Context: an optimization exercise on an open-source flow, tuned for small area, a short achievable clock period and few clock cycles per item. The choices shown serve that exercise and are no tape-out recipe.
At most, simulation tests tie the RTL to the original design; equivalence was not proved.
Some runs may be left out. An edit can pass the tests and still lose a function that they never use.
Function not checked in run 4: the RTL went through the layout flow alone.
Power figures rest on the tool's default switching activity, not on a simulated workload.

==> flow/run.sh <==
#!/bin/bash
# synth_recipe.tcl (not shown) runs the flow's synth.tcl, then flattens the netlist and writes it again
# the make line also repeats each setting of config.mk as NAME=value (left out here)
make -C /OpenROAD-flow-scripts/flow DESIGN_CONFIG=/design/flow/config.mk WORK_HOME=/design/flow/orfs CLKGATE_MAP_FILE= SYNTH_SCRIPT=/design/flow/synth_recipe.tcl finish
==> flow/config.mk <==
export PLATFORM = sky130hd
export DESIGN_NAME = gcd
export DESIGN_NICKNAME = gcd
export VERILOG_FILES = /design/flow/design.v
export SDC_FILE = /design/flow/constraint.sdc
export NUM_CORES = 4
export LEC_CHECK = 0
export CAP_MARGIN = 20
export CORE_MARGIN = 2
export CORE_UTILIZATION = 40
export SLEW_MARGIN = 20
==> flow/constraint.sdc <==
create_clock -name core_clock -period 4.0 [get_ports {clk}]
set_input_delay 0.8000 -clock core_clock [delete_from_list [all_inputs] [get_ports {clk}]]
set_output_delay 0.8000 -clock core_clock [all_outputs]
set_load 0.01 [all_outputs]
==> flow/design.v <==
module datapath(
    input         clk,
    input         rst_n,
    input   [7:0] a,
    input   [7:0] b,        
    input   [1:0] sel_a,     
    input   [1:0] sel_b,     
    input         en_a,      
    input         en_b,      
    output        beq0,      
    output        agtb,      
    output  [7:0] res        
);
wire [7:0] ain, bin;
reg  [7:0] areg, breg;
assign ain = (sel_a == 2'b00) ? a         : (
             (sel_a == 2'b01) ? areg-breg : (
             (sel_a == 2'b10) ? breg      : 8'b0));
assign bin = (sel_b == 2'b00) ? b         : (
             (sel_b == 2'b01) ? areg      : (
             (sel_b == 2'b10) ? breg      : 8'b0));
always @ (posedge clk) begin
    if (~rst_n) begin
        areg <= 8'b0;
        breg <= 8'b0;
    end else begin
        if (en_a) 
            areg <= ain;
        if (en_b) 
            breg <= bin;
    end
end
reg [7:0] res_reg;
always @ (posedge clk) begin
    if (~rst_n)
        res_reg <= 8'b0;
    else
        res_reg <= areg;
end
assign res = res_reg;
assign agtb = areg >= breg;
assign beq0 = breg == 8'b0;
endmodule
module control(
    input            clk,
    input            rst_n,
    input            agtb,        
    input            beq0,        
    input            start,       
    input            res_fetch,   
    output           res_rdy,     
    output     [1:0] sel_a,       
    output     [1:0] sel_b,       
    output           en_a,        
    output           en_b         
);
parameter IDLE   = 3'b001;
parameter CALC   = 3'b010;
parameter FINISH = 3'b100;
reg [2:0] cur_state, nxt_state;
always @ (*) begin
    case(cur_state) 
        IDLE   : nxt_state = start     ? CALC   : IDLE;
        CALC   : nxt_state = beq0      ? FINISH : CALC;
        FINISH : nxt_state = res_fetch ? IDLE   : FINISH;
        default: nxt_state = IDLE;
    endcase
end
always @ (posedge clk) begin
    if (~rst_n)
        cur_state <= IDLE;
    else 
        cur_state <= nxt_state;
end
assign res_rdy = cur_state[2];
assign en_a    = cur_state[1] | cur_state[0];
assign en_b    = cur_state[1] | cur_state[0];
assign sel_a   = cur_state[1] ? (agtb ? 2'b01 : 2'b10) : 2'b00;
assign sel_b   = cur_state[1] ? (agtb ? 2'b10 : 2'b01) : 2'b00;
endmodule
module gcd(
    input           clk,
    input           rst_n,
    input [7:0]     a,
    input [7:0]     b,
    input           start,       
    input           res_fetch,   
    output          res_rdy,     
    output [7:0]    res          
);
wire [1:0] sel_a;
wire [1:0] sel_b;
wire       beq0;
wire       agtb;
wire       en_a;
wire       en_b;
datapath dp (
     .clk     (clk)
    ,.rst_n   (rst_n)
    ,.a       (a)
    ,.b       (b)
    ,.sel_a   (sel_a)
    ,.sel_b   (sel_b)
    ,.en_a    (en_a)
    ,.en_b    (en_b)
    ,.beq0    (beq0)
    ,.agtb    (agtb)
    ,.res     (res)
);
control ctrl (
     .clk       (clk)
    ,.rst_n     (rst_n)
    ,.agtb      (agtb)
    ,.beq0      (beq0)
    ,.start     (start)
    ,.res_fetch (res_fetch)
    ,.res_rdy   (res_rdy)
    ,.sel_a     (sel_a)
    ,.sel_b     (sel_b)
    ,.en_a      (en_a)
    ,.en_b      (en_b)
);
endmodule 
**Run 1: register map, names as in the netlist**

Other sequential cells in the stronger grey, the rest of the logic in the fainter grey.
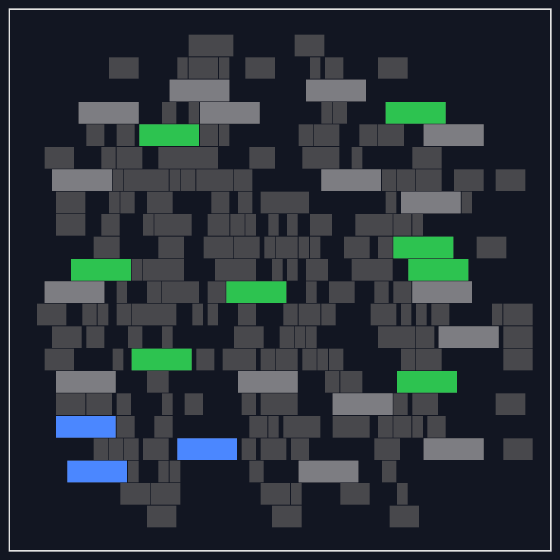
- ctrl.cur_state: blue (flops 3)
- dp.breg: green (flops 8)

**Run 1: metal 3**

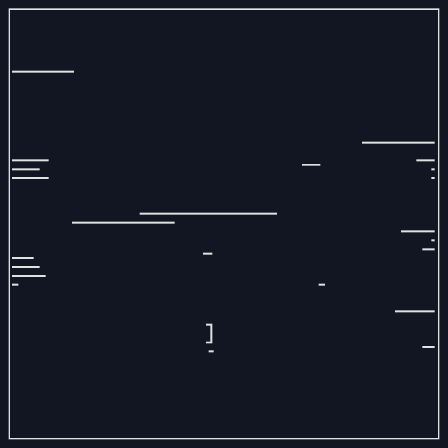
- longest straight run: 20.7 µm
- wire length on this layer: 109 µm
- share of all routed wire: 3.2%
- main direction: horizontal
- nets with wire on the layer: 21
detailed-route via count: 1326
met3 Track Usage GR: 0.03938
final WL: 3431 µm

==> metrics.md, run 1 <==
| Metric | Value |
|---|---|
| Status | finished clean |
| Synthesized instance count | 180 |
| FF-to-FF path depth | 9 |
| Fin. Hold Viols | 0 |
| Layout cells sized above 1 | 0.07426 |
| Layout clock area frac | 0.02441 |
| Bufs w/o clock | 28 |
| Nets | between 200 and 250 |
| Hold endpoint | dp.res_reg[0] |
| Max Freq | approximately 0.42 GHz |
| Reg-to-reg slack, setup | between 1.5 and 2 ns |
| Cts bufs inserted | 3 |
| Rel. slew slack | 0.4925 |
| First-iteration detailed-routing DRC count | 55 |
| Synthesized cell area | 1514 µm² |
| Worst Setup Start Kind | register |
| Clk_buf instances | 4 |
| CTS sink count | 27 |
| CTS Hold Bufs | 0 |
| Worst setup EP type | register |
| RD Place Congestion | about 0.84 |
| Initial antenna violation count | 0 |
| Tightest Pin Transition | ~0.76 ns |
| Sequential cells | 27 |
| Post-DP HPWL | approximately 2500 µm |
| Crit path cell chain | inv_1, ha_1, fa_1, nand2b_2, a21oi_4, o21ai_2, and3_1, a221oi_1, nor2_1 |
| Synthesis-to-layout area growth | 21.90% |
| Peak supply drop | approximately 380 µV |
| Peak per-stage delay on the critical path | around 0.4 ns |
| Clock Path Buffers | 2 |
| Synth unique cells | 39 |
| Gr busiest metal | met2 |
| FFs w/ async S/R, synth | 0 |
| Clock Skews | around 0.0024 ns |
| RSZ-0062 raised after global routing | no |
| CP max FO | 9 |
| I/O pin count | 29 |
| Seq cells post-synth | 27 |
| Worst r2r src | dp.areg[0] |
| Static Leak | between 0.7 and 0.8 nW |
| Avg Cell Area, Syn | 8.411 µm² |
| Worst hold path depth | 1 |
Testbench counts for the RTL of run 1, summed over its fixed seeds: cycles 229,006, items 8,000.
**Run 1: routed metal, one colour a layer**

Only two layers are drawn.
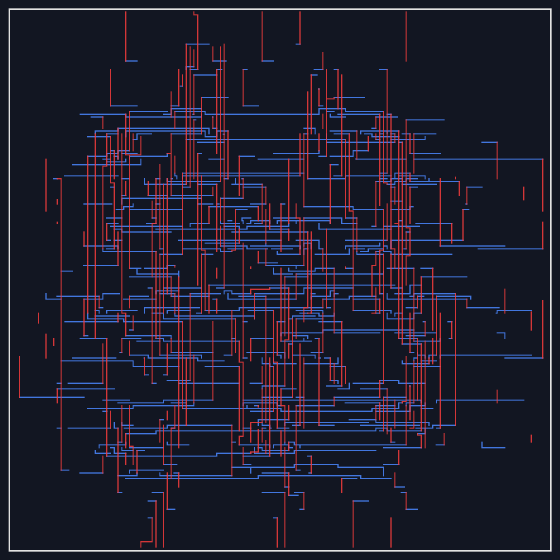
- met1: blue (wire length 1650 µm)
- met2: red (wire length 1610 µm)
GRT Util Overall: 0.1711
post-DR wirelength/cell: 13.72 µm

## run 1: Yosys cell counts, types with 2 or more instances
cell type	number	area share
dfxtp_1	27	0.36
inv_1	22	0.055
a21oi_1	18	0.060
nor2_1	15	0.037
o21ai_0	12	0.040
and2_1	8	0.033
ha_1	8	0.066
a31oi_1	7	0.029
o221ai_1	7	0.040
nand2_1	6	0.015
clkbuf_1	5	0.012
nand2b_1	4	0.017
a221oi_1	3	0.017
a221oi_2	3	0.030
xnor2_1	3	0.017
and3b_1	2	0.012
buf_1	2	0.0050
buf_6	2	0.015
nand3b_1	2	0.0099
nor3_1	2	0.0066
nor4_1	2	0.0083
o211ai_1	2	0.0099
o21a_1	2	0.0099
## run 1: power breakdown
part	internal, W	switching (W)	leakage [nW]
clock	0.0000713	0.0000838	0.0228
combinational	0.000125	0.000145	0.502
sequential	0.000297	0.0000290	0.223
## run 1: kinds of logic (layout without fill, tap and decap cells)
logic type                 count (synthesis)  in the layout  share of synthesized area
buffers and inverters                     32             54                    0.09008
AOI/OAI and AO/OA                         62             62                     0.2876
and+or+nand+nor                           47             47                     0.1686
xor gates and xnor gates                   3              3                    0.01736
DFF                                       27             27                     0.3570
adders and majority gates                  9              9                    0.07934
## run 1: layout by cell type, fill, tap and decap left out, drive strengths merged, types with 3 or more instances in the layout
cell / synthesis / final
a221oi: 6 / 6
dfxtp: 27 / 27
and2: 8 / 8
o21ai: 13 / 13
xnor2: 3 / 3
nand2: 6 / 6
a31oi: 7 / 7
a21oi: 20 / 20
clkbuf: 5 / 4
nor2: 15 / 15
nand2b: 5 / 5
o221ai: 7 / 7
inv: 22 / 22
ha: 8 / 8
clkdlybuf4s50: 0 / 28
## run 1: metal layers
metal  part of all wire  up-vias
met5                  0        -
met4              0.016        0
met3              0.031        6
met2               0.47       26
met1               0.48      611
li1                   -      683
## run 1: per-stage QoR
stage	hold slack (ns)	std cells	power, W	util	worst slack, ns
after global routing	0.5125	250	0.0008052	0.5041	1.485
after detailed placement	0.4706	246	0.0006020	0.4918	1.632
after floorplan	0.4472	180	0.0005321	-	1.891
final	0.4938	250	0.0007515	0.5041	1.618
after global placement	0.4686	246	0.0005964	0.4918	1.662
after CTS	0.5000	250	0.0007564	0.5041	1.619
**Run 1: congestion heat map**

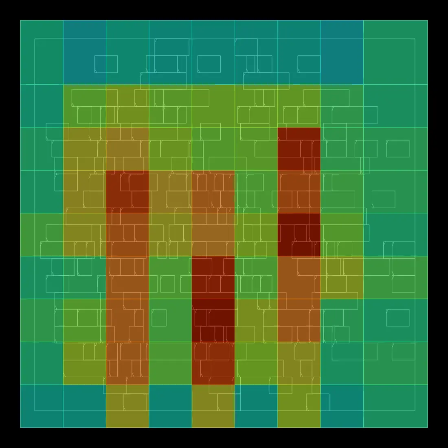

==> run 2: changes to the inputs <==
==> flow/design.v (replaced) <==
module gcd #(
    parameter S = 2              
)(
    input           clk,
    input           rst_n,
    input [7:0]     a,
    input [7:0]     b,
    input           start,       
    input           res_fetch,   
    output          res_rdy,     
    output [7:0]    res          
);
reg  [7:0] x, y;
reg  [2:0] k;
reg        busy;
wire yz = (y == 8'd0);
wire kz = (k == 3'd0);
wire x0 = x[0];
wire y0 = y[0];
assign res_rdy = busy & yz & kz;
assign res     = x;
wire [6:0] p  = x[7:1];
wire [6:0] q  = y[7:1];
wire       ge = (p >= q);
wire [6:0] ad = ge ? (p - q) : (q - p);
wire [6:0] d1 = ~x0 ? p : (~y0 ? q : ad);
wire       both_even = ~x0 & ~y0;
wire [7:0] ysh = (S > 1 && ~d1[0] && ~both_even) ? {2'b0, d1[6:1]} : {1'b0, d1};
always @(posedge clk) begin
    if (~rst_n)
        busy <= 1'b0;
    else if (~busy)
        busy <= start;
    else if (res_rdy & res_fetch)
        busy <= 1'b0;
end
always @(posedge clk) begin
    if (~busy) begin
        x <= a;
        y <= b;
        k <= 3'd0;
    end else if (yz) begin
        if (~kz) begin
            x <= {x[6:0], 1'b0};
            k <= k - 3'd1;
        end
    end else begin
        y <= ysh;
        if (~x0) begin
            x <= y0 ? y : {1'b0, y[7:1]};
            if (~y0)
                k <= k + 3'd1;
        end else if (y0 & ge) begin
            x <= y;
        end
    end
end
endmodule
**Run 2: congestion heat map**

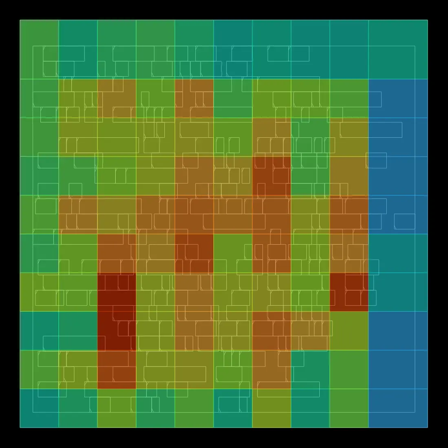
GRT Util Overall: 0.1977
post-DR wirelength/cell: 16.64 µm
met3 Track Usage GR: 0.02624

**Run 2: register map, names as in the netlist**

Other sequential cells in the stronger grey, the rest of the logic in the fainter grey.
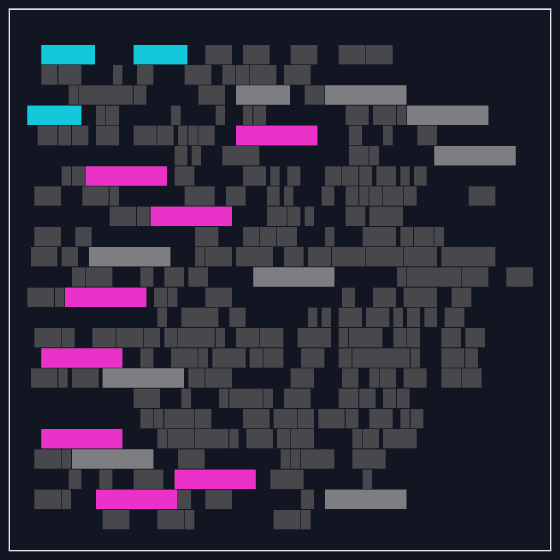
- x: magenta (flops 8)
- k: cyan (flops 3)

==> metrics.md, run 2 <==
| Metric | Value |
|---|---|
| Synth unique cells | 52 (was 39) |
| Nets | 282 (was 232) |
| Synth Area in Compound Gates | 0.2776 (was 0.2876) |
| Arrival @ worst endpoint | 2.49 ns (was 2.55 ns) |
| Synth Warn # | 1 (was 2) |
| Cts bufs inserted | 3 (unchanged) |
| Synthesis-to-layout area growth | 20.72% (was 21.90%) |
| RSZ-0062 raised after global routing | no (unchanged) |
| Share of the synthesized area in the top cell type | 0.2550 (was 0.3570) |
| Synth area leaders | edfxtp_1 (25%), ha_1 (9.3%), a21oi_1 (5.3%), o21ai_0 (5.0%), dfxtp_1 (4.2%) (was dfxtp_1 (36%), ha_1 (6.6%), a21oi_1 (6.0%), inv_1 (5.5%), o221ai_1 (4.0%)) |
| Leading cell type in the layout, fill and taps excluded | clkdlybuf4s50_1 (unchanged) |
| Min-Delay Path Class | register to register (unchanged) |
| Final core utilization | 0.5118 (was 0.5041) |
| Clk slew on worst S/H paths | 0.08 ns (was 0.09 ns) |
| RD Place Congestion | 0.8382 (was 0.8356) |
| FFs w/ async S/R, synth | 0 (unchanged) |
| Synthesized cell area | 1884 µm² (was 1514 µm²) |
| Top-count cell post-synth | a21oi_1 (was dfxtp_1) |
| Seq cells post-synth | 20 (was 27) |
| Worst setup EP type | output pin (was register) |
| Uppermost routed layer | met4 (unchanged) |
| Fin. Hold Viols | 0 (unchanged) |
| Post-Synth XOR/XNOR Area | 0.01859 (was 0.01736) |
| CTS resizes | 0 (unchanged) |
| I/O pin count | 29 (unchanged) |
| Cell count after placement | 292 (was 246) |
| Clock Skews | 0.004418 ns (was 0.002418 ns) |
| Status | finished clean (unchanged) |
| Wl on met1 | 2374 µm (was 1652 µm) |
| Fin cells | 296 (was 250) |
| Worst Setup Start Kind | register (unchanged) |
| Wire length on met2 | 2312 µm (was 1614 µm) |
| CTS sink count | 20 (was 27) |
| Peak supply drop | 227.3 µV (was 382.5 µV) |
| Rel. slew slack | 0.6144 (was 0.4925) |
| Final Slew Violations | 0 (unchanged) |
| Post-synth top cells | a21oi_1 (20), inv_1 (19), o21ai_0 (19), nor2_1 (18), edfxtp_1 (16) (was dfxtp_1 (27), inv_1 (22), a21oi_1 (18), nor2_1 (15), o21ai_0 (12)) |
| H-Tree Depth | 1 (unchanged) |
| Avg Cell Area, Syn | 8.604 µm² (was 8.411 µm²) |
| Max Freq | 0.3039 GHz (was 0.4199 GHz) |
| Most frequent cells in the layout | clkdlybuf4s50_1 (28), a21oi_1 (20), inv_1 (19), o21ai_0 (19), nor2_1 (18) (was clkdlybuf4s50_1 (28), dfxtp_1 (27), inv_1 (22), a21oi_1 (18), nor2_1 (15)) |
| First-iteration detailed-routing DRC count | 118 (was 55) |
| Layout cells sized above 1 | 0.07787 (was 0.07426) |
| Post-DP HPWL | 3639 µm (was 2476 µm) |
| Initial antenna violation count | 0 (unchanged) |
| Post-Synth Adder-Cell Area | 0.1248 (was 0.07934) |
| Synthesized instance count | 219 (was 180) |
| Met3 WL post-DR | 190 µm (was 108 µm) |
| Post-synthesis mux area share | 0.03785 (was 0) |
| Area fraction in and, or, nand and nor cells after synthesis | 0.1766 (was 0.1686) |
| Tightest Pin Transition | 0.5772 ns (was 0.7589 ns) |
| Final period util | 0.8227 (was 0.5954) |
| Largest family of logic cells by synthesized area | compound AO/OA/AOI/OAI gates (unchanged) |
Testbench counts for the RTL of run 2, summed over its fixed seeds: cycles 76,406, items 8,000.
**Run 2: routed metal, one colour a layer**

Only two layers are drawn.
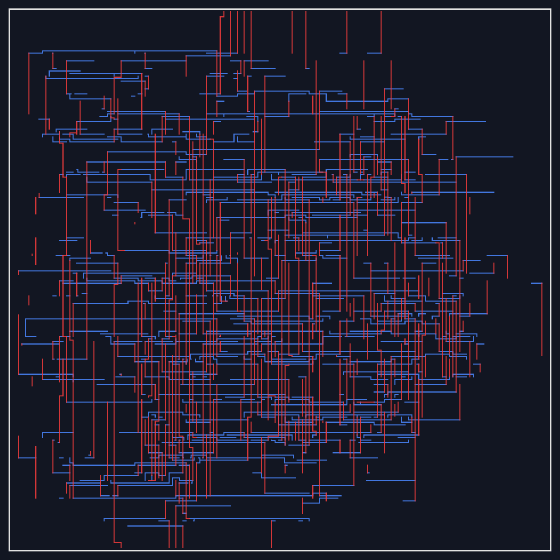
- met1: blue (wire length 2370 µm)
- met2: red (wire length 2310 µm)
detailed-route via count: 1734
final WL: 4925 µm

**Run 2: layout detail**

Region (44, 44) to (64, 64) µm. Cells in grey, sequential cells in the stronger grey; small squares are vias.
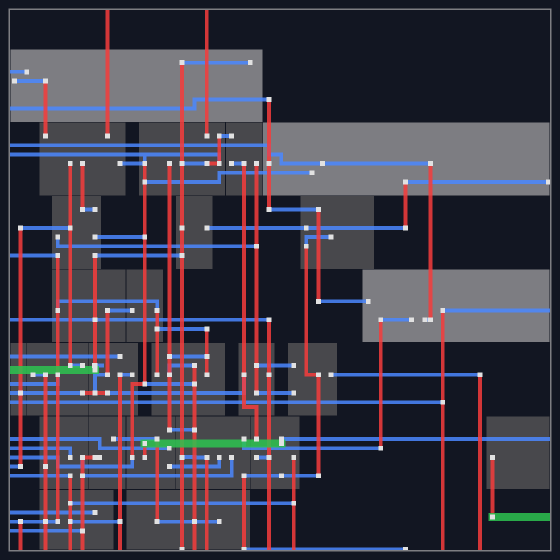
- met3: green
- met1: blue
- met2: red
- cells with their middle in the window: 24
- sequential cells in the window: 3
- netlist names of flops here include: y (3)
- most frequent: a21oi_1 (3), edfxtp_1 (3)

==> run 2: cell types whose count changed after synthesis, moves of 6 or more <==
cell / change
ha_1: +6
mux2i_1: +6
edfxtp_1: +16
nand2_1: +7
o21ai_0: +7
o221ai_1: -7
dfxtp_1: -23
==> run 2: cell type report <==
type | instances | area share
multi-input cells | 167 | 0.5264
flip-flops and latches | 20 | 0.2464
repair buffers | 34 | 0.1430
inverters | 19 | 0.03135
well taps | 52 | 0.02860
clock buffers | 4 | 0.02420
==> run 2: path summary, 6_finish.rpt <==
path,startpoint,to,slack [ns],cells after the start
hold reg to reg,k[2],k[2],0.50,2
setup reg to reg,x[1],y[5],0.94,9
setup / recovery,y[1],res_rdy,0.71,5
hold / removal,k[2],k[2],0.50,2
==> run 2: critical path, cell delays in order (launching register included) <==
cell             delay [ns]
edfxtp_1               0.51
nor2_1                 0.37
and4_1                 0.54
nand3_1                0.17
inv_1                  0.10
clkdlybuf4s50_1        0.54
==> run 2: logic make-up after synthesis <==
group | Yosys count
buf+inv | 32
compound gates | 76
fa+ha+maj | 17
mux | 7
xor+xnor | 4
simple gates | 63
flops | 20
==> run 2: stage by stage <==
| step | power [W] | setup slack, ns |
|---|---|---|
| final | 0.001057 | 0.7092 |
| after global routing | 0.001132 | 0.5803 |
| after CTS | 0.001063 | 0.6914 |
| after detailed placement | 0.0008971 | 0.9570 |
| after global placement | 0.0009010 | 0.9891 |
| after floorplan | 0.0007256 | 1.153 |
==> run 2: routing by layer <==
layer | track usage | up-vias
met5 | 0 | -
met4 | 0.05144 | 0
met3 | 0.02624 | 5
met2 | 0.3283 | 40
met1 | 0.2716 | 833
li1 | - | 856
==> run 2: power by group <==
part           switching [W]  internal (W)  leakage (nW)
sequential         0.0000550      0.000266         0.200
clock              0.0000742     0.0000878        0.0288
combinational       0.000302      0.000272         0.675
**Run 2: metal 3**

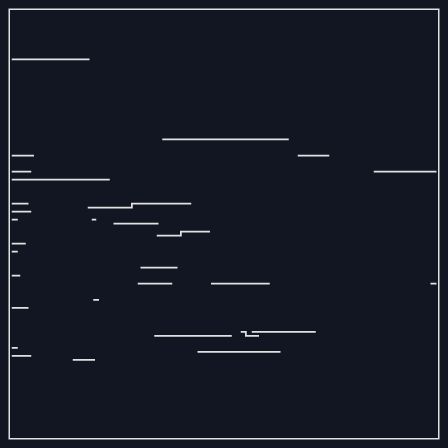

==> run 3: changes to the inputs <==
--- a/flow/design.v
+++ b/flow/design.v
@@ -1,4 +1,4 @@
 module gcd #(
-    parameter S = 2              
+    parameter S = 1              
 )(
     input           clk,
**Run 3: metal 3**

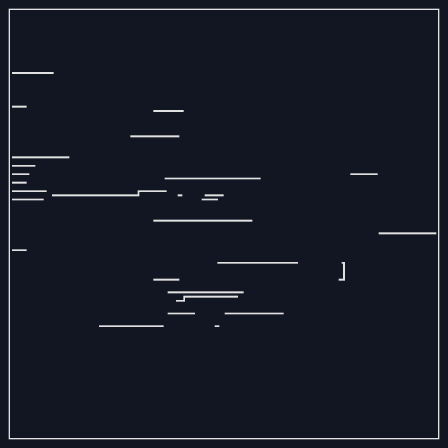
- share of all routed wire: 4.0%
- nets with wire on the layer: 23
- main direction: horizontal
- wire length on this layer: 184 µm
- longest straight run: 15.6 µm

**Run 3: register map, names as in the netlist**

Other sequential cells in the stronger grey, the rest of the logic in the fainter grey.
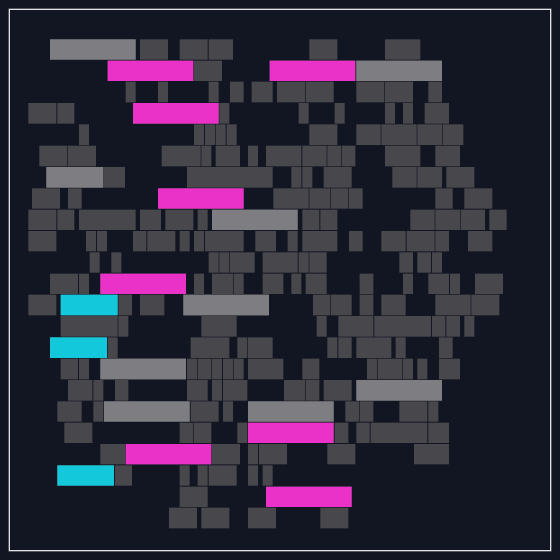
- k: cyan (flops 3)
- x: magenta (flops 8)
- not coloured: 9
sequential cell area share: 0.2705
Reg area: 560.5 µm²
final core utilization: 0.5143
Seq. pwr: 0.000314 W

**Run 3: routed metal, one colour a layer**

Only two layers are drawn.
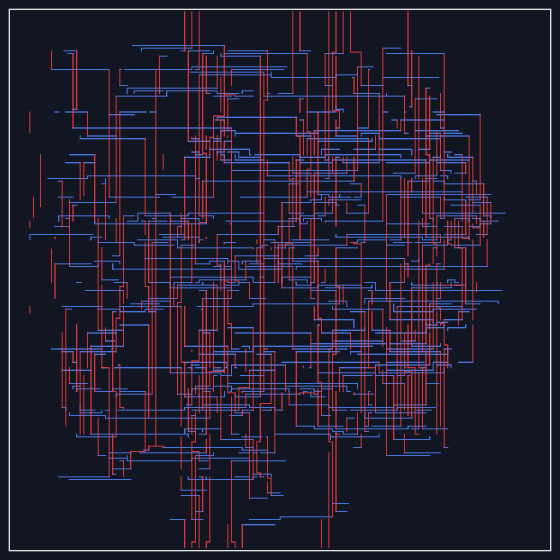
- met2: red (wire length 2250 µm)
- met1: blue (wire length 2080 µm)
GRT Util Overall: 0.2076
post-DR wirelength/cell: 17.12 µm
final WL: 4570 µm

**Run 3: congestion heat map**

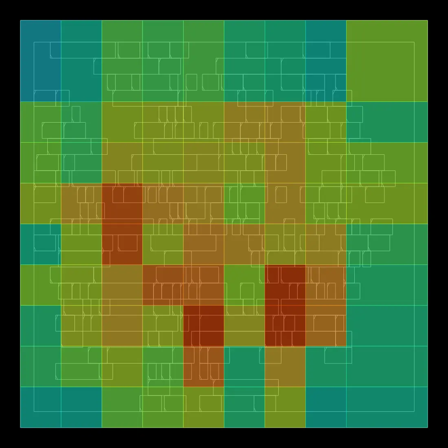
gr busiest metal: met2
met3 Track Usage GR: 0.02922

==> metrics.md, run 3 <==
| Metric | Value |
|---|---|
| Avg Cell Area, Syn | 8.745 µm² (was 8.604 µm²) |
| Uppermost routed layer | met4 (unchanged) |
| CTS resizes | 0 (unchanged) |
| Post-synth top cells | nand2_1 (21), inv_1 (20), nor2_1 (19), edfxtp_1 (16), o21ai_0 (15) (was a21oi_1 (20), inv_1 (19), o21ai_0 (19), nor2_1 (18), edfxtp_1 (16)) |
| Detailed-route via count | 1517 (was 1734) |
| RD Place Congestion | 0.8783 (was 0.8382) |
| Nets | 254 (was 282) |
| Crit path cell chain | or4_1, and4b_1, nand2_1, inv_1, clkdlybuf4s50_1 (was nor2_1, and4_1, nand3_1, inv_1, clkdlybuf4s50_1) |
| Final period util | 0.7927 (was 0.8227) |
| Max Freq | 0.3154 GHz (was 0.3039 GHz) |
| Fin. Hold Viols | 0 (unchanged) |
| Slowest library cell on the worst path | or4_1 (was and4_1) |
| Synth unique cells | 38 (was 52) |
| Post-DP HPWL | 3353 µm (was 3639 µm) |
| FF-to-FF path depth | 8 (was 9) |
| Cts bufs inserted | 3 (unchanged) |
| Arrival @ worst endpoint | 2.37 ns (was 2.49 ns) |
| Synthesized instance count | 193 (was 219) |
| Most frequent cells in the layout | clkdlybuf4s50_1 (28), nand2_1 (21), inv_1 (20), nor2_1 (19), edfxtp_1 (16) (was clkdlybuf4s50_1 (28), a21oi_1 (20), inv_1 (19), o21ai_0 (19), nor2_1 (18)) |
| Met3 WL post-DR | 184 µm (was 190 µm) |
| Layout cells sized above 1 | 0.04608 (was 0.07787) |
| Wire length on met2 | 2249 µm (was 2312 µm) |
| Peak supply drop | 261.9 µV (was 227.3 µV) |
| Post-Synth Adder-Cell Area | 0.1319 (was 0.1248) |
| Synth Area in Compound Gates | 0.2216 (was 0.2776) |
| Top-count cell post-synth | nand2_1 (was a21oi_1) |
| Initial antenna violation count | 0 (unchanged) |
| CP max FO | 5 (was 12) |
| Post-synthesis mux area share | 0.03558 (was 0.03785) |
| Seq cells post-synth | 20 (unchanged) |
| Synth Warn # | 1 (unchanged) |
| Clk slew on worst S/H paths | 0.08 ns (about the same) |
| RSZ-0062 raised after global routing | no (unchanged) |
| Share of the synthesized area in the top cell type | 0.2847 (was 0.2550) |
| First-iteration detailed-routing DRC count | 106 (was 118) |
| Status | finished clean (unchanged) |
| Static Leak | 0.8575 nW (was 0.9037 nW) |
| Leading cell type in the layout, fill and taps excluded | clkdlybuf4s50_1 (unchanged) |
| Min-Delay Path Class | register to register (unchanged) |
| Wl on met1 | 2084 µm (was 2374 µm) |
| Setup WS pre-CTS | 1.159 ns (was 0.9570 ns) |
| Peak per-stage delay on the critical path | 0.58 ns (was 0.54 ns) |
| CTS sink count | 20 (unchanged) |
| Area fraction in and, or, nand and nor cells after synthesis | 0.1638 (was 0.1766) |
| Worst setup EP type | output pin (unchanged) |
| Final Slew Violations | 0 (unchanged) |
| I/O pin count | 29 (unchanged) |
| CTS Hold Bufs | 0 (unchanged) |
| Post-Synth XOR/XNOR Area | 0.04151 (was 0.01859) |
| Clock Path Buffers | 2 (unchanged) |
| Tightest Pin Transition | 0.6266 ns (was 0.5772 ns) |
Testbench counts for the RTL of run 3, summed over its fixed seeds: cycles 96,964, items 8,000.
==> run 3: changes by cell type after synthesis, moves of 3 or more <==
cell	previous run	this run
a21oi_1	20	8
xnor2_1	3	6
a221oi_1	4	11
or3_1	1	4
a222oi_1	5	0
o21ai_0	19	15
nand2b_1	4	1
nand3b_1	5	2
nor2b_1	4	1
nand2_1	13	21
a21boi_0	3	0
==> run 3: area by class of cell <==
class,instances,area share
tap,50,0.03019
sequential,20,0.2705
timing repair buffer,30,0.1425
clock buffer,3,0.01993
inverter,21,0.03804
multi-input combinational,142,0.4843
clock inverter,1,0.01449
==> run 3: stage by stage <==
stage	instance area (µm²)	instances	hold WS [ns]	utilization	total power (W)
final	2072	267	0.5062	0.5143	0.0009242
after global routing	2072	267	0.5374	0.5143	0.0009795
after CTS	2072	267	0.5150	0.5143	0.0009202
after detailed placement	2001	263	0.5009	0.4966	0.0007096
after global placement	2001	263	0.5016	0.4966	0.0006976
after floorplan	1688	193	0.4942	-	0.0005780
==> run 3: path summary, 6_finish.rpt <==
kind         start  endpoint  slack (ns)
max           y[4]   res_rdy        0.83
min           busy      x[0]        0.51
max reg2reg   x[4]      y[5]        1.30
min reg2reg   busy      x[0]        0.51
==> run 3: kinds of logic (layout without fill, tap and decap cells) <==
logic type,after synthesis,in the layout
AOI/OAI and AO/OA,53,53
xor gates and xnor gates,8,8
adders and majority gates,16,16
buffers and inverters,31,55
DFF,20,20
muxes,6,6
and+or+nand+nor,59,59
==> run 3: metal layers <==
metal / up-vias / track usage
li1: 737 / -
met1: 733 / 0.2804
met2: 40 / 0.3425
met3: 7 / 0.02922
met4: 0 / 0.06618
met5: - / 0
==> run 3: where the power goes <==
part / internal (W) / switching, W
combinational: 0.000186 / 0.000217
clock: 0.000134 / 0.0000738
sequential: 0.000262 / 0.0000515
==> run 3: worst max-delay path, delay by kind of cell (launching register included) <==
kind          cells  cell delay [ns]
buf+inv           2             0.59
flops             1             0.45
simple gates      3             1.07
**Run 3: layout detail**

Region (42, 42) to (62, 62) µm. Cells in grey, sequential cells in the stronger grey; small squares are vias.
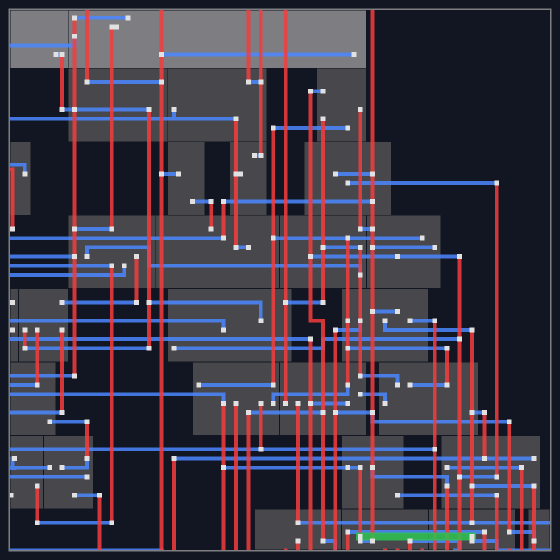

==> run 4: changes to the inputs <==
==> flow/design.v (replaced) <==
module gcd (
    input           clk,
    input           rst_n,
    input [7:0]     a,
    input [7:0]     b,
    input           start,       
    input           res_fetch,   
    output          res_rdy,     
    output [7:0]    res          
);
reg  [7:0] x, y;
reg  [2:0] k;
reg        busy;
reg        rdy;
reg        yz;           
assign res = x;
wire x0 = x[0];
wire y0 = y[0];
wire kz = (k == 3'd0);
wire both_even = ~x0 & ~y0;
wire [6:0] p  = x[7:1] & {7{(~x0 | y0) & ~yz}};
wire [6:0] q  = y[7:1] & {7{x0}};
wire [6:0] t = ~(p ^ q);                 
wire [6:0] g = p & ~q;                   
wire [7:0] c;                            
wire [7:0] pa;                           
assign c[0]  = 1'b0;
assign pa[0] = 1'b1;
genvar i;
generate
    for (i = 0; i < 7; i = i + 1) begin : chain
        assign c[i+1]  = g[i] | (t[i] & c[i]);
        assign pa[i+1] = pa[i] & t[i];
    end
endgenerate
wire       gt = c[7];
wire       eq = pa[7];
wire       ge = gt | eq;
wire [6:0] d  = t ^ (c[6:0] | (pa[6:0] & {7{gt}})) ^ {7{~gt}};
wire [7:0] yn = (d[0] | both_even) ? {1'b0, d} : {2'b0, d[6:1]};
assign res_rdy = rdy | (busy & kz & x0 & y0 & (x[7:1] == y[7:1]));
always @(posedge clk) begin
    if (~rst_n) begin
        busy <= 1'b0;
        rdy  <= 1'b0;
    end else if (~busy) begin
        busy <= start;
        rdy  <= start & (b == 8'd0);
    end else if (res_rdy & res_fetch) begin
        busy <= 1'b0;
        rdy  <= 1'b0;
    end else if (yz) begin
        rdy  <= (k[2:1] == 2'd0);
    end else begin
        rdy  <= kz & ~both_even & eq;
    end
end
always @(posedge clk) begin
    y  <= busy ? yn : b;
    yz <= busy ? eq : (b == 8'd0);
end
always @(posedge clk) begin
    if (~busy) begin
        x <= a;
        k <= 3'd0;
    end else if (yz) begin
        if (~kz) begin
            x <= {x[6:0], 1'b0};
            k <= k - 3'd1;
        end
    end else begin
        if (both_even) begin
            x <= {1'b0, y[7:1]};
            k <= k + 3'd1;
        end else if (ge) begin
            x <= y;
        end
    end
end
endmodule
==> flow/flow/run.sh (new file) <==
#!/bin/bash
# Layout flow: the standard flow (standard.sh) with these changes:
#  - synthesis maps the logic with flow/abc.script, an area-recovering ABC
#    script with a 1.2 ns delay target, instead of ORFS's speed script, and
#    does not map adders to the full/half adder cells;
#  - the port buffers are sky130_fd_sc_hd__buf_1.
# Everything else, the registers included, is the standard flow's.
set -euo pipefail
work=$(pwd)
export FLOW_WORK=$work
export MY_ABC_SCRIPT=$work/flow/abc.script
bash standard.sh \
  SYNTH_SCRIPT=$work/flow/synth.tcl \
  ADDER_MAP_FILE= \
  "BUFFER_PORTS_ARGS=-buffer_cell sky130_fd_sc_hd__buf_1" \
  finish > $work/flow_make.log 2>&1
==> flow/flow/abc.script (new file) <==
strash
balance
rewrite
refactor
balance
rewrite
rewrite -z
balance
refactor -z
rewrite -z
balance
dch -f
map -D 1200
buffer -p
upsize -D 1200
dnsize -D 1200
topo
==> flow/flow/synth.tcl (new file) <==
# The standard flow's synthesis script (synth_recipe.tcl) with one change: ABC maps the logic
# with the script in $::env(MY_ABC_SCRIPT) instead of ORFS's speed script.
proc abc {args} {
  set i [lsearch $args -script]
  if {$i >= 0} {
    set args [lreplace $args [expr {$i + 1}] [expr {$i + 1}] $::env(MY_ABC_SCRIPT)]
  }
  puts "abc (flow/synth.tcl): $args"
  yosys abc {*}$args
}
source $::env(FLOW_WORK)/synth_recipe.tcl
==> flow/standard.sh (new file) <==
#!/bin/bash
# synth_recipe.tcl (not shown) runs the flow's synth.tcl, then flattens the netlist and writes it again
# the make line also repeats each setting of config.mk as NAME=value (left out here)
make -C /OpenROAD-flow-scripts/flow DESIGN_CONFIG=/design/flow/config.mk WORK_HOME=/design/flow/orfs CLKGATE_MAP_FILE= SYNTH_SCRIPT=/design/flow/synth_recipe.tcl "${@:-finish}"
removed: flow/run.sh
**Run 4: layout detail**

Region (41, 41) to (61, 61) µm. Cells in grey, sequential cells in the stronger grey; small squares are vias.
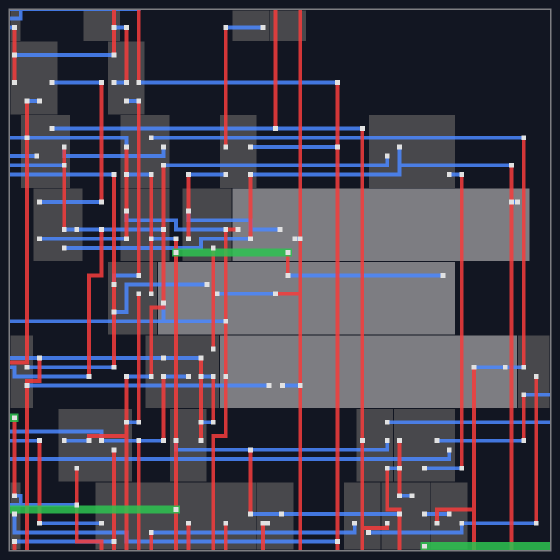
- met3: green
- met2: red
- met1: blue
- netlist names of flops here include: x (3)
- cells with their middle in the window: 24
- most frequent: a21oi_1 (7), nand2_1 (3), edfxtp_1 (3)
- sequential cells in the window: 3

**Run 4: register map, names as in the netlist**

Other sequential cells in the stronger grey, the rest of the logic in the fainter grey.
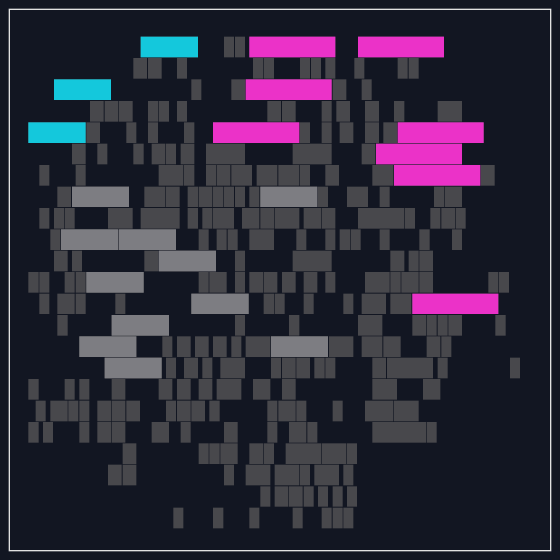
- x: magenta (flops 8)
- k: cyan (flops 3)
- not coloured: 11

==> metrics.md, run 4 <==
| Metric | Value |
|---|---|
| Met3 WL post-DR | 315 µm (was 184 µm) |
| Post-Synth XOR/XNOR Area | 0.04195 (was 0.04151) |
| Clk slew on worst S/H paths | 0.08 ns (about the same) |
| Peak supply drop | 264.2 µV (was 261.9 µV) |
| Synthesized cell area | 1670 µm² (was 1688 µm²) |
| Initial antenna violation count | 0 (unchanged) |
| Tightest Pin Transition | 0.6575 ns (was 0.6266 ns) |
| FF-to-FF path depth | 11 (was 8) |
| Clock Path Buffers | 2 (unchanged) |
| Post-synth top cells | nand2_1 (51), inv_1 (24), nand3_1 (24), nor2_1 (22), a21oi_1 (21) (was nand2_1 (21), inv_1 (20), nor2_1 (19), edfxtp_1 (16), o21ai_0 (15)) |
| Hold Crit Start | k[2] (was busy) |
| First-iteration detailed-routing DRC count | 142 (was 106) |
| Post-synthesis mux area share | 0 (was 0.03558) |
| Wl on met1 | 2169 µm (was 2084 µm) |
| Most used cell, CP | nand2_1 |
| Worst setup EP type | register (was output pin) |
| Min-Delay Path Class | register to register (unchanged) |
| Peak per-stage delay on the critical path | 0.54 ns (was 0.58 ns) |
| Fin. Hold Viols | 0 (unchanged) |
| Synthesis-to-layout area growth | 10.56% (was 22.76%) |
| Leading cell type in the layout, fill and taps excluded | nand2_1 (was clkdlybuf4s50_1) |
| Slowest library cell on the worst path | dfxtp_1 (was or4_1) |
| RD Place Congestion | 0.9122 (was 0.8783) |
| Synth unique cells | 39 (was 38) |
| Nets | 290 (was 254) |
| Worst r2r src | yz (was x[4]) |
| CTS resizes | 0 (unchanged) |
| Static Leak | 0.7749 nW (was 0.8575 nW) |
| Max Freq | 0.3389 GHz (was 0.3154 GHz) |
| Synth Warn # | 1 (unchanged) |
| Synth Area in Compound Gates | 0.2404 (was 0.2216) |
| Worst Setup Start Kind | register (unchanged) |
| Post-Synth Adder-Cell Area | 0 (was 0.1319) |
| FFs w/ async S/R, synth | 0 (unchanged) |
| Share of the synthesized area in the top cell type | 0.1678 (was 0.2847) |
| Top-count cell post-synth | nand2_1 (unchanged) |
| Post-DP HPWL | 3602 µm (was 3353 µm) |
| Final period util | 0.7376 (was 0.7927) |
| Largest family of logic cells by synthesized area | simple AND/OR/NAND/NOR gates (was compound AO/OA/AOI/OAI gates) |
| Seq cells post-synth | 22 (was 20) |
| Synth area leaders | dfxtp_1 (17%), edfxtp_1 (14%), nand2_1 (11%), nand3_1 (7.2%), a21oi_1 (6.3%) (was edfxtp_1 (28%), ha_1 (9.6%), a221oi_1 (5.7%), dfxtp_1 (4.7%), nand2_1 (4.7%)) |
| Final Slew Violations | 0 (unchanged) |
| H-Tree Depth | 1 (unchanged) |
| CTS Hold Bufs | 0 (unchanged) |
| Avg Cell Area, Syn | 6.790 µm² (was 8.745 µm²) |
| Status | finished clean (unchanged) |
| Area fraction in and, or, nand and nor cells after synthesis | 0.3064 (was 0.1638) |
| Hold endpoint | k[2] (was x[0]) |
| CP max FO | 12 (was 5) |
| Rel. slew slack | 0.5600 (was 0.5823) |
| Uppermost routed layer | met4 (unchanged) |
| RSZ-0062 raised after global routing | no (unchanged) |
**Run 4: metal 3**

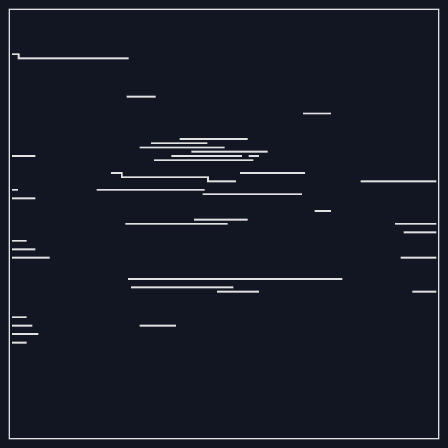
- longest straight run: 34.0 µm
- share of all routed wire: 6.9%
- nets with wire on the layer: 32
detailed-route via count: 1752
final WL: 4583 µm

**Run 4: routed metal, one colour a layer**

Only two layers are drawn.
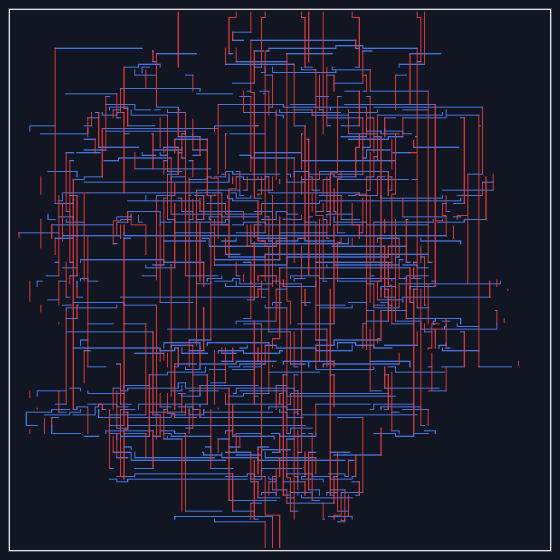
- met1: blue (wire length 2170 µm)
- met2: red (wire length 2090 µm)
GRT Util Overall: 0.2126
post-DR wirelength/cell: 14.37 µm

==> run 4: cell count changes after synthesis, sizes merged, moves of 5 or more <==
| cell | change |
|---|---|
| nand2 | +30 |
| nor3 | +5 |
| a21oi | +16 |
| inv | +7 |
| nand3 | +22 |
| edfxtp | -8 |
| nand4 | +6 |
| ha | -13 |
| mux2i | -6 |
| dfxtp | +10 |
| a221oi | -10 |
==> run 4: how the worst max path moves through the flow <==
stage	slack, ns	to	cells after the start	startpoint
finish	1.05	x[0]	11	yz
floorplan	1.70	x[0]	12	x[0]
global route	0.72	x[2]	11	yz
global placement	1.17	x[4]	11	yz
detailed placement	1.08	x[0]	11	yz
CTS	1.06	x[0]	11	yz
==> run 4: per-layer routing <==
layer,up-vias,track usage
li1,893,-
met1,797,0.3144
met2,60,0.3377
met3,2,0.02922
met4,0,0.02250
met5,-,0
==> run 4: metrics by stage <==
step                std cells  cell area (µm²)  worst slack, ns  total power [W]  utilization
floorplan                 246             1670            1.701        0.0008953            -
global placement          315             1792            1.166         0.001041       0.4479
detailed placement        315             1792            1.078         0.001039       0.4479
CTS                       319             1847            1.058         0.001205       0.4617
global route              319             1847           0.7174         0.001320       0.4617
finish                    319             1847            1.049         0.001205       0.4617
==> run 4: kinds of logic after synthesis <==
kind of cell    Yosys count
simple gates            116
xor+xnor                  8
buf+inv                  40
flops                    22
compound gates           60
==> run 4: where the power goes <==
part | switching (W) | leakage, nW | total [W] | internal [W]
combinational | 0.000425 | 0.547 | 0.000668 | 0.000243
clock | 0.0000753 | 0.0288 | 0.000163 | 0.0000879
sequential | 0.0000837 | 0.199 | 0.000374 | 0.000291
==> run 4: final cells by class <==
cell class | count | area, µm² | area share
multi-input cells | 184 | 983.4 | 0.5325
well taps | 50 | 62.56 | 0.03388
clock buffers | 4 | 55.05 | 0.02981
flip-flops and latches | 22 | 520.5 | 0.2818
inverters | 30 | 112.6 | 0.06098
repair buffers | 29 | 112.6 | 0.06098
**Run 4: congestion heat map**

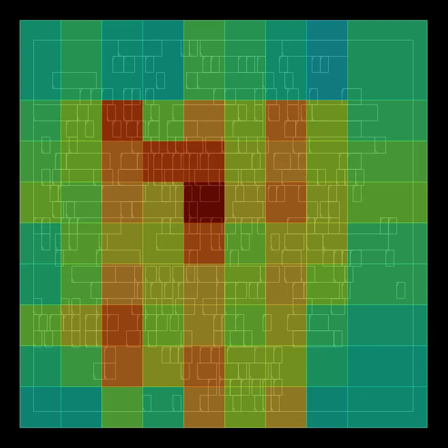

==> run 5: changes to the inputs <==
==> flow/design.v (replaced) <==
module gcd (
    input           clk,
    input           rst_n,
    input [7:0]     a,
    input [7:0]     b,
    input           start,       
    input           res_fetch,   
    output          res_rdy,     
    output [7:0]    res          
);
reg  [7:0] x, y;
reg  [2:0] k;
reg        busy;
reg        rdy;
reg        yz;           
reg        mx;           
reg        my;           
assign res = x;
wire x0 = x[0];
wire y0 = y[0];
wire kz = (k == 3'd0);
wire both_even = ~x0 & ~y0;
wire [6:0] p = x[7:1] & {7{mx}};
wire [6:0] q = y[7:1] & {7{my}};
wire [6:0] t = ~(p ^ q);
wire [27:0] gg;                                  
wire [27:0] pp;
assign gg[6:0] = p & ~q;
assign pp[6:0] = t;
genvar l, i;
generate
    for (l = 1; l <= 3; l = l + 1) begin : lv
        for (i = 0; i < 7; i = i + 1) begin : bt
            if (i >= (1 << (l - 1))) begin : jn
                assign gg[7*l+i] = gg[7*(l-1)+i] | (pp[7*(l-1)+i] & gg[7*(l-1)+i-(1 << (l - 1))]);
                assign pp[7*l+i] = pp[7*(l-1)+i] & pp[7*(l-1)+i-(1 << (l - 1))];
            end else begin : kp
                assign gg[7*l+i] = gg[7*(l-1)+i];
                assign pp[7*l+i] = pp[7*(l-1)+i];
            end
        end
    end
endgenerate
wire [6:0] G  = gg[27:21];
wire [6:0] P  = pp[27:21];
wire [6:0] c0 = {G[5:0], 1'b0};                  
wire [6:0] c1 = {G[5:0] | P[5:0], 1'b1};         
wire [6:0] d1 = t ^ c1;                          
wire [6:0] d2 = ~(t ^ c0);                       
wire       ge = G[6] | P[6];                     
wire       eq = P[6];                            
wire       s2  = t[0] & ~both_even;
wire [7:0] y1  = s2 ? {2'b0, d1[6:1]} : {1'b0, d1};
wire [7:0] y2  = s2 ? {2'b0, d2[6:1]} : {1'b0, d2};
wire [7:0] yn  = ge ? y1 : y2;
wire       yn0 = ~t[0] | ~(t[1] | both_even);    
assign res_rdy = rdy | (busy & kz & x0 & y0 & (x[7:1] == y[7:1]));
always @(posedge clk) begin
    if (~rst_n) begin
        busy <= 1'b0;
        rdy  <= 1'b0;
    end else if (~busy) begin
        busy <= start;
        rdy  <= start & (b == 8'd0);
    end else if (res_rdy & res_fetch) begin
        busy <= 1'b0;
        rdy  <= 1'b0;
    end else if (yz) begin
        rdy  <= (k[2:1] == 2'd0);
    end else begin
        rdy  <= kz & ~both_even & eq;
    end
end
always @(posedge clk) begin
    if (~busy) begin
        y  <= b;
        yz <= (b == 8'd0);
        mx <= (~a[0] | b[0]) & (b != 8'd0);
        my <= a[0];
    end else begin
        y  <= yn;
        yz <= eq;
        if (yz) begin
            mx <= 1'b0;
            my <= kz & x0;
        end else if (both_even) begin
            mx <= (~y[1] | x[1]) & ~eq;
            my <= y[1];
        end else begin
            mx <= yn0;
            my <= 1'b1;
        end
    end
end
always @(posedge clk) begin
    if (~busy) begin
        x <= a;
        k <= 3'd0;
    end else if (yz) begin
        if (~kz) begin
            x <= {x[6:0], 1'b0};
            k <= k - 3'd1;
        end
    end else if (both_even) begin
        x <= {1'b0, y[7:1]};
        k <= k + 3'd1;
    end else if (ge) begin
        x <= y;
    end
end
endmodule
**Run 5: congestion heat map**

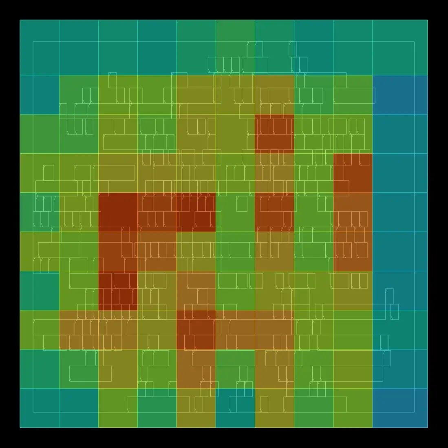
final core utilization: 0.4612
GRT Util Overall: 0.1958
GR Util met2: 0.3097
met3 Track Usage GR: 0.03094
GR Util met1: 0.2860

**Run 5: metal 3**

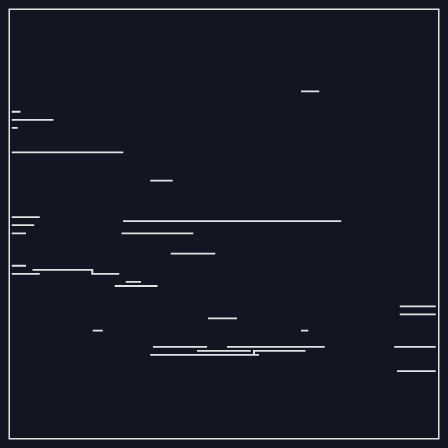
- wire length on this layer: 221 µm
- nets with wire on the layer: 26
detailed-route via count: 1889
final WL: 4681 µm

**Run 5: routed metal, one colour a layer**

Only two layers are drawn.
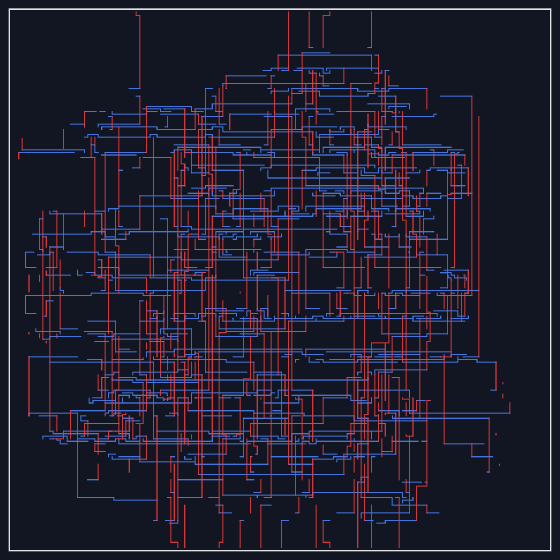
- met2: red (wire length 2150 µm)
- met1: blue (wire length 2290 µm)

**Run 5: layout detail**

Region (44, 44) to (64, 64) µm. Cells in grey, sequential cells in the stronger grey; small squares are vias.
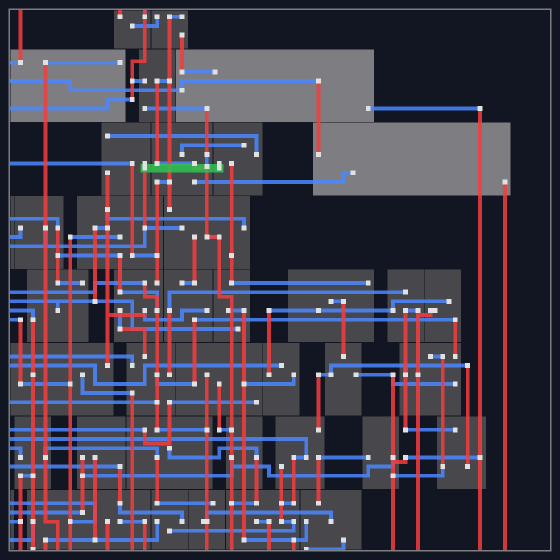
- met1: blue
- met3: green
- met2: red
- most frequent: nand2_1 (6), nand3_1 (6)
- cells with their middle in the window: 37
- netlist names of flops here include: y (3)
- sequential cells in the window: 3

==> metrics.md, run 5 <==
| Metric | Value |
|---|---|
| Status | finished clean (unchanged) |
| Final Slew Violations | 0 (unchanged) |
| Post-DP HPWL | 3649 µm (was 3602 µm) |
| FFs w/ async S/R, synth | 0 (unchanged) |
| CTS resizes | 0 (unchanged) |
| Nets | 318 (was 290) |
| Hold_ws | 0.4906 ns (was 0.4747 ns) |
| Peak supply drop | 272.8 µV (was 264.2 µV) |
| Post-DR wirelength/cell | 13.41 µm (was 14.37 µm) |
| Fin. Hold Viols | 0 (unchanged) |
| Arrival @ worst endpoint | 1.76 ns (was 2.91 ns) |
| Worst r2r src | mx (was yz) |
| Synth unique cells | 41 (was 39) |
| Leading cell type in the layout, fill and taps excluded | nand2_1 (unchanged) |
| CTS Hold Bufs | 0 (unchanged) |
| Synthesized instance count | 274 (was 246) |
| Yosys top cell by area | dfxtp_1 (unchanged) |
| Post-synth top cells | nand2_1 (52), nor2_1 (38), inv_1 (29), nand3_1 (26), a21oi_1 (18) (was nand2_1 (51), inv_1 (24), nand3_1 (24), nor2_1 (22), a21oi_1 (21)) |
| Initial antenna violation count | 0 (unchanged) |
| RSZ-0062 raised after global routing | no (unchanged) |
| Min-Delay Path Class | register to register (unchanged) |
| Synth Warn # | 1 (unchanged) |
| I/O pin count | 29 (unchanged) |
| CP max FO | 27 (was 12) |
| Final period util | 0.6411 (was 0.7376) |
| Synthesis-to-layout area growth | 9.932% (was 10.56%) |
| Most frequent cells in the layout | nand2_1 (52), nor2_1 (38), inv_1 (29), buf_1 (28), nand3_1 (26) (was nand2_1 (51), buf_1 (28), nand3_1 (24), inv_1 (24), nor2_1 (22)) |
| H-Tree Depth | 1 (unchanged) |
| Clock Path Buffers | 2 (unchanged) |
| RD Place Congestion | 0.9203 (was 0.9122) |
| CTS sink count | 24 (was 22) |
| Top-count cell post-synth | nand2_1 (unchanged) |
| Reg-to-reg slack, setup | 1.50 ns (was 1.05 ns) |
| Cts bufs inserted | 3 (unchanged) |
| Worst Setup Start Kind | register (unchanged) |
| Max Freq | 0.3899 GHz (was 0.3389 GHz) |
Testbench counts for the RTL of run 5, summed over its fixed seeds: cycles 70,428, items 8,000.
-- run 5: cell families after synthesis --
logic type      Yosys count  share of synthesized area
xor+xnor                 11                    0.05239
buf+inv                  41                    0.09251
compound gates           67                     0.2408
flops                    24                     0.3048
simple gates            131                     0.3095
-- run 5: cell type report --
type | count | area (µm²)
Clock buffer | 4 | 55.05
Fill cell | 460 | 2362
Inverter | 30 | 112.6
Multi-Input combinational cell | 209 | 1109
Sequential cell | 24 | 560.5
Tap cell | 52 | 65.06
Timing Repair Buffer | 30 | 120.1
-- run 5: per-stage QoR --
step / util / worst slack [ns] / cell area [µm²] / instances / power, W
floorplan: - / 1.529 / 1839 / 274 / 0.0008750
global placement: 0.4486 / 1.596 / 1967 / 345 / 0.001010
detailed placement: 0.4486 / 1.523 / 1967 / 345 / 0.001006
CTS: 0.4612 / 1.437 / 2022 / 349 / 0.001180
global route: 0.4612 / 1.239 / 2022 / 349 / 0.001293
finish: 0.4612 / 1.435 / 2022 / 349 / 0.001179
-- run 5: worst min-delay path by stage --
stage | from | endpoint | cells past startpoint
6_report | k[1] | k[1] | 2
5_1_grt | k[2] | k[2] | 2
4_1_cts | k[1] | k[1] | 2
3_5_place_dp | k[2] | k[2] | 2
3_3_place_gp | k[2] | k[2] | 2
2_1_floorplan | k[2] | k[2] | 2
-- run 5: metal layers --
| layer | track usage | wire length, µm | vias to the layer above |
|---|---|---|---|
| met3 | 0.03094 | 220 | 4 |
| met4 | 0.03354 | 25 | 0 |
| met2 | 0.3097 | 2145 | 42 |
| met5 | 0 | 0 | - |
| met1 | 0.2860 | 2289 | 861 |
| li1 | - | - | 982 |
-- run 5: critical path, cell delays in order, from the launching register on --
cell and delay (ns):
dfxtp_1 0.32, buf_4 0.27, nand4_1 0.15, nor4_1 0.24
nand3_1 0.14, o21bai_1 0.20, buf_1 0.17
-- run 5: where the power goes --
group / total [W] / internal [W] / switching, W / leakage, nW
logic: 0.000624 / 0.000221 / 0.000404 / 0.628
registers: 0.000384 / 0.000304 / 0.0000791 / 0.217
clock network: 0.000171 / 0.0000881 / 0.0000831 / 0.0288
total: 0.00118 / 0.000613 / 0.000566 / 0.873
**Run 5: register map, names as in the netlist**

Other sequential cells in the stronger grey, the rest of the logic in the fainter grey.
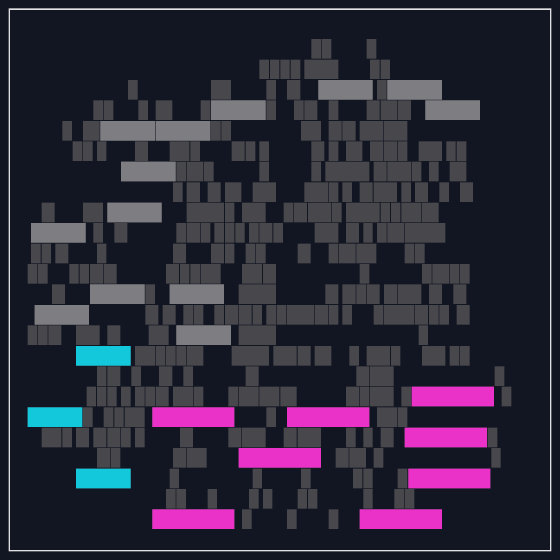

==> run 6: changes to the inputs <==
--- a/flow/design.v
+++ b/flow/design.v
@@ -16,4 +16,5 @@
 reg        mx;           
 reg        my;           
+reg        oe;           
 assign res = x;
 wire x0 = x[0];
@@ -54,20 +55,25 @@
 wire [7:0] y2  = s2 ? {2'b0, d2[6:1]} : {1'b0, d2};
 wire [7:0] yn  = ge ? y1 : y2;
-wire       yn0 = ~t[0] | ~(t[1] | both_even);    
-assign res_rdy = rdy | (busy & kz & x0 & y0 & (x[7:1] == y[7:1]));
+wire       yn0 = ~t[0] | ~t[1];                  
+assign res_rdy = rdy | (oe & (x[7:1] == y[7:1]));
 always @(posedge clk) begin
     if (~rst_n) begin
         busy <= 1'b0;
         rdy  <= 1'b0;
+        oe   <= 1'b0;
     end else if (~busy) begin
         busy <= start;
         rdy  <= start & (b == 8'd0);
+        oe   <= start & a[0] & b[0];
     end else if (res_rdy & res_fetch) begin
         busy <= 1'b0;
         rdy  <= 1'b0;
+        oe   <= 1'b0;
     end else if (yz) begin
         rdy  <= (k[2:1] == 2'd0);
+        oe   <= 1'b0;
     end else begin
         rdy  <= kz & ~both_even & eq;
+        oe   <= kz & ~both_even & yn0;
     end
 end
--- a/flow/flow/run.sh
+++ b/flow/flow/run.sh
@@ -2,5 +2,5 @@
 # Layout flow: the standard flow (standard.sh) with these changes:
 #  - synthesis maps the logic with flow/abc.script, an area-recovering ABC
-#    script with a 1.2 ns delay target, instead of ORFS's speed script, and
+#    script with a 1.5 ns delay target, instead of ORFS's speed script, and
 #    does not map adders to the full/half adder cells;
 #  - the port buffers are sky130_fd_sc_hd__buf_1.
==> flow/flow/abc.script (replaced) <==
strash
balance
rewrite
refactor
balance
rewrite
rewrite -z
balance
refactor -z
rewrite -z
balance
dch -f
map -D 1500
upsize -D 1500
dnsize -D 1500
topo
**Run 6: register map, names as in the netlist**

Other sequential cells in the stronger grey, the rest of the logic in the fainter grey.
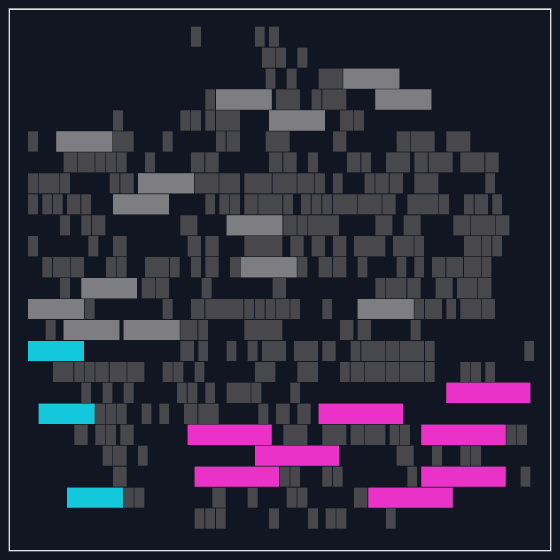
- x: magenta (flops 8)
- k: cyan (flops 3)

**Run 6: congestion heat map**

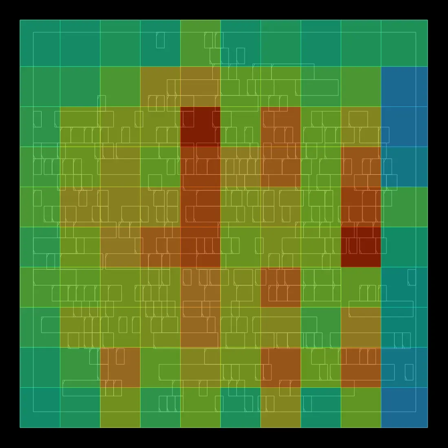
GR Util met1: 0.3088
GR Util met2: 0.3090
GRT Util Overall: 0.2012
post-DR wirelength/cell: 13.61 µm
met3 Track Usage GR: 0.02453

==> metrics.md, run 6 <==
| Metric | Value |
|---|---|
| Status | finished clean (unchanged) |
| Tightest Pin Transition | 0.6487 ns (was 0.6521 ns) |
| Pint | 0.0006081 W (was 0.0006132 W) |
| Worst setup EP type | output pin (unchanged) |
| FF-to-FF path depth | 10 (was 11) |
| Leading cell type in the layout, fill and taps excluded | nor2_1 (was nand2_1) |
| Clock Skews | 0.009140 ns (was 0.002788 ns) |
| DP Area | 1926 µm² (was 1967 µm²) |
| Synth Area in Compound Gates | 0.2684 (was 0.2408) |
| FFs w/ async S/R, synth | 0 (unchanged) |
| I/O pin count | 29 (unchanged) |
| Clk network pwr share | 0.139 (was 0.145) |
| Max Freq | 0.4050 GHz (was 0.3899 GHz) |
| Final period util | 0.6173 (was 0.6411) |
| Fin. Hold Viols | 0 (unchanged) |
| Peak per-stage delay on the critical path | 0.49 ns (was 0.32 ns) |
| Post-synthesis mux area share | 0.005727 (was 0) |
| CTS resizes | 0 (unchanged) |
| CTS Hold Bufs | 0 (unchanged) |
| RSZ-0062 raised after global routing | no (unchanged) |
| Avg Cell Area, Syn | 6.936 µm² (was 6.713 µm²) |
| Area fraction in and, or, nand and nor cells after synthesis | 0.2770 (was 0.3095) |
| Synthesized instance count | 252 (was 274) |
| Largest family of logic cells by synthesized area | simple AND/OR/NAND/NOR gates (unchanged) |
| Worst Setup Start Kind | register (unchanged) |
Testbench counts for the RTL of run 6, summed over its fixed seeds: cycles 70,428, items 8,000.
**Run 6: metal 3**

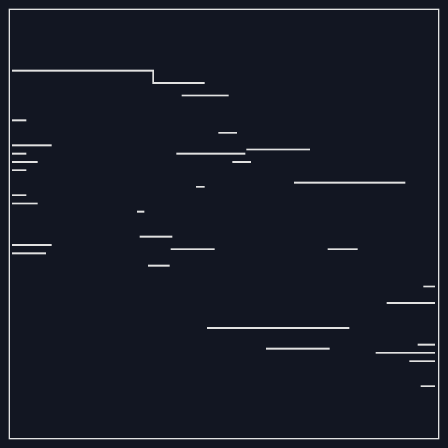
- wire length on this layer: 201 µm
- main direction: horizontal
- longest straight run: 23.0 µm
detailed-route via count: 1830
final WL: 4586 µm

**Run 6: routed metal, one colour a layer**

Only two layers are drawn.
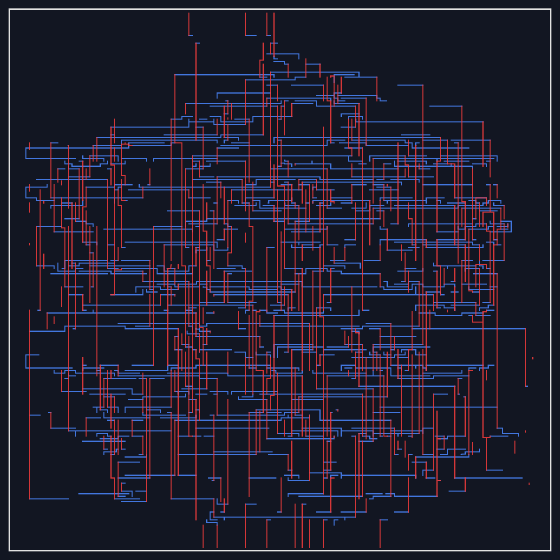
- met2: red (wire length 2070 µm)
- met1: blue (wire length 2300 µm)

run 6: cell type report:
class                           instances  area (µm²)
Timing Repair Buffer                   30       120.1
Inverter                               29       108.9
Sequential cell                        25       580.6
Fill cell                             460        2320
Tap cell                               52       65.06
Multi-Input combinational cell        197        1051
Clock buffer                            3       41.29
Clock inverter                          1       7.507
run 6: power groups by stage:
stage                     Combinational (W)  Sequential [W]  Clock, W
after global placement             0.000599        0.000396         0
after detailed placement           0.000590        0.000397         0
after floorplan                    0.000461        0.000383         0
after CTS                          0.000594        0.000391  0.000162
after global routing               0.000679        0.000400  0.000174
final                              0.000598        0.000390  0.000159
run 6: cells by family (layout without fill, tap and decap cells):
kind of cell	Yosys count	after routing
AND/OR/NAND/NOR	109	109
AO/OA/AOI/OAI	77	77
buffers and inverters	30	63
flip-flops	25	25
XOR/XNOR	10	10
multiplexers	1	1
run 6: worst min path at each step:
stage	slack, ns	endpoint	depth (start not counted)	startpoint
after floorplan	0.47	k[2]	2	k[2]
after global placement	0.50	k[2]	2	k[2]
after detailed placement	0.50	k[2]	2	k[2]
after CTS	0.52	k[2]	2	k[2]
after global routing	0.56	k[1]	2	k[1]
final	0.51	k[2]	2	k[2]
run 6: tightest hold or removal path: cells and delay by family, from the launching register on:
family	cells	cell delay (ns)
compound gates	1	0.06
simple gates	1	0.07
flops	1	0.35
run 6: per-stage QoR:
step	worst slack (ns)	instances	utilization	power, W
4_1_cts	1.515	337	0.4598	0.001147
5_1_grt	1.395	337	0.4598	0.001254
3_3_place_gp	1.689	333	0.4484	0.0009958
6_report	1.531	337	0.4598	0.001148
3_5_place_dp	1.702	333	0.4484	0.0009867
2_1_floorplan	1.577	252	-	0.0008435
run 6: routing by layer:
layer	share of wire	vias to the layer above
met5	0	-
met4	0.0037	0
met3	0.044	2
met2	0.45	44
met1	0.50	833
li1	-	951
**Run 6: layout detail**

Region (43, 43) to (63, 63) µm. Cells in grey, sequential cells in the stronger grey; small squares are vias.
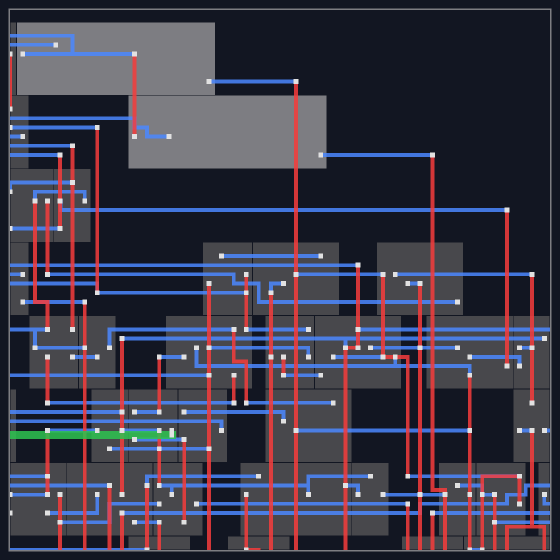

==> run 7: changes to the inputs <==
--- a/flow/design.v
+++ b/flow/design.v
@@ -14,7 +14,7 @@
 reg        rdy;
 reg        yz;           
+reg        xo;           
 reg        mx;           
 reg        my;           
-reg        oe;           
 assign res = x;
 wire x0 = x[0];
@@ -22,4 +22,6 @@
 wire kz = (k == 3'd0);
 wire both_even = ~x0 & ~y0;
+wire yis1 = (y == 8'd1);
+wire sb = (yz | xo) & ~kz;               
 wire [6:0] p = x[7:1] & {7{mx}};
 wire [6:0] q = y[7:1] & {7{my}};
@@ -56,24 +58,19 @@
 wire [7:0] yn  = ge ? y1 : y2;
 wire       yn0 = ~t[0] | ~t[1];                  
-assign res_rdy = rdy | (oe & (x[7:1] == y[7:1]));
+assign res_rdy = rdy;
 always @(posedge clk) begin
     if (~rst_n) begin
         busy <= 1'b0;
         rdy  <= 1'b0;
-        oe   <= 1'b0;
     end else if (~busy) begin
         busy <= start;
-        rdy  <= start & (b == 8'd0);
-        oe   <= start & a[0] & b[0];
+        rdy  <= start & ((b == 8'd0) | (a == 8'd1));
     end else if (res_rdy & res_fetch) begin
         busy <= 1'b0;
         rdy  <= 1'b0;
-        oe   <= 1'b0;
-    end else if (yz) begin
+    end else if (yz | sb) begin
         rdy  <= (k[2:1] == 2'd0);
-        oe   <= 1'b0;
     end else begin
-        rdy  <= kz & ~both_even & eq;
-        oe   <= kz & ~both_even & yn0;
+        rdy  <= kz & ~both_even & (eq | (ge ? yis1 : xo));
     end
 end
@@ -84,16 +81,20 @@
         mx <= (~a[0] | b[0]) & (b != 8'd0);
         my <= a[0];
+        xo <= (a == 8'd1);
     end else begin
-        y  <= yn;
-        yz <= eq;
-        if (yz) begin
+        y  <= sb ? 8'd0 : yn;
+        yz <= eq | sb;
+        if (yz | sb) begin
             mx <= 1'b0;
             my <= kz & x0;
+            xo <= kz & xo;
         end else if (both_even) begin
             mx <= (~y[1] | x[1]) & ~eq;
             my <= y[1];
+            xo <= (y[7:1] == 7'd1);
         end else begin
             mx <= yn0;
             my <= 1'b1;
+            xo <= ge ? yis1 : xo;
         end
     end
@@ -103,5 +104,5 @@
         x <= a;
         k <= 3'd0;
-    end else if (yz) begin
+    end else if (yz | sb) begin
         if (~kz) begin
             x <= {x[6:0], 1'b0};
==> flow/flow/run.sh (replaced) <==
#!/bin/bash
# Layout flow: the standard flow (standard.sh) with these changes:
#  - synthesis maps the logic with flow/abc.script, an area-recovering ABC
#    script with a 1.3 ns delay target, instead of ORFS's speed script, and
#    does not map adders to the full/half adder cells;
#  - the port buffers are sky130_fd_sc_hd__buf_1;
#  - repair_timing aims for 1.7 ns of setup slack but only sizes gates up and
#    swaps pins (no buffering), which upsizes the weak gates that drive large
#    loads without growing the design much.
# Everything else, the registers included, is the standard flow's.
set -euo pipefail
work=$(pwd)
export FLOW_WORK=$work
export MY_ABC_SCRIPT=$work/flow/abc.script
bash standard.sh \
  SYNTH_SCRIPT=$work/flow/synth.tcl \
  ADDER_MAP_FILE= \
  "BUFFER_PORTS_ARGS=-buffer_cell sky130_fd_sc_hd__buf_1" \
  SETUP_SLACK_MARGIN=1.7 \
  SETUP_MOVE_SEQUENCE=sizeup,swap \
  finish > $work/flow_make.log 2>&1
==> flow/flow/abc.script (replaced) <==
strash
balance
rewrite
refactor
balance
rewrite
rewrite -z
balance
refactor -z
rewrite -z
balance
dch -f
map -D 1300
upsize -D 1300
dnsize -D 1300
topo
**Run 7: layout detail**

Region (44, 44) to (64, 64) µm. Cells in grey, sequential cells in the stronger grey; small squares are vias.
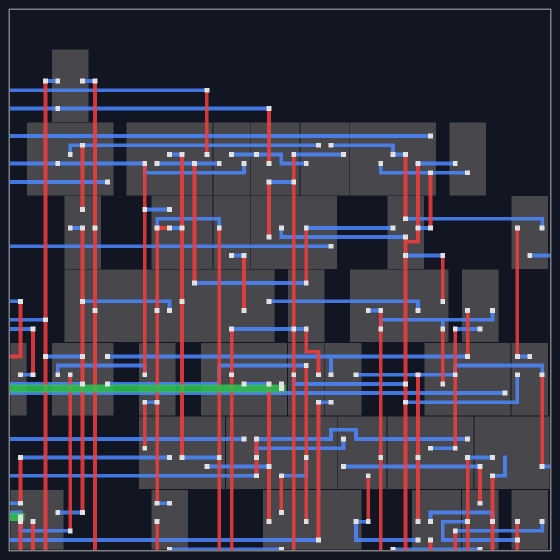
- met1: blue
- met3: green
- met2: red
- sequential cells in the window: 0
- most frequent: nor2_1 (7), xor2_1 (6), nand2_1 (4)
- cells with their middle in the window: 35

**Run 7: congestion heat map**

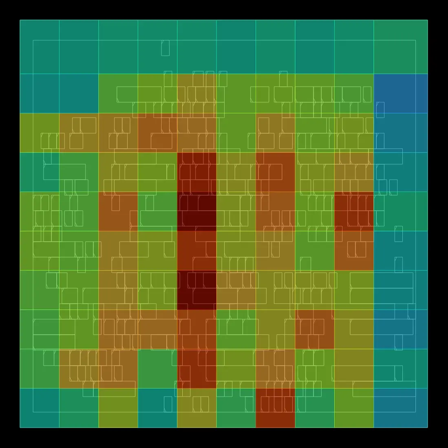
post-DR wirelength/cell: 13.75 µm
GR Util met1: 0.2974
met3 Track Usage GR: 0.02954
GRT Util Overall: 0.2039
GR Util met2: 0.3272

==> metrics.md, run 7 <==
| Metric | Value |
|---|---|
| Status | finished clean (unchanged) |
| Seq cells post-synth | 25 (unchanged) |
| Initial antenna violation count | 0 (unchanged) |
| Post-synth top cells | nand2_1 (55), nor2_1 (33), clkinv_1 (28), a21oi_1 (25), o21ai_0 (23) (was nor2_1 (42), nand2_1 (39), clkinv_1 (24), o21ai_0 (24), a21oi_1 (22)) |
| H-Tree Depth | 1 (unchanged) |
| Clk network pwr share | 0.118 (was 0.139) |
| Switching Share | 0.4898 (was 0.4702) |
| Post-DP HPWL | 3910 µm (was 3677 µm) |
| RSZ-0062 raised after global routing | no (unchanged) |
| I/O pin count | 29 (unchanged) |
| Post-Synth XOR/XNOR Area | 0.05278 (was 0.05011) |
| Relative contribution of sequential cells to total power | 0.310 (was 0.340) |
| Tightest Pin Transition | 0.5514 ns (was 0.6487 ns) |
| Arrival @ worst endpoint | 2.20 ns (was 1.67 ns) |
| CP max FO | 13 (was 6) |
| Comb pwr share | 0.571 (was 0.521) |
| Synthesis-to-layout area growth | 14.26% (was 12.96%) |
| CTS Hold Bufs | 0 (unchanged) |
| Synthesized instance count | 273 (was 252) |
| Worst setup EP type | register (was output pin) |
| Fin. Hold Viols | 0 (unchanged) |
| Final core utilization | 0.4757 (was 0.4598) |
| Area fraction in and, or, nand and nor cells after synthesis | 0.2899 (was 0.2770) |
| Worst Setup Start Kind | register (unchanged) |
| Share of the synthesized area in the top cell type | 0.1864 (was 0.1947) |
| Synth Warn # | 1 (unchanged) |
| Clk pwr | 0.000150 W (was 0.000159 W) |
| Nets | 327 (was 306) |
| Min-Delay Path Class | register to register (unchanged) |
| Top-count cell post-synth | nand2_1 (was nor2_1) |
| Wire length on met2 | 2196 µm (was 2073 µm) |
| Synth unique cells | 39 (was 38) |
| Rel. slew slack | 0.6310 (was 0.5659) |
Testbench counts for the RTL of run 7, summed over its fixed seeds: cycles 63,362, items 8,000.
**Run 7: routed metal, one colour a layer**

Only two layers are drawn.
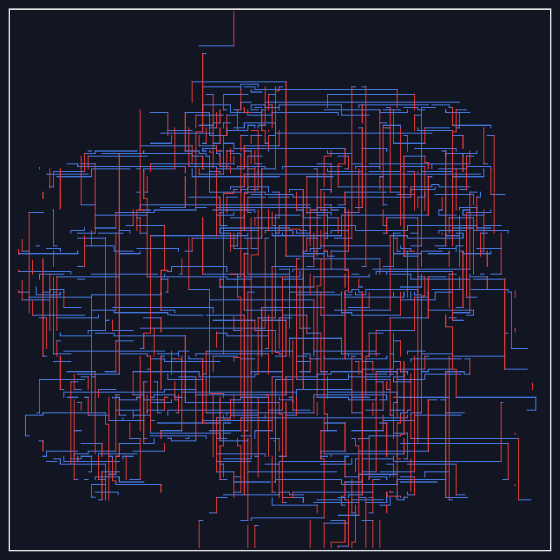
- met2: red (wire length 2200 µm)
- met1: blue (wire length 2480 µm)
detailed-route via count: 1962
final WL: 4921 µm

**Run 7: metal 3**

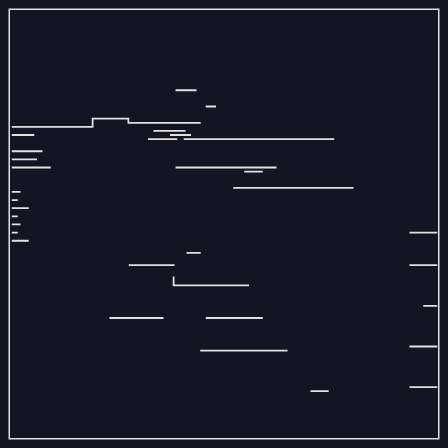
- nets with wire on the layer: 31
- share of all routed wire: 4.5%
- wire length on this layer: 220 µm

[run 7: cell types whose count changed after synthesis, sizes merged, moves of 3 or more]
| cell | before | now |
|---|---|---|
| and3 | 4 | 1 |
| a31oi | 2 | 5 |
| a221oi | 7 | 0 |
| xnor2 | 7 | 3 |
| a21oi | 22 | 25 |
| nor2 | 47 | 35 |
| nand3 | 5 | 12 |
| nor3 | 5 | 8 |
| o211ai | 1 | 5 |
| nand2 | 43 | 57 |
| clkinv | 24 | 28 |
| xor2 | 3 | 8 |
[run 7: repair_timing]
action / 4_1_cts / 5_1_grt
hold endpoints to repair: 0 / 0
gates cloned: 0 / 0
setup endpoints to repair: 9 / 18
gates resized for setup: 3 / 7
setup buffers: 0 / 0
[run 7: final timing paths]
kind              slack, ns  cells after the start    to  start
hold reg to reg        0.49                      2  k[2]   k[2]
hold / removal         0.49                      2  k[2]   k[2]
setup reg to reg       1.90                      5  x[2]   x[0]
setup / recovery       1.90                      5  x[2]   x[0]
[run 7: logic make-up (layout without fill, tap and decap cells)]
kind of cell,Yosys count,after routing
xor gates and xnor gates,11,11
and+or+nand+nor,122,122
DFF,25,25
AOI/OAI and AO/OA,79,79
buffers and inverters,36,69
[run 7: worst max-delay path, stage by stage (launching register included)]
cell and delay, ns:
edfxtp_1 0.46, nor2_2 0.46, clkinvlp_4 0.41, a211oi_1 0.34
a21oi_1 0.06, o21ai_0 0.19
[run 7: through the flow]
| step | worst slack, ns | area, µm² | hold WS, ns | instances | total power (W) |
|---|---|---|---|---|---|
| 2_1_floorplan | 1.793 | 1826 | 0.4533 | 273 | 0.0009236 |
| 3_3_place_gp | 1.253 | 2003 | 0.4709 | 354 | 0.001105 |
| 3_5_place_dp | 1.278 | 2003 | 0.4790 | 354 | 0.001095 |
| 4_1_cts | 1.763 | 2066 | 0.4940 | 358 | 0.001256 |
| 5_1_grt | 1.696 | 2086 | 0.5147 | 358 | 0.001383 |
| 6_report | 1.897 | 2086 | 0.4851 | 358 | 0.001267 |
[run 7: cell type report]
| class | count | area, µm² |
|---|---|---|
| Clock buffer | 4 | 45.04 |
| Fill cell | 472 | 2298 |
| Inverter | 35 | 137.6 |
| Multi-Input combinational cell | 212 | 1134 |
| Sequential cell | 25 | 584.3 |
| Tap cell | 52 | 65.06 |
| Timing Repair Buffer | 30 | 120.1 |
**Run 7: register map, names as in the netlist**

Other sequential cells in the stronger grey, the rest of the logic in the fainter grey.
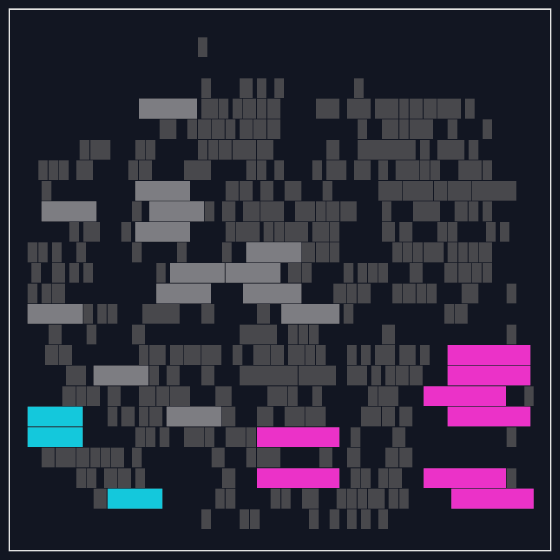

==> run 8: changes to the inputs <==
--- a/flow/design.v
+++ b/flow/design.v
@@ -53,9 +53,10 @@
 wire       ge = G[6] | P[6];                     
 wire       eq = P[6];                            
-wire       s2  = t[0] & ~both_even;
-wire [7:0] y1  = s2 ? {2'b0, d1[6:1]} : {1'b0, d1};
-wire [7:0] y2  = s2 ? {2'b0, d2[6:1]} : {1'b0, d2};
+wire       s2  = t[0] & ~t[1] & ~both_even;
+wire       s3  = t[0] & t[1] & ~both_even;
+wire [7:0] y1  = s3 ? {3'b0, d1[6:2]} : s2 ? {2'b0, d1[6:1]} : {1'b0, d1};
+wire [7:0] y2  = s3 ? {3'b0, d2[6:2]} : s2 ? {2'b0, d2[6:1]} : {1'b0, d2};
 wire [7:0] yn  = ge ? y1 : y2;
-wire       yn0 = ~t[0] | ~t[1];                  
+wire       yn0 = ~t[0] | ~(t[1] & t[2]);         
 assign res_rdy = rdy;
 always @(posedge clk) begin
**Run 8: register map, names as in the netlist**

Other sequential cells in the stronger grey, the rest of the logic in the fainter grey.
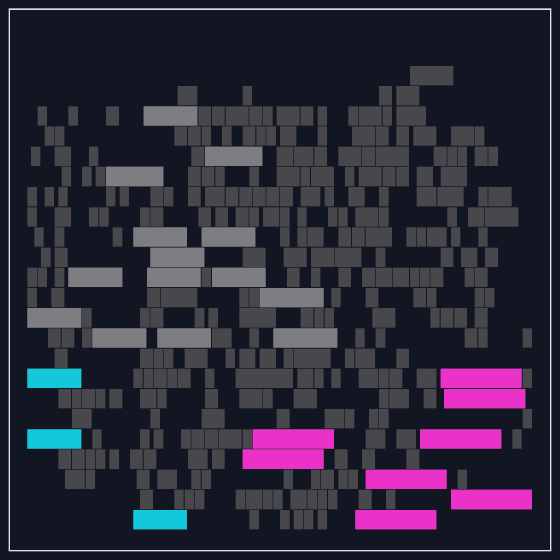
- k: cyan (flops 3)
- x: magenta (flops 8; where south-east)
Seq. pwr: 0.000408 W
final core utilization: 0.4705

**Run 8: layout detail**

Region (45, 45) to (65, 65) µm. Cells in grey, sequential cells in the stronger grey; small squares are vias.
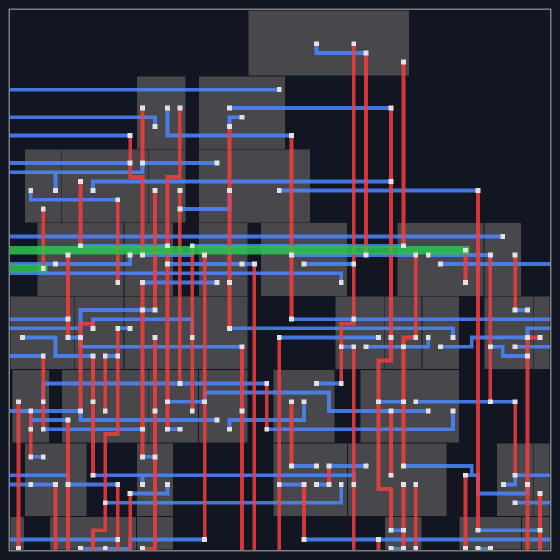
- met2: red
- met1: blue
- met3: green
- sequential cells in the window: 0
- cells with their middle in the window: 31
- most frequent: nand2_1 (6), xor2_1 (4)

**Run 8: congestion heat map**

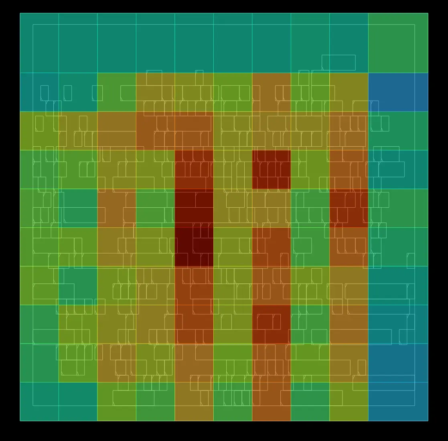
met3 Track Usage GR: 0.03591
GRT Util Overall: 0.2170
GR Util met1: 0.3108
GR Util met2: 0.3485

**Run 8: metal 3**

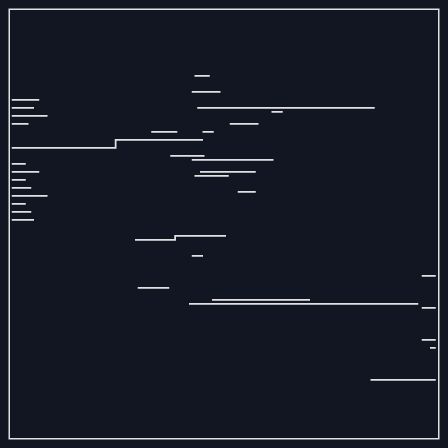
- longest straight run: 38.6 µm
- main direction: horizontal
- share of all routed wire: 4.7%
- nets with wire on the layer: 32
- wire length on this layer: 256 µm
final WL: 5415 µm
detailed-route via count: 2048

==> metrics.md, run 8 <==
| Metric | Value |
|---|---|
| DP Area | 2077 µm² (was 2003 µm²) |
| Nets | 336 (was 327) |
| Hold Crit Start | k[2] (unchanged) |
| Final Slew Violations | 0 (unchanged) |
| Arrival @ worst endpoint | 2.29 ns (was 2.20 ns) |
| Crit path cell chain | nand2_1, nand3_2, a21oi_1, o21ai_1, nand2_1, nand2_1, xnor2_1, o21ai_1, o311ai_1, o21ai_1 (was nor2_2, clkinvlp_4, a211oi_1, a21oi_1, o21ai_0) |
| Peak per-stage delay on the critical path | 0.47 ns (was 0.46 ns) |
| Synthesized cell area | 1891 µm² (was 1826 µm²) |
| Peak supply drop | 244.1 µV (was 261.0 µV) |
| CTS sink count | 25 (unchanged) |
| Synth Warn # | 1 (unchanged) |
| Leading cell type in the layout, fill and taps excluded | nand2_1 (unchanged) |
| Total power | 0.001430 W (was 0.001267 W) |
| Share of the synthesized area in the top cell type | 0.1800 (was 0.1864) |
| Min-Delay Path Class | register to register (unchanged) |
| Synth unique cells | 40 (was 39) |
| Static Leak | 0.8158 nW (was 0.7860 nW) |
| Initial antenna violation count | 0 (unchanged) |
| Cts bufs inserted | 3 (unchanged) |
| Tightest Pin Transition | 0.4544 ns (was 0.5514 ns) |
| # fillers | 496 (was 472) |
| Setup WS pre-CTS | 1.491 ns (was 1.278 ns) |
| Clock Path Buffers | 2 (unchanged) |
| Rel. slew slack | 0.6948 (was 0.6310) |
| Layout cells sized above 1 | 0.1143 (was 0.1013) |
| Post-DR wirelength/cell | 14.67 µm (was 13.75 µm) |
| Finished Cell Area | 2178 µm² (was 2086 µm²) |
| Synthesis-to-layout area growth | 15.22% (was 14.26%) |
| Hold_ws | 0.4897 ns (was 0.4851 ns) |
| Post-DP HPWL | 4260 µm (was 3910 µm) |
| Fin cells | 369 (was 358) |
| Final period util | 0.5331 (was 0.5259) |
| H-Tree Depth | 1 (unchanged) |
| Worst Setup Start Kind | register (unchanged) |
| Post-synth top cells | nand2_1 (59), clkinv_1 (31), a21oi_1 (26), nor2_1 (26) (was nand2_1 (55), nor2_1 (33), clkinv_1 (28), a21oi_1 (25), o21ai_0 (23)) |
| Yosys top cell by area | dfxtp_1 (unchanged) |
| Max Freq | 0.4690 GHz (was 0.4754 GHz) |
| FF-to-FF path depth | 10 (was 5) |
| Fin. Hold Viols | 0 (unchanged) |
| Hold endpoint | k[2] (unchanged) |
| First-iteration detailed-routing DRC count | 183 (was 88) |
| Slowest library cell on the worst path | edfxtp_1 (unchanged) |
| Reg-to-reg slack, setup | 1.87 ns (was 1.90 ns) |
| Clk slew on worst S/H paths | 0.10 ns (was 0.09 ns) |
| Clock Skews | 0.01131 ns (was 0.001463 ns) |
| Status | finished clean (unchanged) |
| Worst setup EP type | register (unchanged) |
Testbench counts for the RTL of run 8, summed over its fixed seeds: cycles 58,916, items 8,000.
==> run 8: final cells by class <==
| class | count | area, µm² | share of cell area |
|---|---|---|---|
| timing repair buffer | 30 | 120.1 | 0.05514 |
| tap | 54 | 67.56 | 0.03102 |
| clock buffer | 3 | 41.29 | 0.01895 |
| sequential | 25 | 590.6 | 0.2711 |
| clock inverter | 1 | 8.758 | 0.004021 |
| multi-input combinational | 221 | 1215 | 0.5577 |
| inverter | 35 | 135.1 | 0.06203 |
==> run 8: logic make-up (layout without fill, tap and decap cells) <==
family / count (synthesis) / after routing / synth area share
simple gates: 128 / 128 / 0.3064
flops: 25 / 25 / 0.3071
buf+inv: 36 / 69 / 0.07346
xor+xnor: 9 / 9 / 0.04169
compound gates: 84 / 84 / 0.2713
==> run 8: repair_timing <==
| item | 4_1_cts | 5_1_grt |
|---|---|---|
| resized for setup | 5 | 12 |
| setup endpoints to repair | 11 | 17 |
| gates cloned | 0 | 0 |
| buffers inserted | 0 | 0 |
==> run 8: worst max-delay path by stage <==
stage | startpoint | end | slack (ns) | cells past startpoint
2_1_floorplan | mx | x[0] | 1.87 | 9
3_3_place_gp | my | x[5] | 1.57 | 9
3_5_place_dp | my | x[5] | 1.49 | 9
4_1_cts | mx | x[5] | 1.77 | 9
5_1_grt | x[2] | y[4] | 1.70 | 10
6_report | x[2] | y[4] | 1.87 | 10
==> run 8: critical path: cells and delay by family, from the launching register on <==
kind	cells	cell delay (ns)
AOI/OAI and AO/OA	5	0.88
xor gates and xnor gates	1	0.28
DFF	1	0.47
and+or+nand+nor	4	0.40
==> run 8: power breakdown <==
group	switching (W)	leakage [nW]	internal, W
Clock	0.0000873	0.0261	0.0000731
Sequential	0.0000819	0.227	0.000326
Combinational	0.000556	0.563	0.000306
==> run 8: metal layers <==
layer  track usage  part of all wire
met5             0                 0
met4       0.03704             0.010
met3       0.03591             0.047
met2        0.3485              0.45
met1        0.3108              0.50
**Run 8: routed metal, one colour a layer**

Only two layers are drawn.
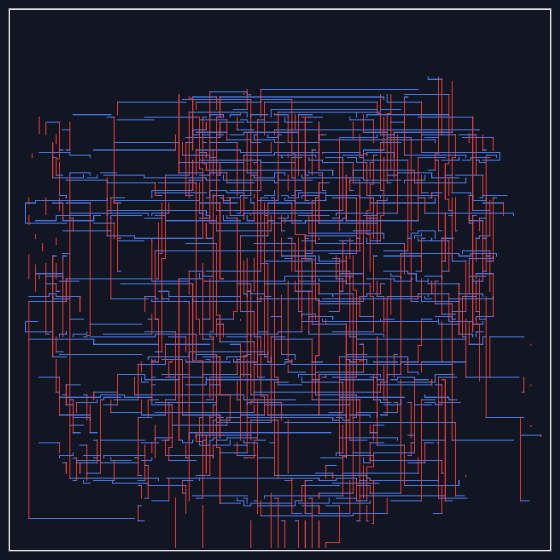

==> run 9: changes to the inputs <==
==> flow/design.v (replaced) <==
module gcd (
    input           clk,
    input           rst_n,
    input [7:0]     a,
    input [7:0]     b,
    input           start,       
    input           res_fetch,   
    output          res_rdy,     
    output [7:0]    res          
);
reg  [7:0] x, y;
reg  [2:0] k;
reg        busy;
reg        rdy;
reg        yz;           
reg        xo;           
reg        mx;           
reg        my;           
assign res = x;
wire [7:0] m = 8'd1 << k;
wire [6:0] p = x[7:1] & {7{mx}};
wire [6:0] q = y[7:1] & {7{my}};
wire [6:0] t = ~(p ^ q);
wire [27:0] gg;                                  
wire [27:0] pp;
assign gg[6:0] = p & ~q;
assign pp[6:0] = t;
genvar l, i;
generate
    for (l = 1; l <= 3; l = l + 1) begin : lv
        for (i = 0; i < 7; i = i + 1) begin : bt
            if (i >= (1 << (l - 1))) begin : jn
                assign gg[7*l+i] = gg[7*(l-1)+i] | (pp[7*(l-1)+i] & gg[7*(l-1)+i-(1 << (l - 1))]);
                assign pp[7*l+i] = pp[7*(l-1)+i] & pp[7*(l-1)+i-(1 << (l - 1))];
            end else begin : kp
                assign gg[7*l+i] = gg[7*(l-1)+i];
                assign pp[7*l+i] = pp[7*(l-1)+i];
            end
        end
    end
endgenerate
wire [6:0] G  = gg[27:21];
wire [6:0] P  = pp[27:21];
wire [6:0] c0 = {G[5:0], 1'b0};                  
wire [6:0] c1 = {G[5:0] | P[5:0], 1'b1};         
wire [6:0] d1 = t ^ c1;                          
wire [6:0] d2 = ~(t ^ c0);                       
wire       ge = G[6] | P[6];                     
wire       eq = P[6];                            
wire [9:0] tx  = {3'b111, t};
wire       tk0 = tx[k];
wire       tk1 = tx[k + 1];
wire       tk2 = tx[k + 2];
wire       s2  = tk0 & ~tk1;
wire       s3  = tk0 & tk1;
wire [7:0] y1  = s3 ? {3'b0, d1[6:2]} : s2 ? {2'b0, d1[6:1]} : {1'b0, d1};
wire [7:0] y2  = s3 ? {3'b0, d2[6:2]} : s2 ? {2'b0, d2[6:1]} : {1'b0, d2};
wire [7:0] yn  = ge ? y1 : y2;
wire       ynk = ~tk0 | ~(tk1 & tk2);            
function pow2;
    input [7:0] v;
    pow2 = (v != 8'd0) & ((v & (v - 8'd1)) == 8'd0);
endfunction
wire [7:0] ab  = a | b;
wire [7:0] ml  = ab & (~ab + 8'd1);              
wire [2:0] kl  = {|(ml & 8'hf0), |(ml & 8'hcc), |(ml & 8'haa)};
wire       al  = |(a & ml);
wire       bl  = |(b & ml);
assign res_rdy = rdy;
always @(posedge clk) begin
    if (~rst_n) begin
        busy <= 1'b0;
        rdy  <= 1'b0;
    end else if (~busy) begin
        busy <= start;
        rdy  <= start & ((b == 8'd0) | (pow2(a) & al));
    end else if (res_rdy & res_fetch) begin
        busy <= 1'b0;
        rdy  <= 1'b0;
    end else if (yz) begin
        rdy  <= 1'b1;
    end else begin
        rdy  <= eq | (ge ? pow2(y) : xo);
    end
end
always @(posedge clk) begin
    if (~busy) begin
        y  <= b;
        yz <= (b == 8'd0);
        mx <= (~al | bl) & (b != 8'd0);
        my <= al;
        xo <= pow2(a) & al;
    end else begin
        y  <= yn;
        yz <= eq;
        mx <= ynk & ~eq;
        my <= 1'b1;
        if (~yz & ge)
            xo <= pow2(y);
    end
end
always @(posedge clk) begin
    if (~busy) begin
        x <= a;
        k <= kl;
    end else if (~yz & ge) begin
        x <= y;
    end
end
endmodule
==> flow/flow/run.sh (replaced) <==
#!/bin/bash
# Layout flow: the standard flow (standard.sh) with these changes:
#  - synthesis maps the logic with flow/abc.script, an area-recovering ABC
#    script with a 1.5 ns delay target, instead of ORFS's speed script, and
#    does not map adders to the full/half adder cells;
#  - the port buffers are sky130_fd_sc_hd__buf_1;
#  - repair_timing aims for 1.5 ns of setup slack but only sizes gates up and
#    swaps pins (no buffering), which upsizes the weak gates that drive large
#    loads without growing the design much.
# Everything else, the registers included, is the standard flow's.
set -euo pipefail
work=$(pwd)
export FLOW_WORK=$work
export MY_ABC_SCRIPT=$work/flow/abc.script
bash standard.sh \
  SYNTH_SCRIPT=$work/flow/synth.tcl \
  ADDER_MAP_FILE= \
  "BUFFER_PORTS_ARGS=-buffer_cell sky130_fd_sc_hd__buf_1" \
  SETUP_SLACK_MARGIN=1.5 \
  SETUP_MOVE_SEQUENCE=sizeup,swap \
  finish > $work/flow_make.log 2>&1
==> flow/flow/abc.script (replaced) <==
strash
balance
rewrite
refactor
balance
rewrite
rewrite -z
balance
refactor -z
rewrite -z
balance
dch -f
map -D 1500
upsize -D 1500
dnsize -D 1500
topo
**Run 9: routed metal, one colour a layer**

Only two layers are drawn.
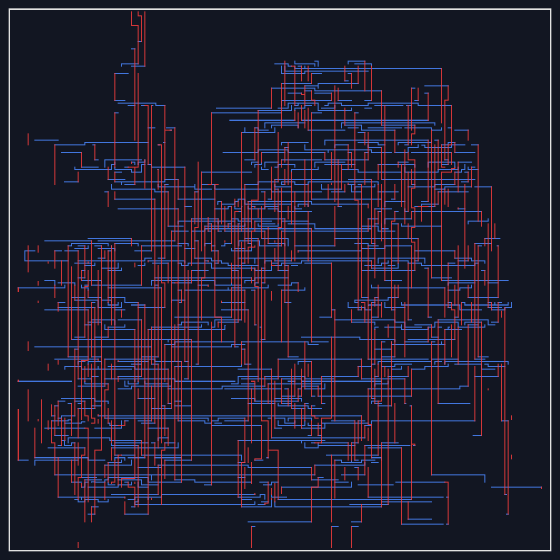
- met1: blue (wire length 2620 µm)
- met2: red (wire length 2610 µm)

**Run 9: congestion heat map**

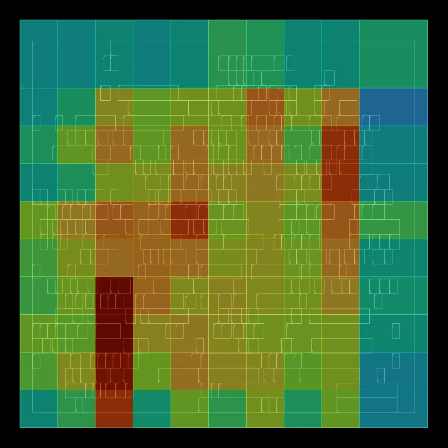
GR Util met2: 0.3687
post-DR wirelength/cell: 14.03 µm
GR Util met1: 0.2937
met3 Track Usage GR: 0.02033
GRT Util Overall: 0.2122

**Run 9: metal 3**

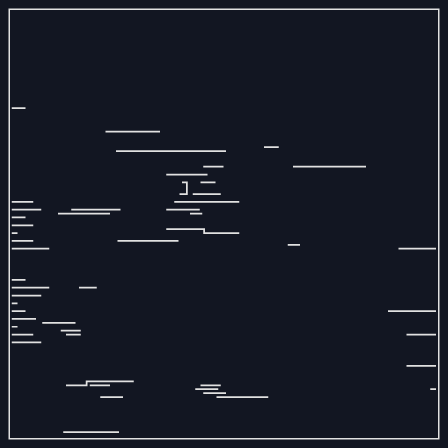
- share of all routed wire: 4.8%
- longest straight run: 18.9 µm
- wire length on this layer: 266 µm

**Run 9: layout detail**

Region (46, 46) to (66, 66) µm. Cells in grey, sequential cells in the stronger grey; small squares are vias.
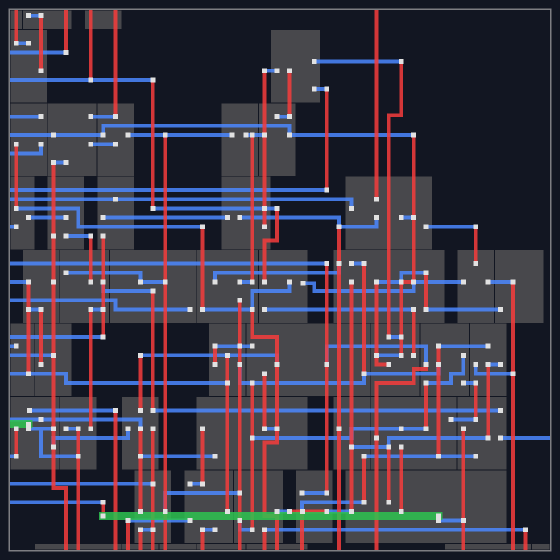
- met3: green
- met2: red
- met1: blue
- most frequent: nand2_1 (7)
- sequential cells in the window: 0
- cells with their middle in the window: 38

==> metrics.md, run 9 <==
| Metric | Value |
|---|---|
| Yosys top cell by area | edfxtp_1 (was dfxtp_1) |
| Peak per-stage delay on the critical path | 0.41 ns (was 0.47 ns) |
| Top-count cell post-synth | nand2_1 (unchanged) |
| Cts bufs inserted | 3 (unchanged) |
| Static Leak | 0.8254 nW (was 0.8158 nW) |
| Nets | 348 (was 336) |
| H-Tree Depth | 1 (unchanged) |
| Fin cells | 394 (was 369) |
| Worst r2r src | my (was x[2]) |
| Post-synth top cells | nand2_1 (57), a21oi_1 (39), nor2_1 (29), o21ai_0 (29), clkinv_1 (28) (was nand2_1 (59), clkinv_1 (31), a21oi_1 (26), nor2_1 (26)) |
| Worst setup margin | 1.643 ns (was 1.868 ns) |
| Share of the synthesized area in the top cell type | 0.1809 (was 0.1800) |
| CTS resizes | 2 (was 5) |
| Layout cells sized above 1 | 0.1284 (was 0.1143) |
| Most frequent cells in the layout | nand2_1 (57), a21oi_1 (38), clkinv_1 (28), nor2_1 (28), buf_1 (28) (was nand2_1 (58), clkinv_1 (30), buf_1 (28), a21oi_1 (25), nor2_1 (22)) |
| Avg Cell Area, Syn | 6.775 µm² (was 6.704 µm²) |
| I/O pin count | 29 (unchanged) |
| Synthesized cell area | 1992 µm² (was 1891 µm²) |
| Initial antenna violation count | 0 (unchanged) |
| Leading cell type in the layout, fill and taps excluded | nand2_1 (unchanged) |
| Status | finished clean (unchanged) |
| Most used cell, CP | nand2_1 |
| Synth area leaders | edfxtp_1 (18%), dfxtp_1 (13%), nand2_1 (11%), a21oi_1 (9.8%), o21ai_0 (7.3%) (was dfxtp_1 (18%), edfxtp_1 (13%), nand2_1 (12%), a21oi_1 (6.9%), clkinv_1 (6.2%)) |
| Post-DP HPWL | 4562 µm (was 4260 µm) |
| RSZ-0062 raised after global routing | yes (was no) |
| Detailed-route via count | 2156 (was 2048) |
| Arrival @ worst endpoint | 2.46 ns (was 2.29 ns) |
| Max Freq | 0.4243 GHz (was 0.4690 GHz) |
| Clk slew on worst S/H paths | 0.10 ns (about the same) |
| CTS Hold Bufs | 0 (unchanged) |
| First-iteration detailed-routing DRC count | 171 (was 183) |
| FFs w/ async S/R, synth | 0 (unchanged) |
| Synthesis-to-layout area growth | 13.94% (was 15.22%) |
| Final period util | 0.5892 (was 0.5331) |
| Reg area | 625.6 µm² (was 590.6 µm²) |
| Clock Path Buffers | 2 (unchanged) |
| Tightest Pin Transition | 0.4816 ns (was 0.4544 ns) |
| CTS sink count | 25 (unchanged) |
| CP max FO | 5 (was 4) |
| Crit path cell chain | buf_1, nor3_2, nand4_1, a2111oi_0, nand2_1, nor4_2, nand2_1, o21ai_0 (was nand2_1, nand3_2, a21oi_1, o21ai_1, nand2_1, nand2_1, xnor2_1, o21ai_1, o311ai_1, o21ai_1) |
| CP Launch Point | a[2] (was x[2]) |
| Synth Warn # | 1 (unchanged) |
| CP delay by family, top | simple AND/OR/NAND/NOR gates (was compound AO/OA/AOI/OAI gates) |
Testbench counts for the RTL of run 9, summed over its fixed seeds: cycles 53,759, items 8,000.
-- run 9: cell type report --
type | instances | area share
Multi-Input combinational cell | 232 | 0.5540
Sequential cell | 25 | 0.2756
Timing Repair Buffer | 29 | 0.04961
Tap cell | 67 | 0.03693
Clock inverter | 1 | 0.003859
Inverter | 37 | 0.06174
Clock buffer | 3 | 0.01819
-- run 9: report_power, final --
group / internal [W] / switching [W] / leakage [nW] / total (W)
Sequential: 0.000321 / 0.0000521 / 0.237 / 0.000373
Clock: 0.0000729 / 0.0000828 / 0.0261 / 0.000156
Combinational: 0.000219 / 0.000437 / 0.562 / 0.000656
Total: 0.000613 / 0.000572 / 0.825 / 0.00118
-- run 9: logic make-up (layout without fill, tap and decap cells) --
group	Yosys count	after routing	synth area share
AO/OA/AOI/OAI	102	102	0.3053
buffers and inverters	37	70	0.07035
XOR/XNOR	5	5	0.02576
AND/OR/NAND/NOR	125	125	0.2871
flip-flops	25	25	0.3116
-- run 9: metal layers --
layer	GRT usage	vias up	routed length, µm
met5	0	-	0
met4	0.02976	0	33
met3	0.02033	2	265
met2	0.3687	79	2614
met1	0.2937	980	2615
li1	-	1095	-
-- run 9: worst paths after layout --
kind | end | cells past startpoint | slack (ns)
worst max-delay path | xo | 8 | 1.64
worst min-delay path | x[0] | 2 | 0.60
worst max register to register | xo | 10 | 1.69
worst min register to register | x[0] | 2 | 0.60
-- run 9: worst reg2reg max path: stages, from the launching register on --
cell,delay (ns)
dfxtp_2,0.46
nand2_2,0.09
nand3_2,0.11
inv_2,0.06
nor2_4,0.18
nand2_2,0.09
a31oi_4,0.21
o211ai_2,0.12
nand2_4,0.13
inv_2,0.10
o21ai_2,0.40
-- run 9: per-stage QoR --
| step | cell area, µm² | hold WS [ns] | total power, W | util |
|---|---|---|---|---|
| 2_1_floorplan | 1992 | 0.5104 | 0.0008606 | - |
| 5_1_grt | 2270 | 0.6485 | 0.001284 | 0.4774 |
| 3_3_place_gp | 2188 | 0.5724 | 0.001024 | 0.4603 |
| 6_report | 2270 | 0.5980 | 0.001185 | 0.4774 |
| 4_1_cts | 2248 | 0.5832 | 0.001171 | 0.4729 |
| 3_5_place_dp | 2188 | 0.5754 | 0.001014 | 0.4603 |

[separate check: timing with driven ports]
No port has a modelled driver above. Below, the same layouts with a new extraction and two added sets of constraints.
Step 1 assumes that a clkbuf_16 drives the clock port and a buf_2 every other input.
Step 2 moves the port delays by t, midway between the first and last clock arrival at a register: inputs arrive t later, outputs are due t later. That takes back most of the time a late clock gives input paths.
Slacks: ideal ports / drivers / drivers and shift; pairs: ideal ports / drivers.
run | t, ns | setup WS [ns] | clock arrival spread, ns
run 1 | 0.292 | 1.618 / 1.618 / 1.618 | 0.003 / 0.002
run 2 | 0.288 | 0.709 / 0.683 / 0.940 | 0.005 / 0.005
run 3 | 0.286 | 0.829 / 0.805 / 1.092 | 0.008 / 0.007
run 4 | 0.287 | 1.049 / 1.049 / 1.049 | 0.009 / 0.008
run 5 | 0.293 | 1.435 / 1.412 / 1.497 | 0.003 / 0.002
run 6 | 0.295 | 1.531 / 1.505 / 1.681 | 0.009 / 0.009
run 7 | 0.294 | 1.897 / 1.897 / 1.897 | 0.001 / 0.001
run 8 | 0.297 | 1.868 / 1.868 / 1.868 | 0.011 / 0.011
run 9 | 0.293 | 1.643 / 1.648 / 1.355 | 0.012 / 0.012
After both steps setup and hold are still met in every run listed. The setup slack of run 9, which loses most, moves by +0.005 ns with the drivers and by -0.288 ns with both steps.
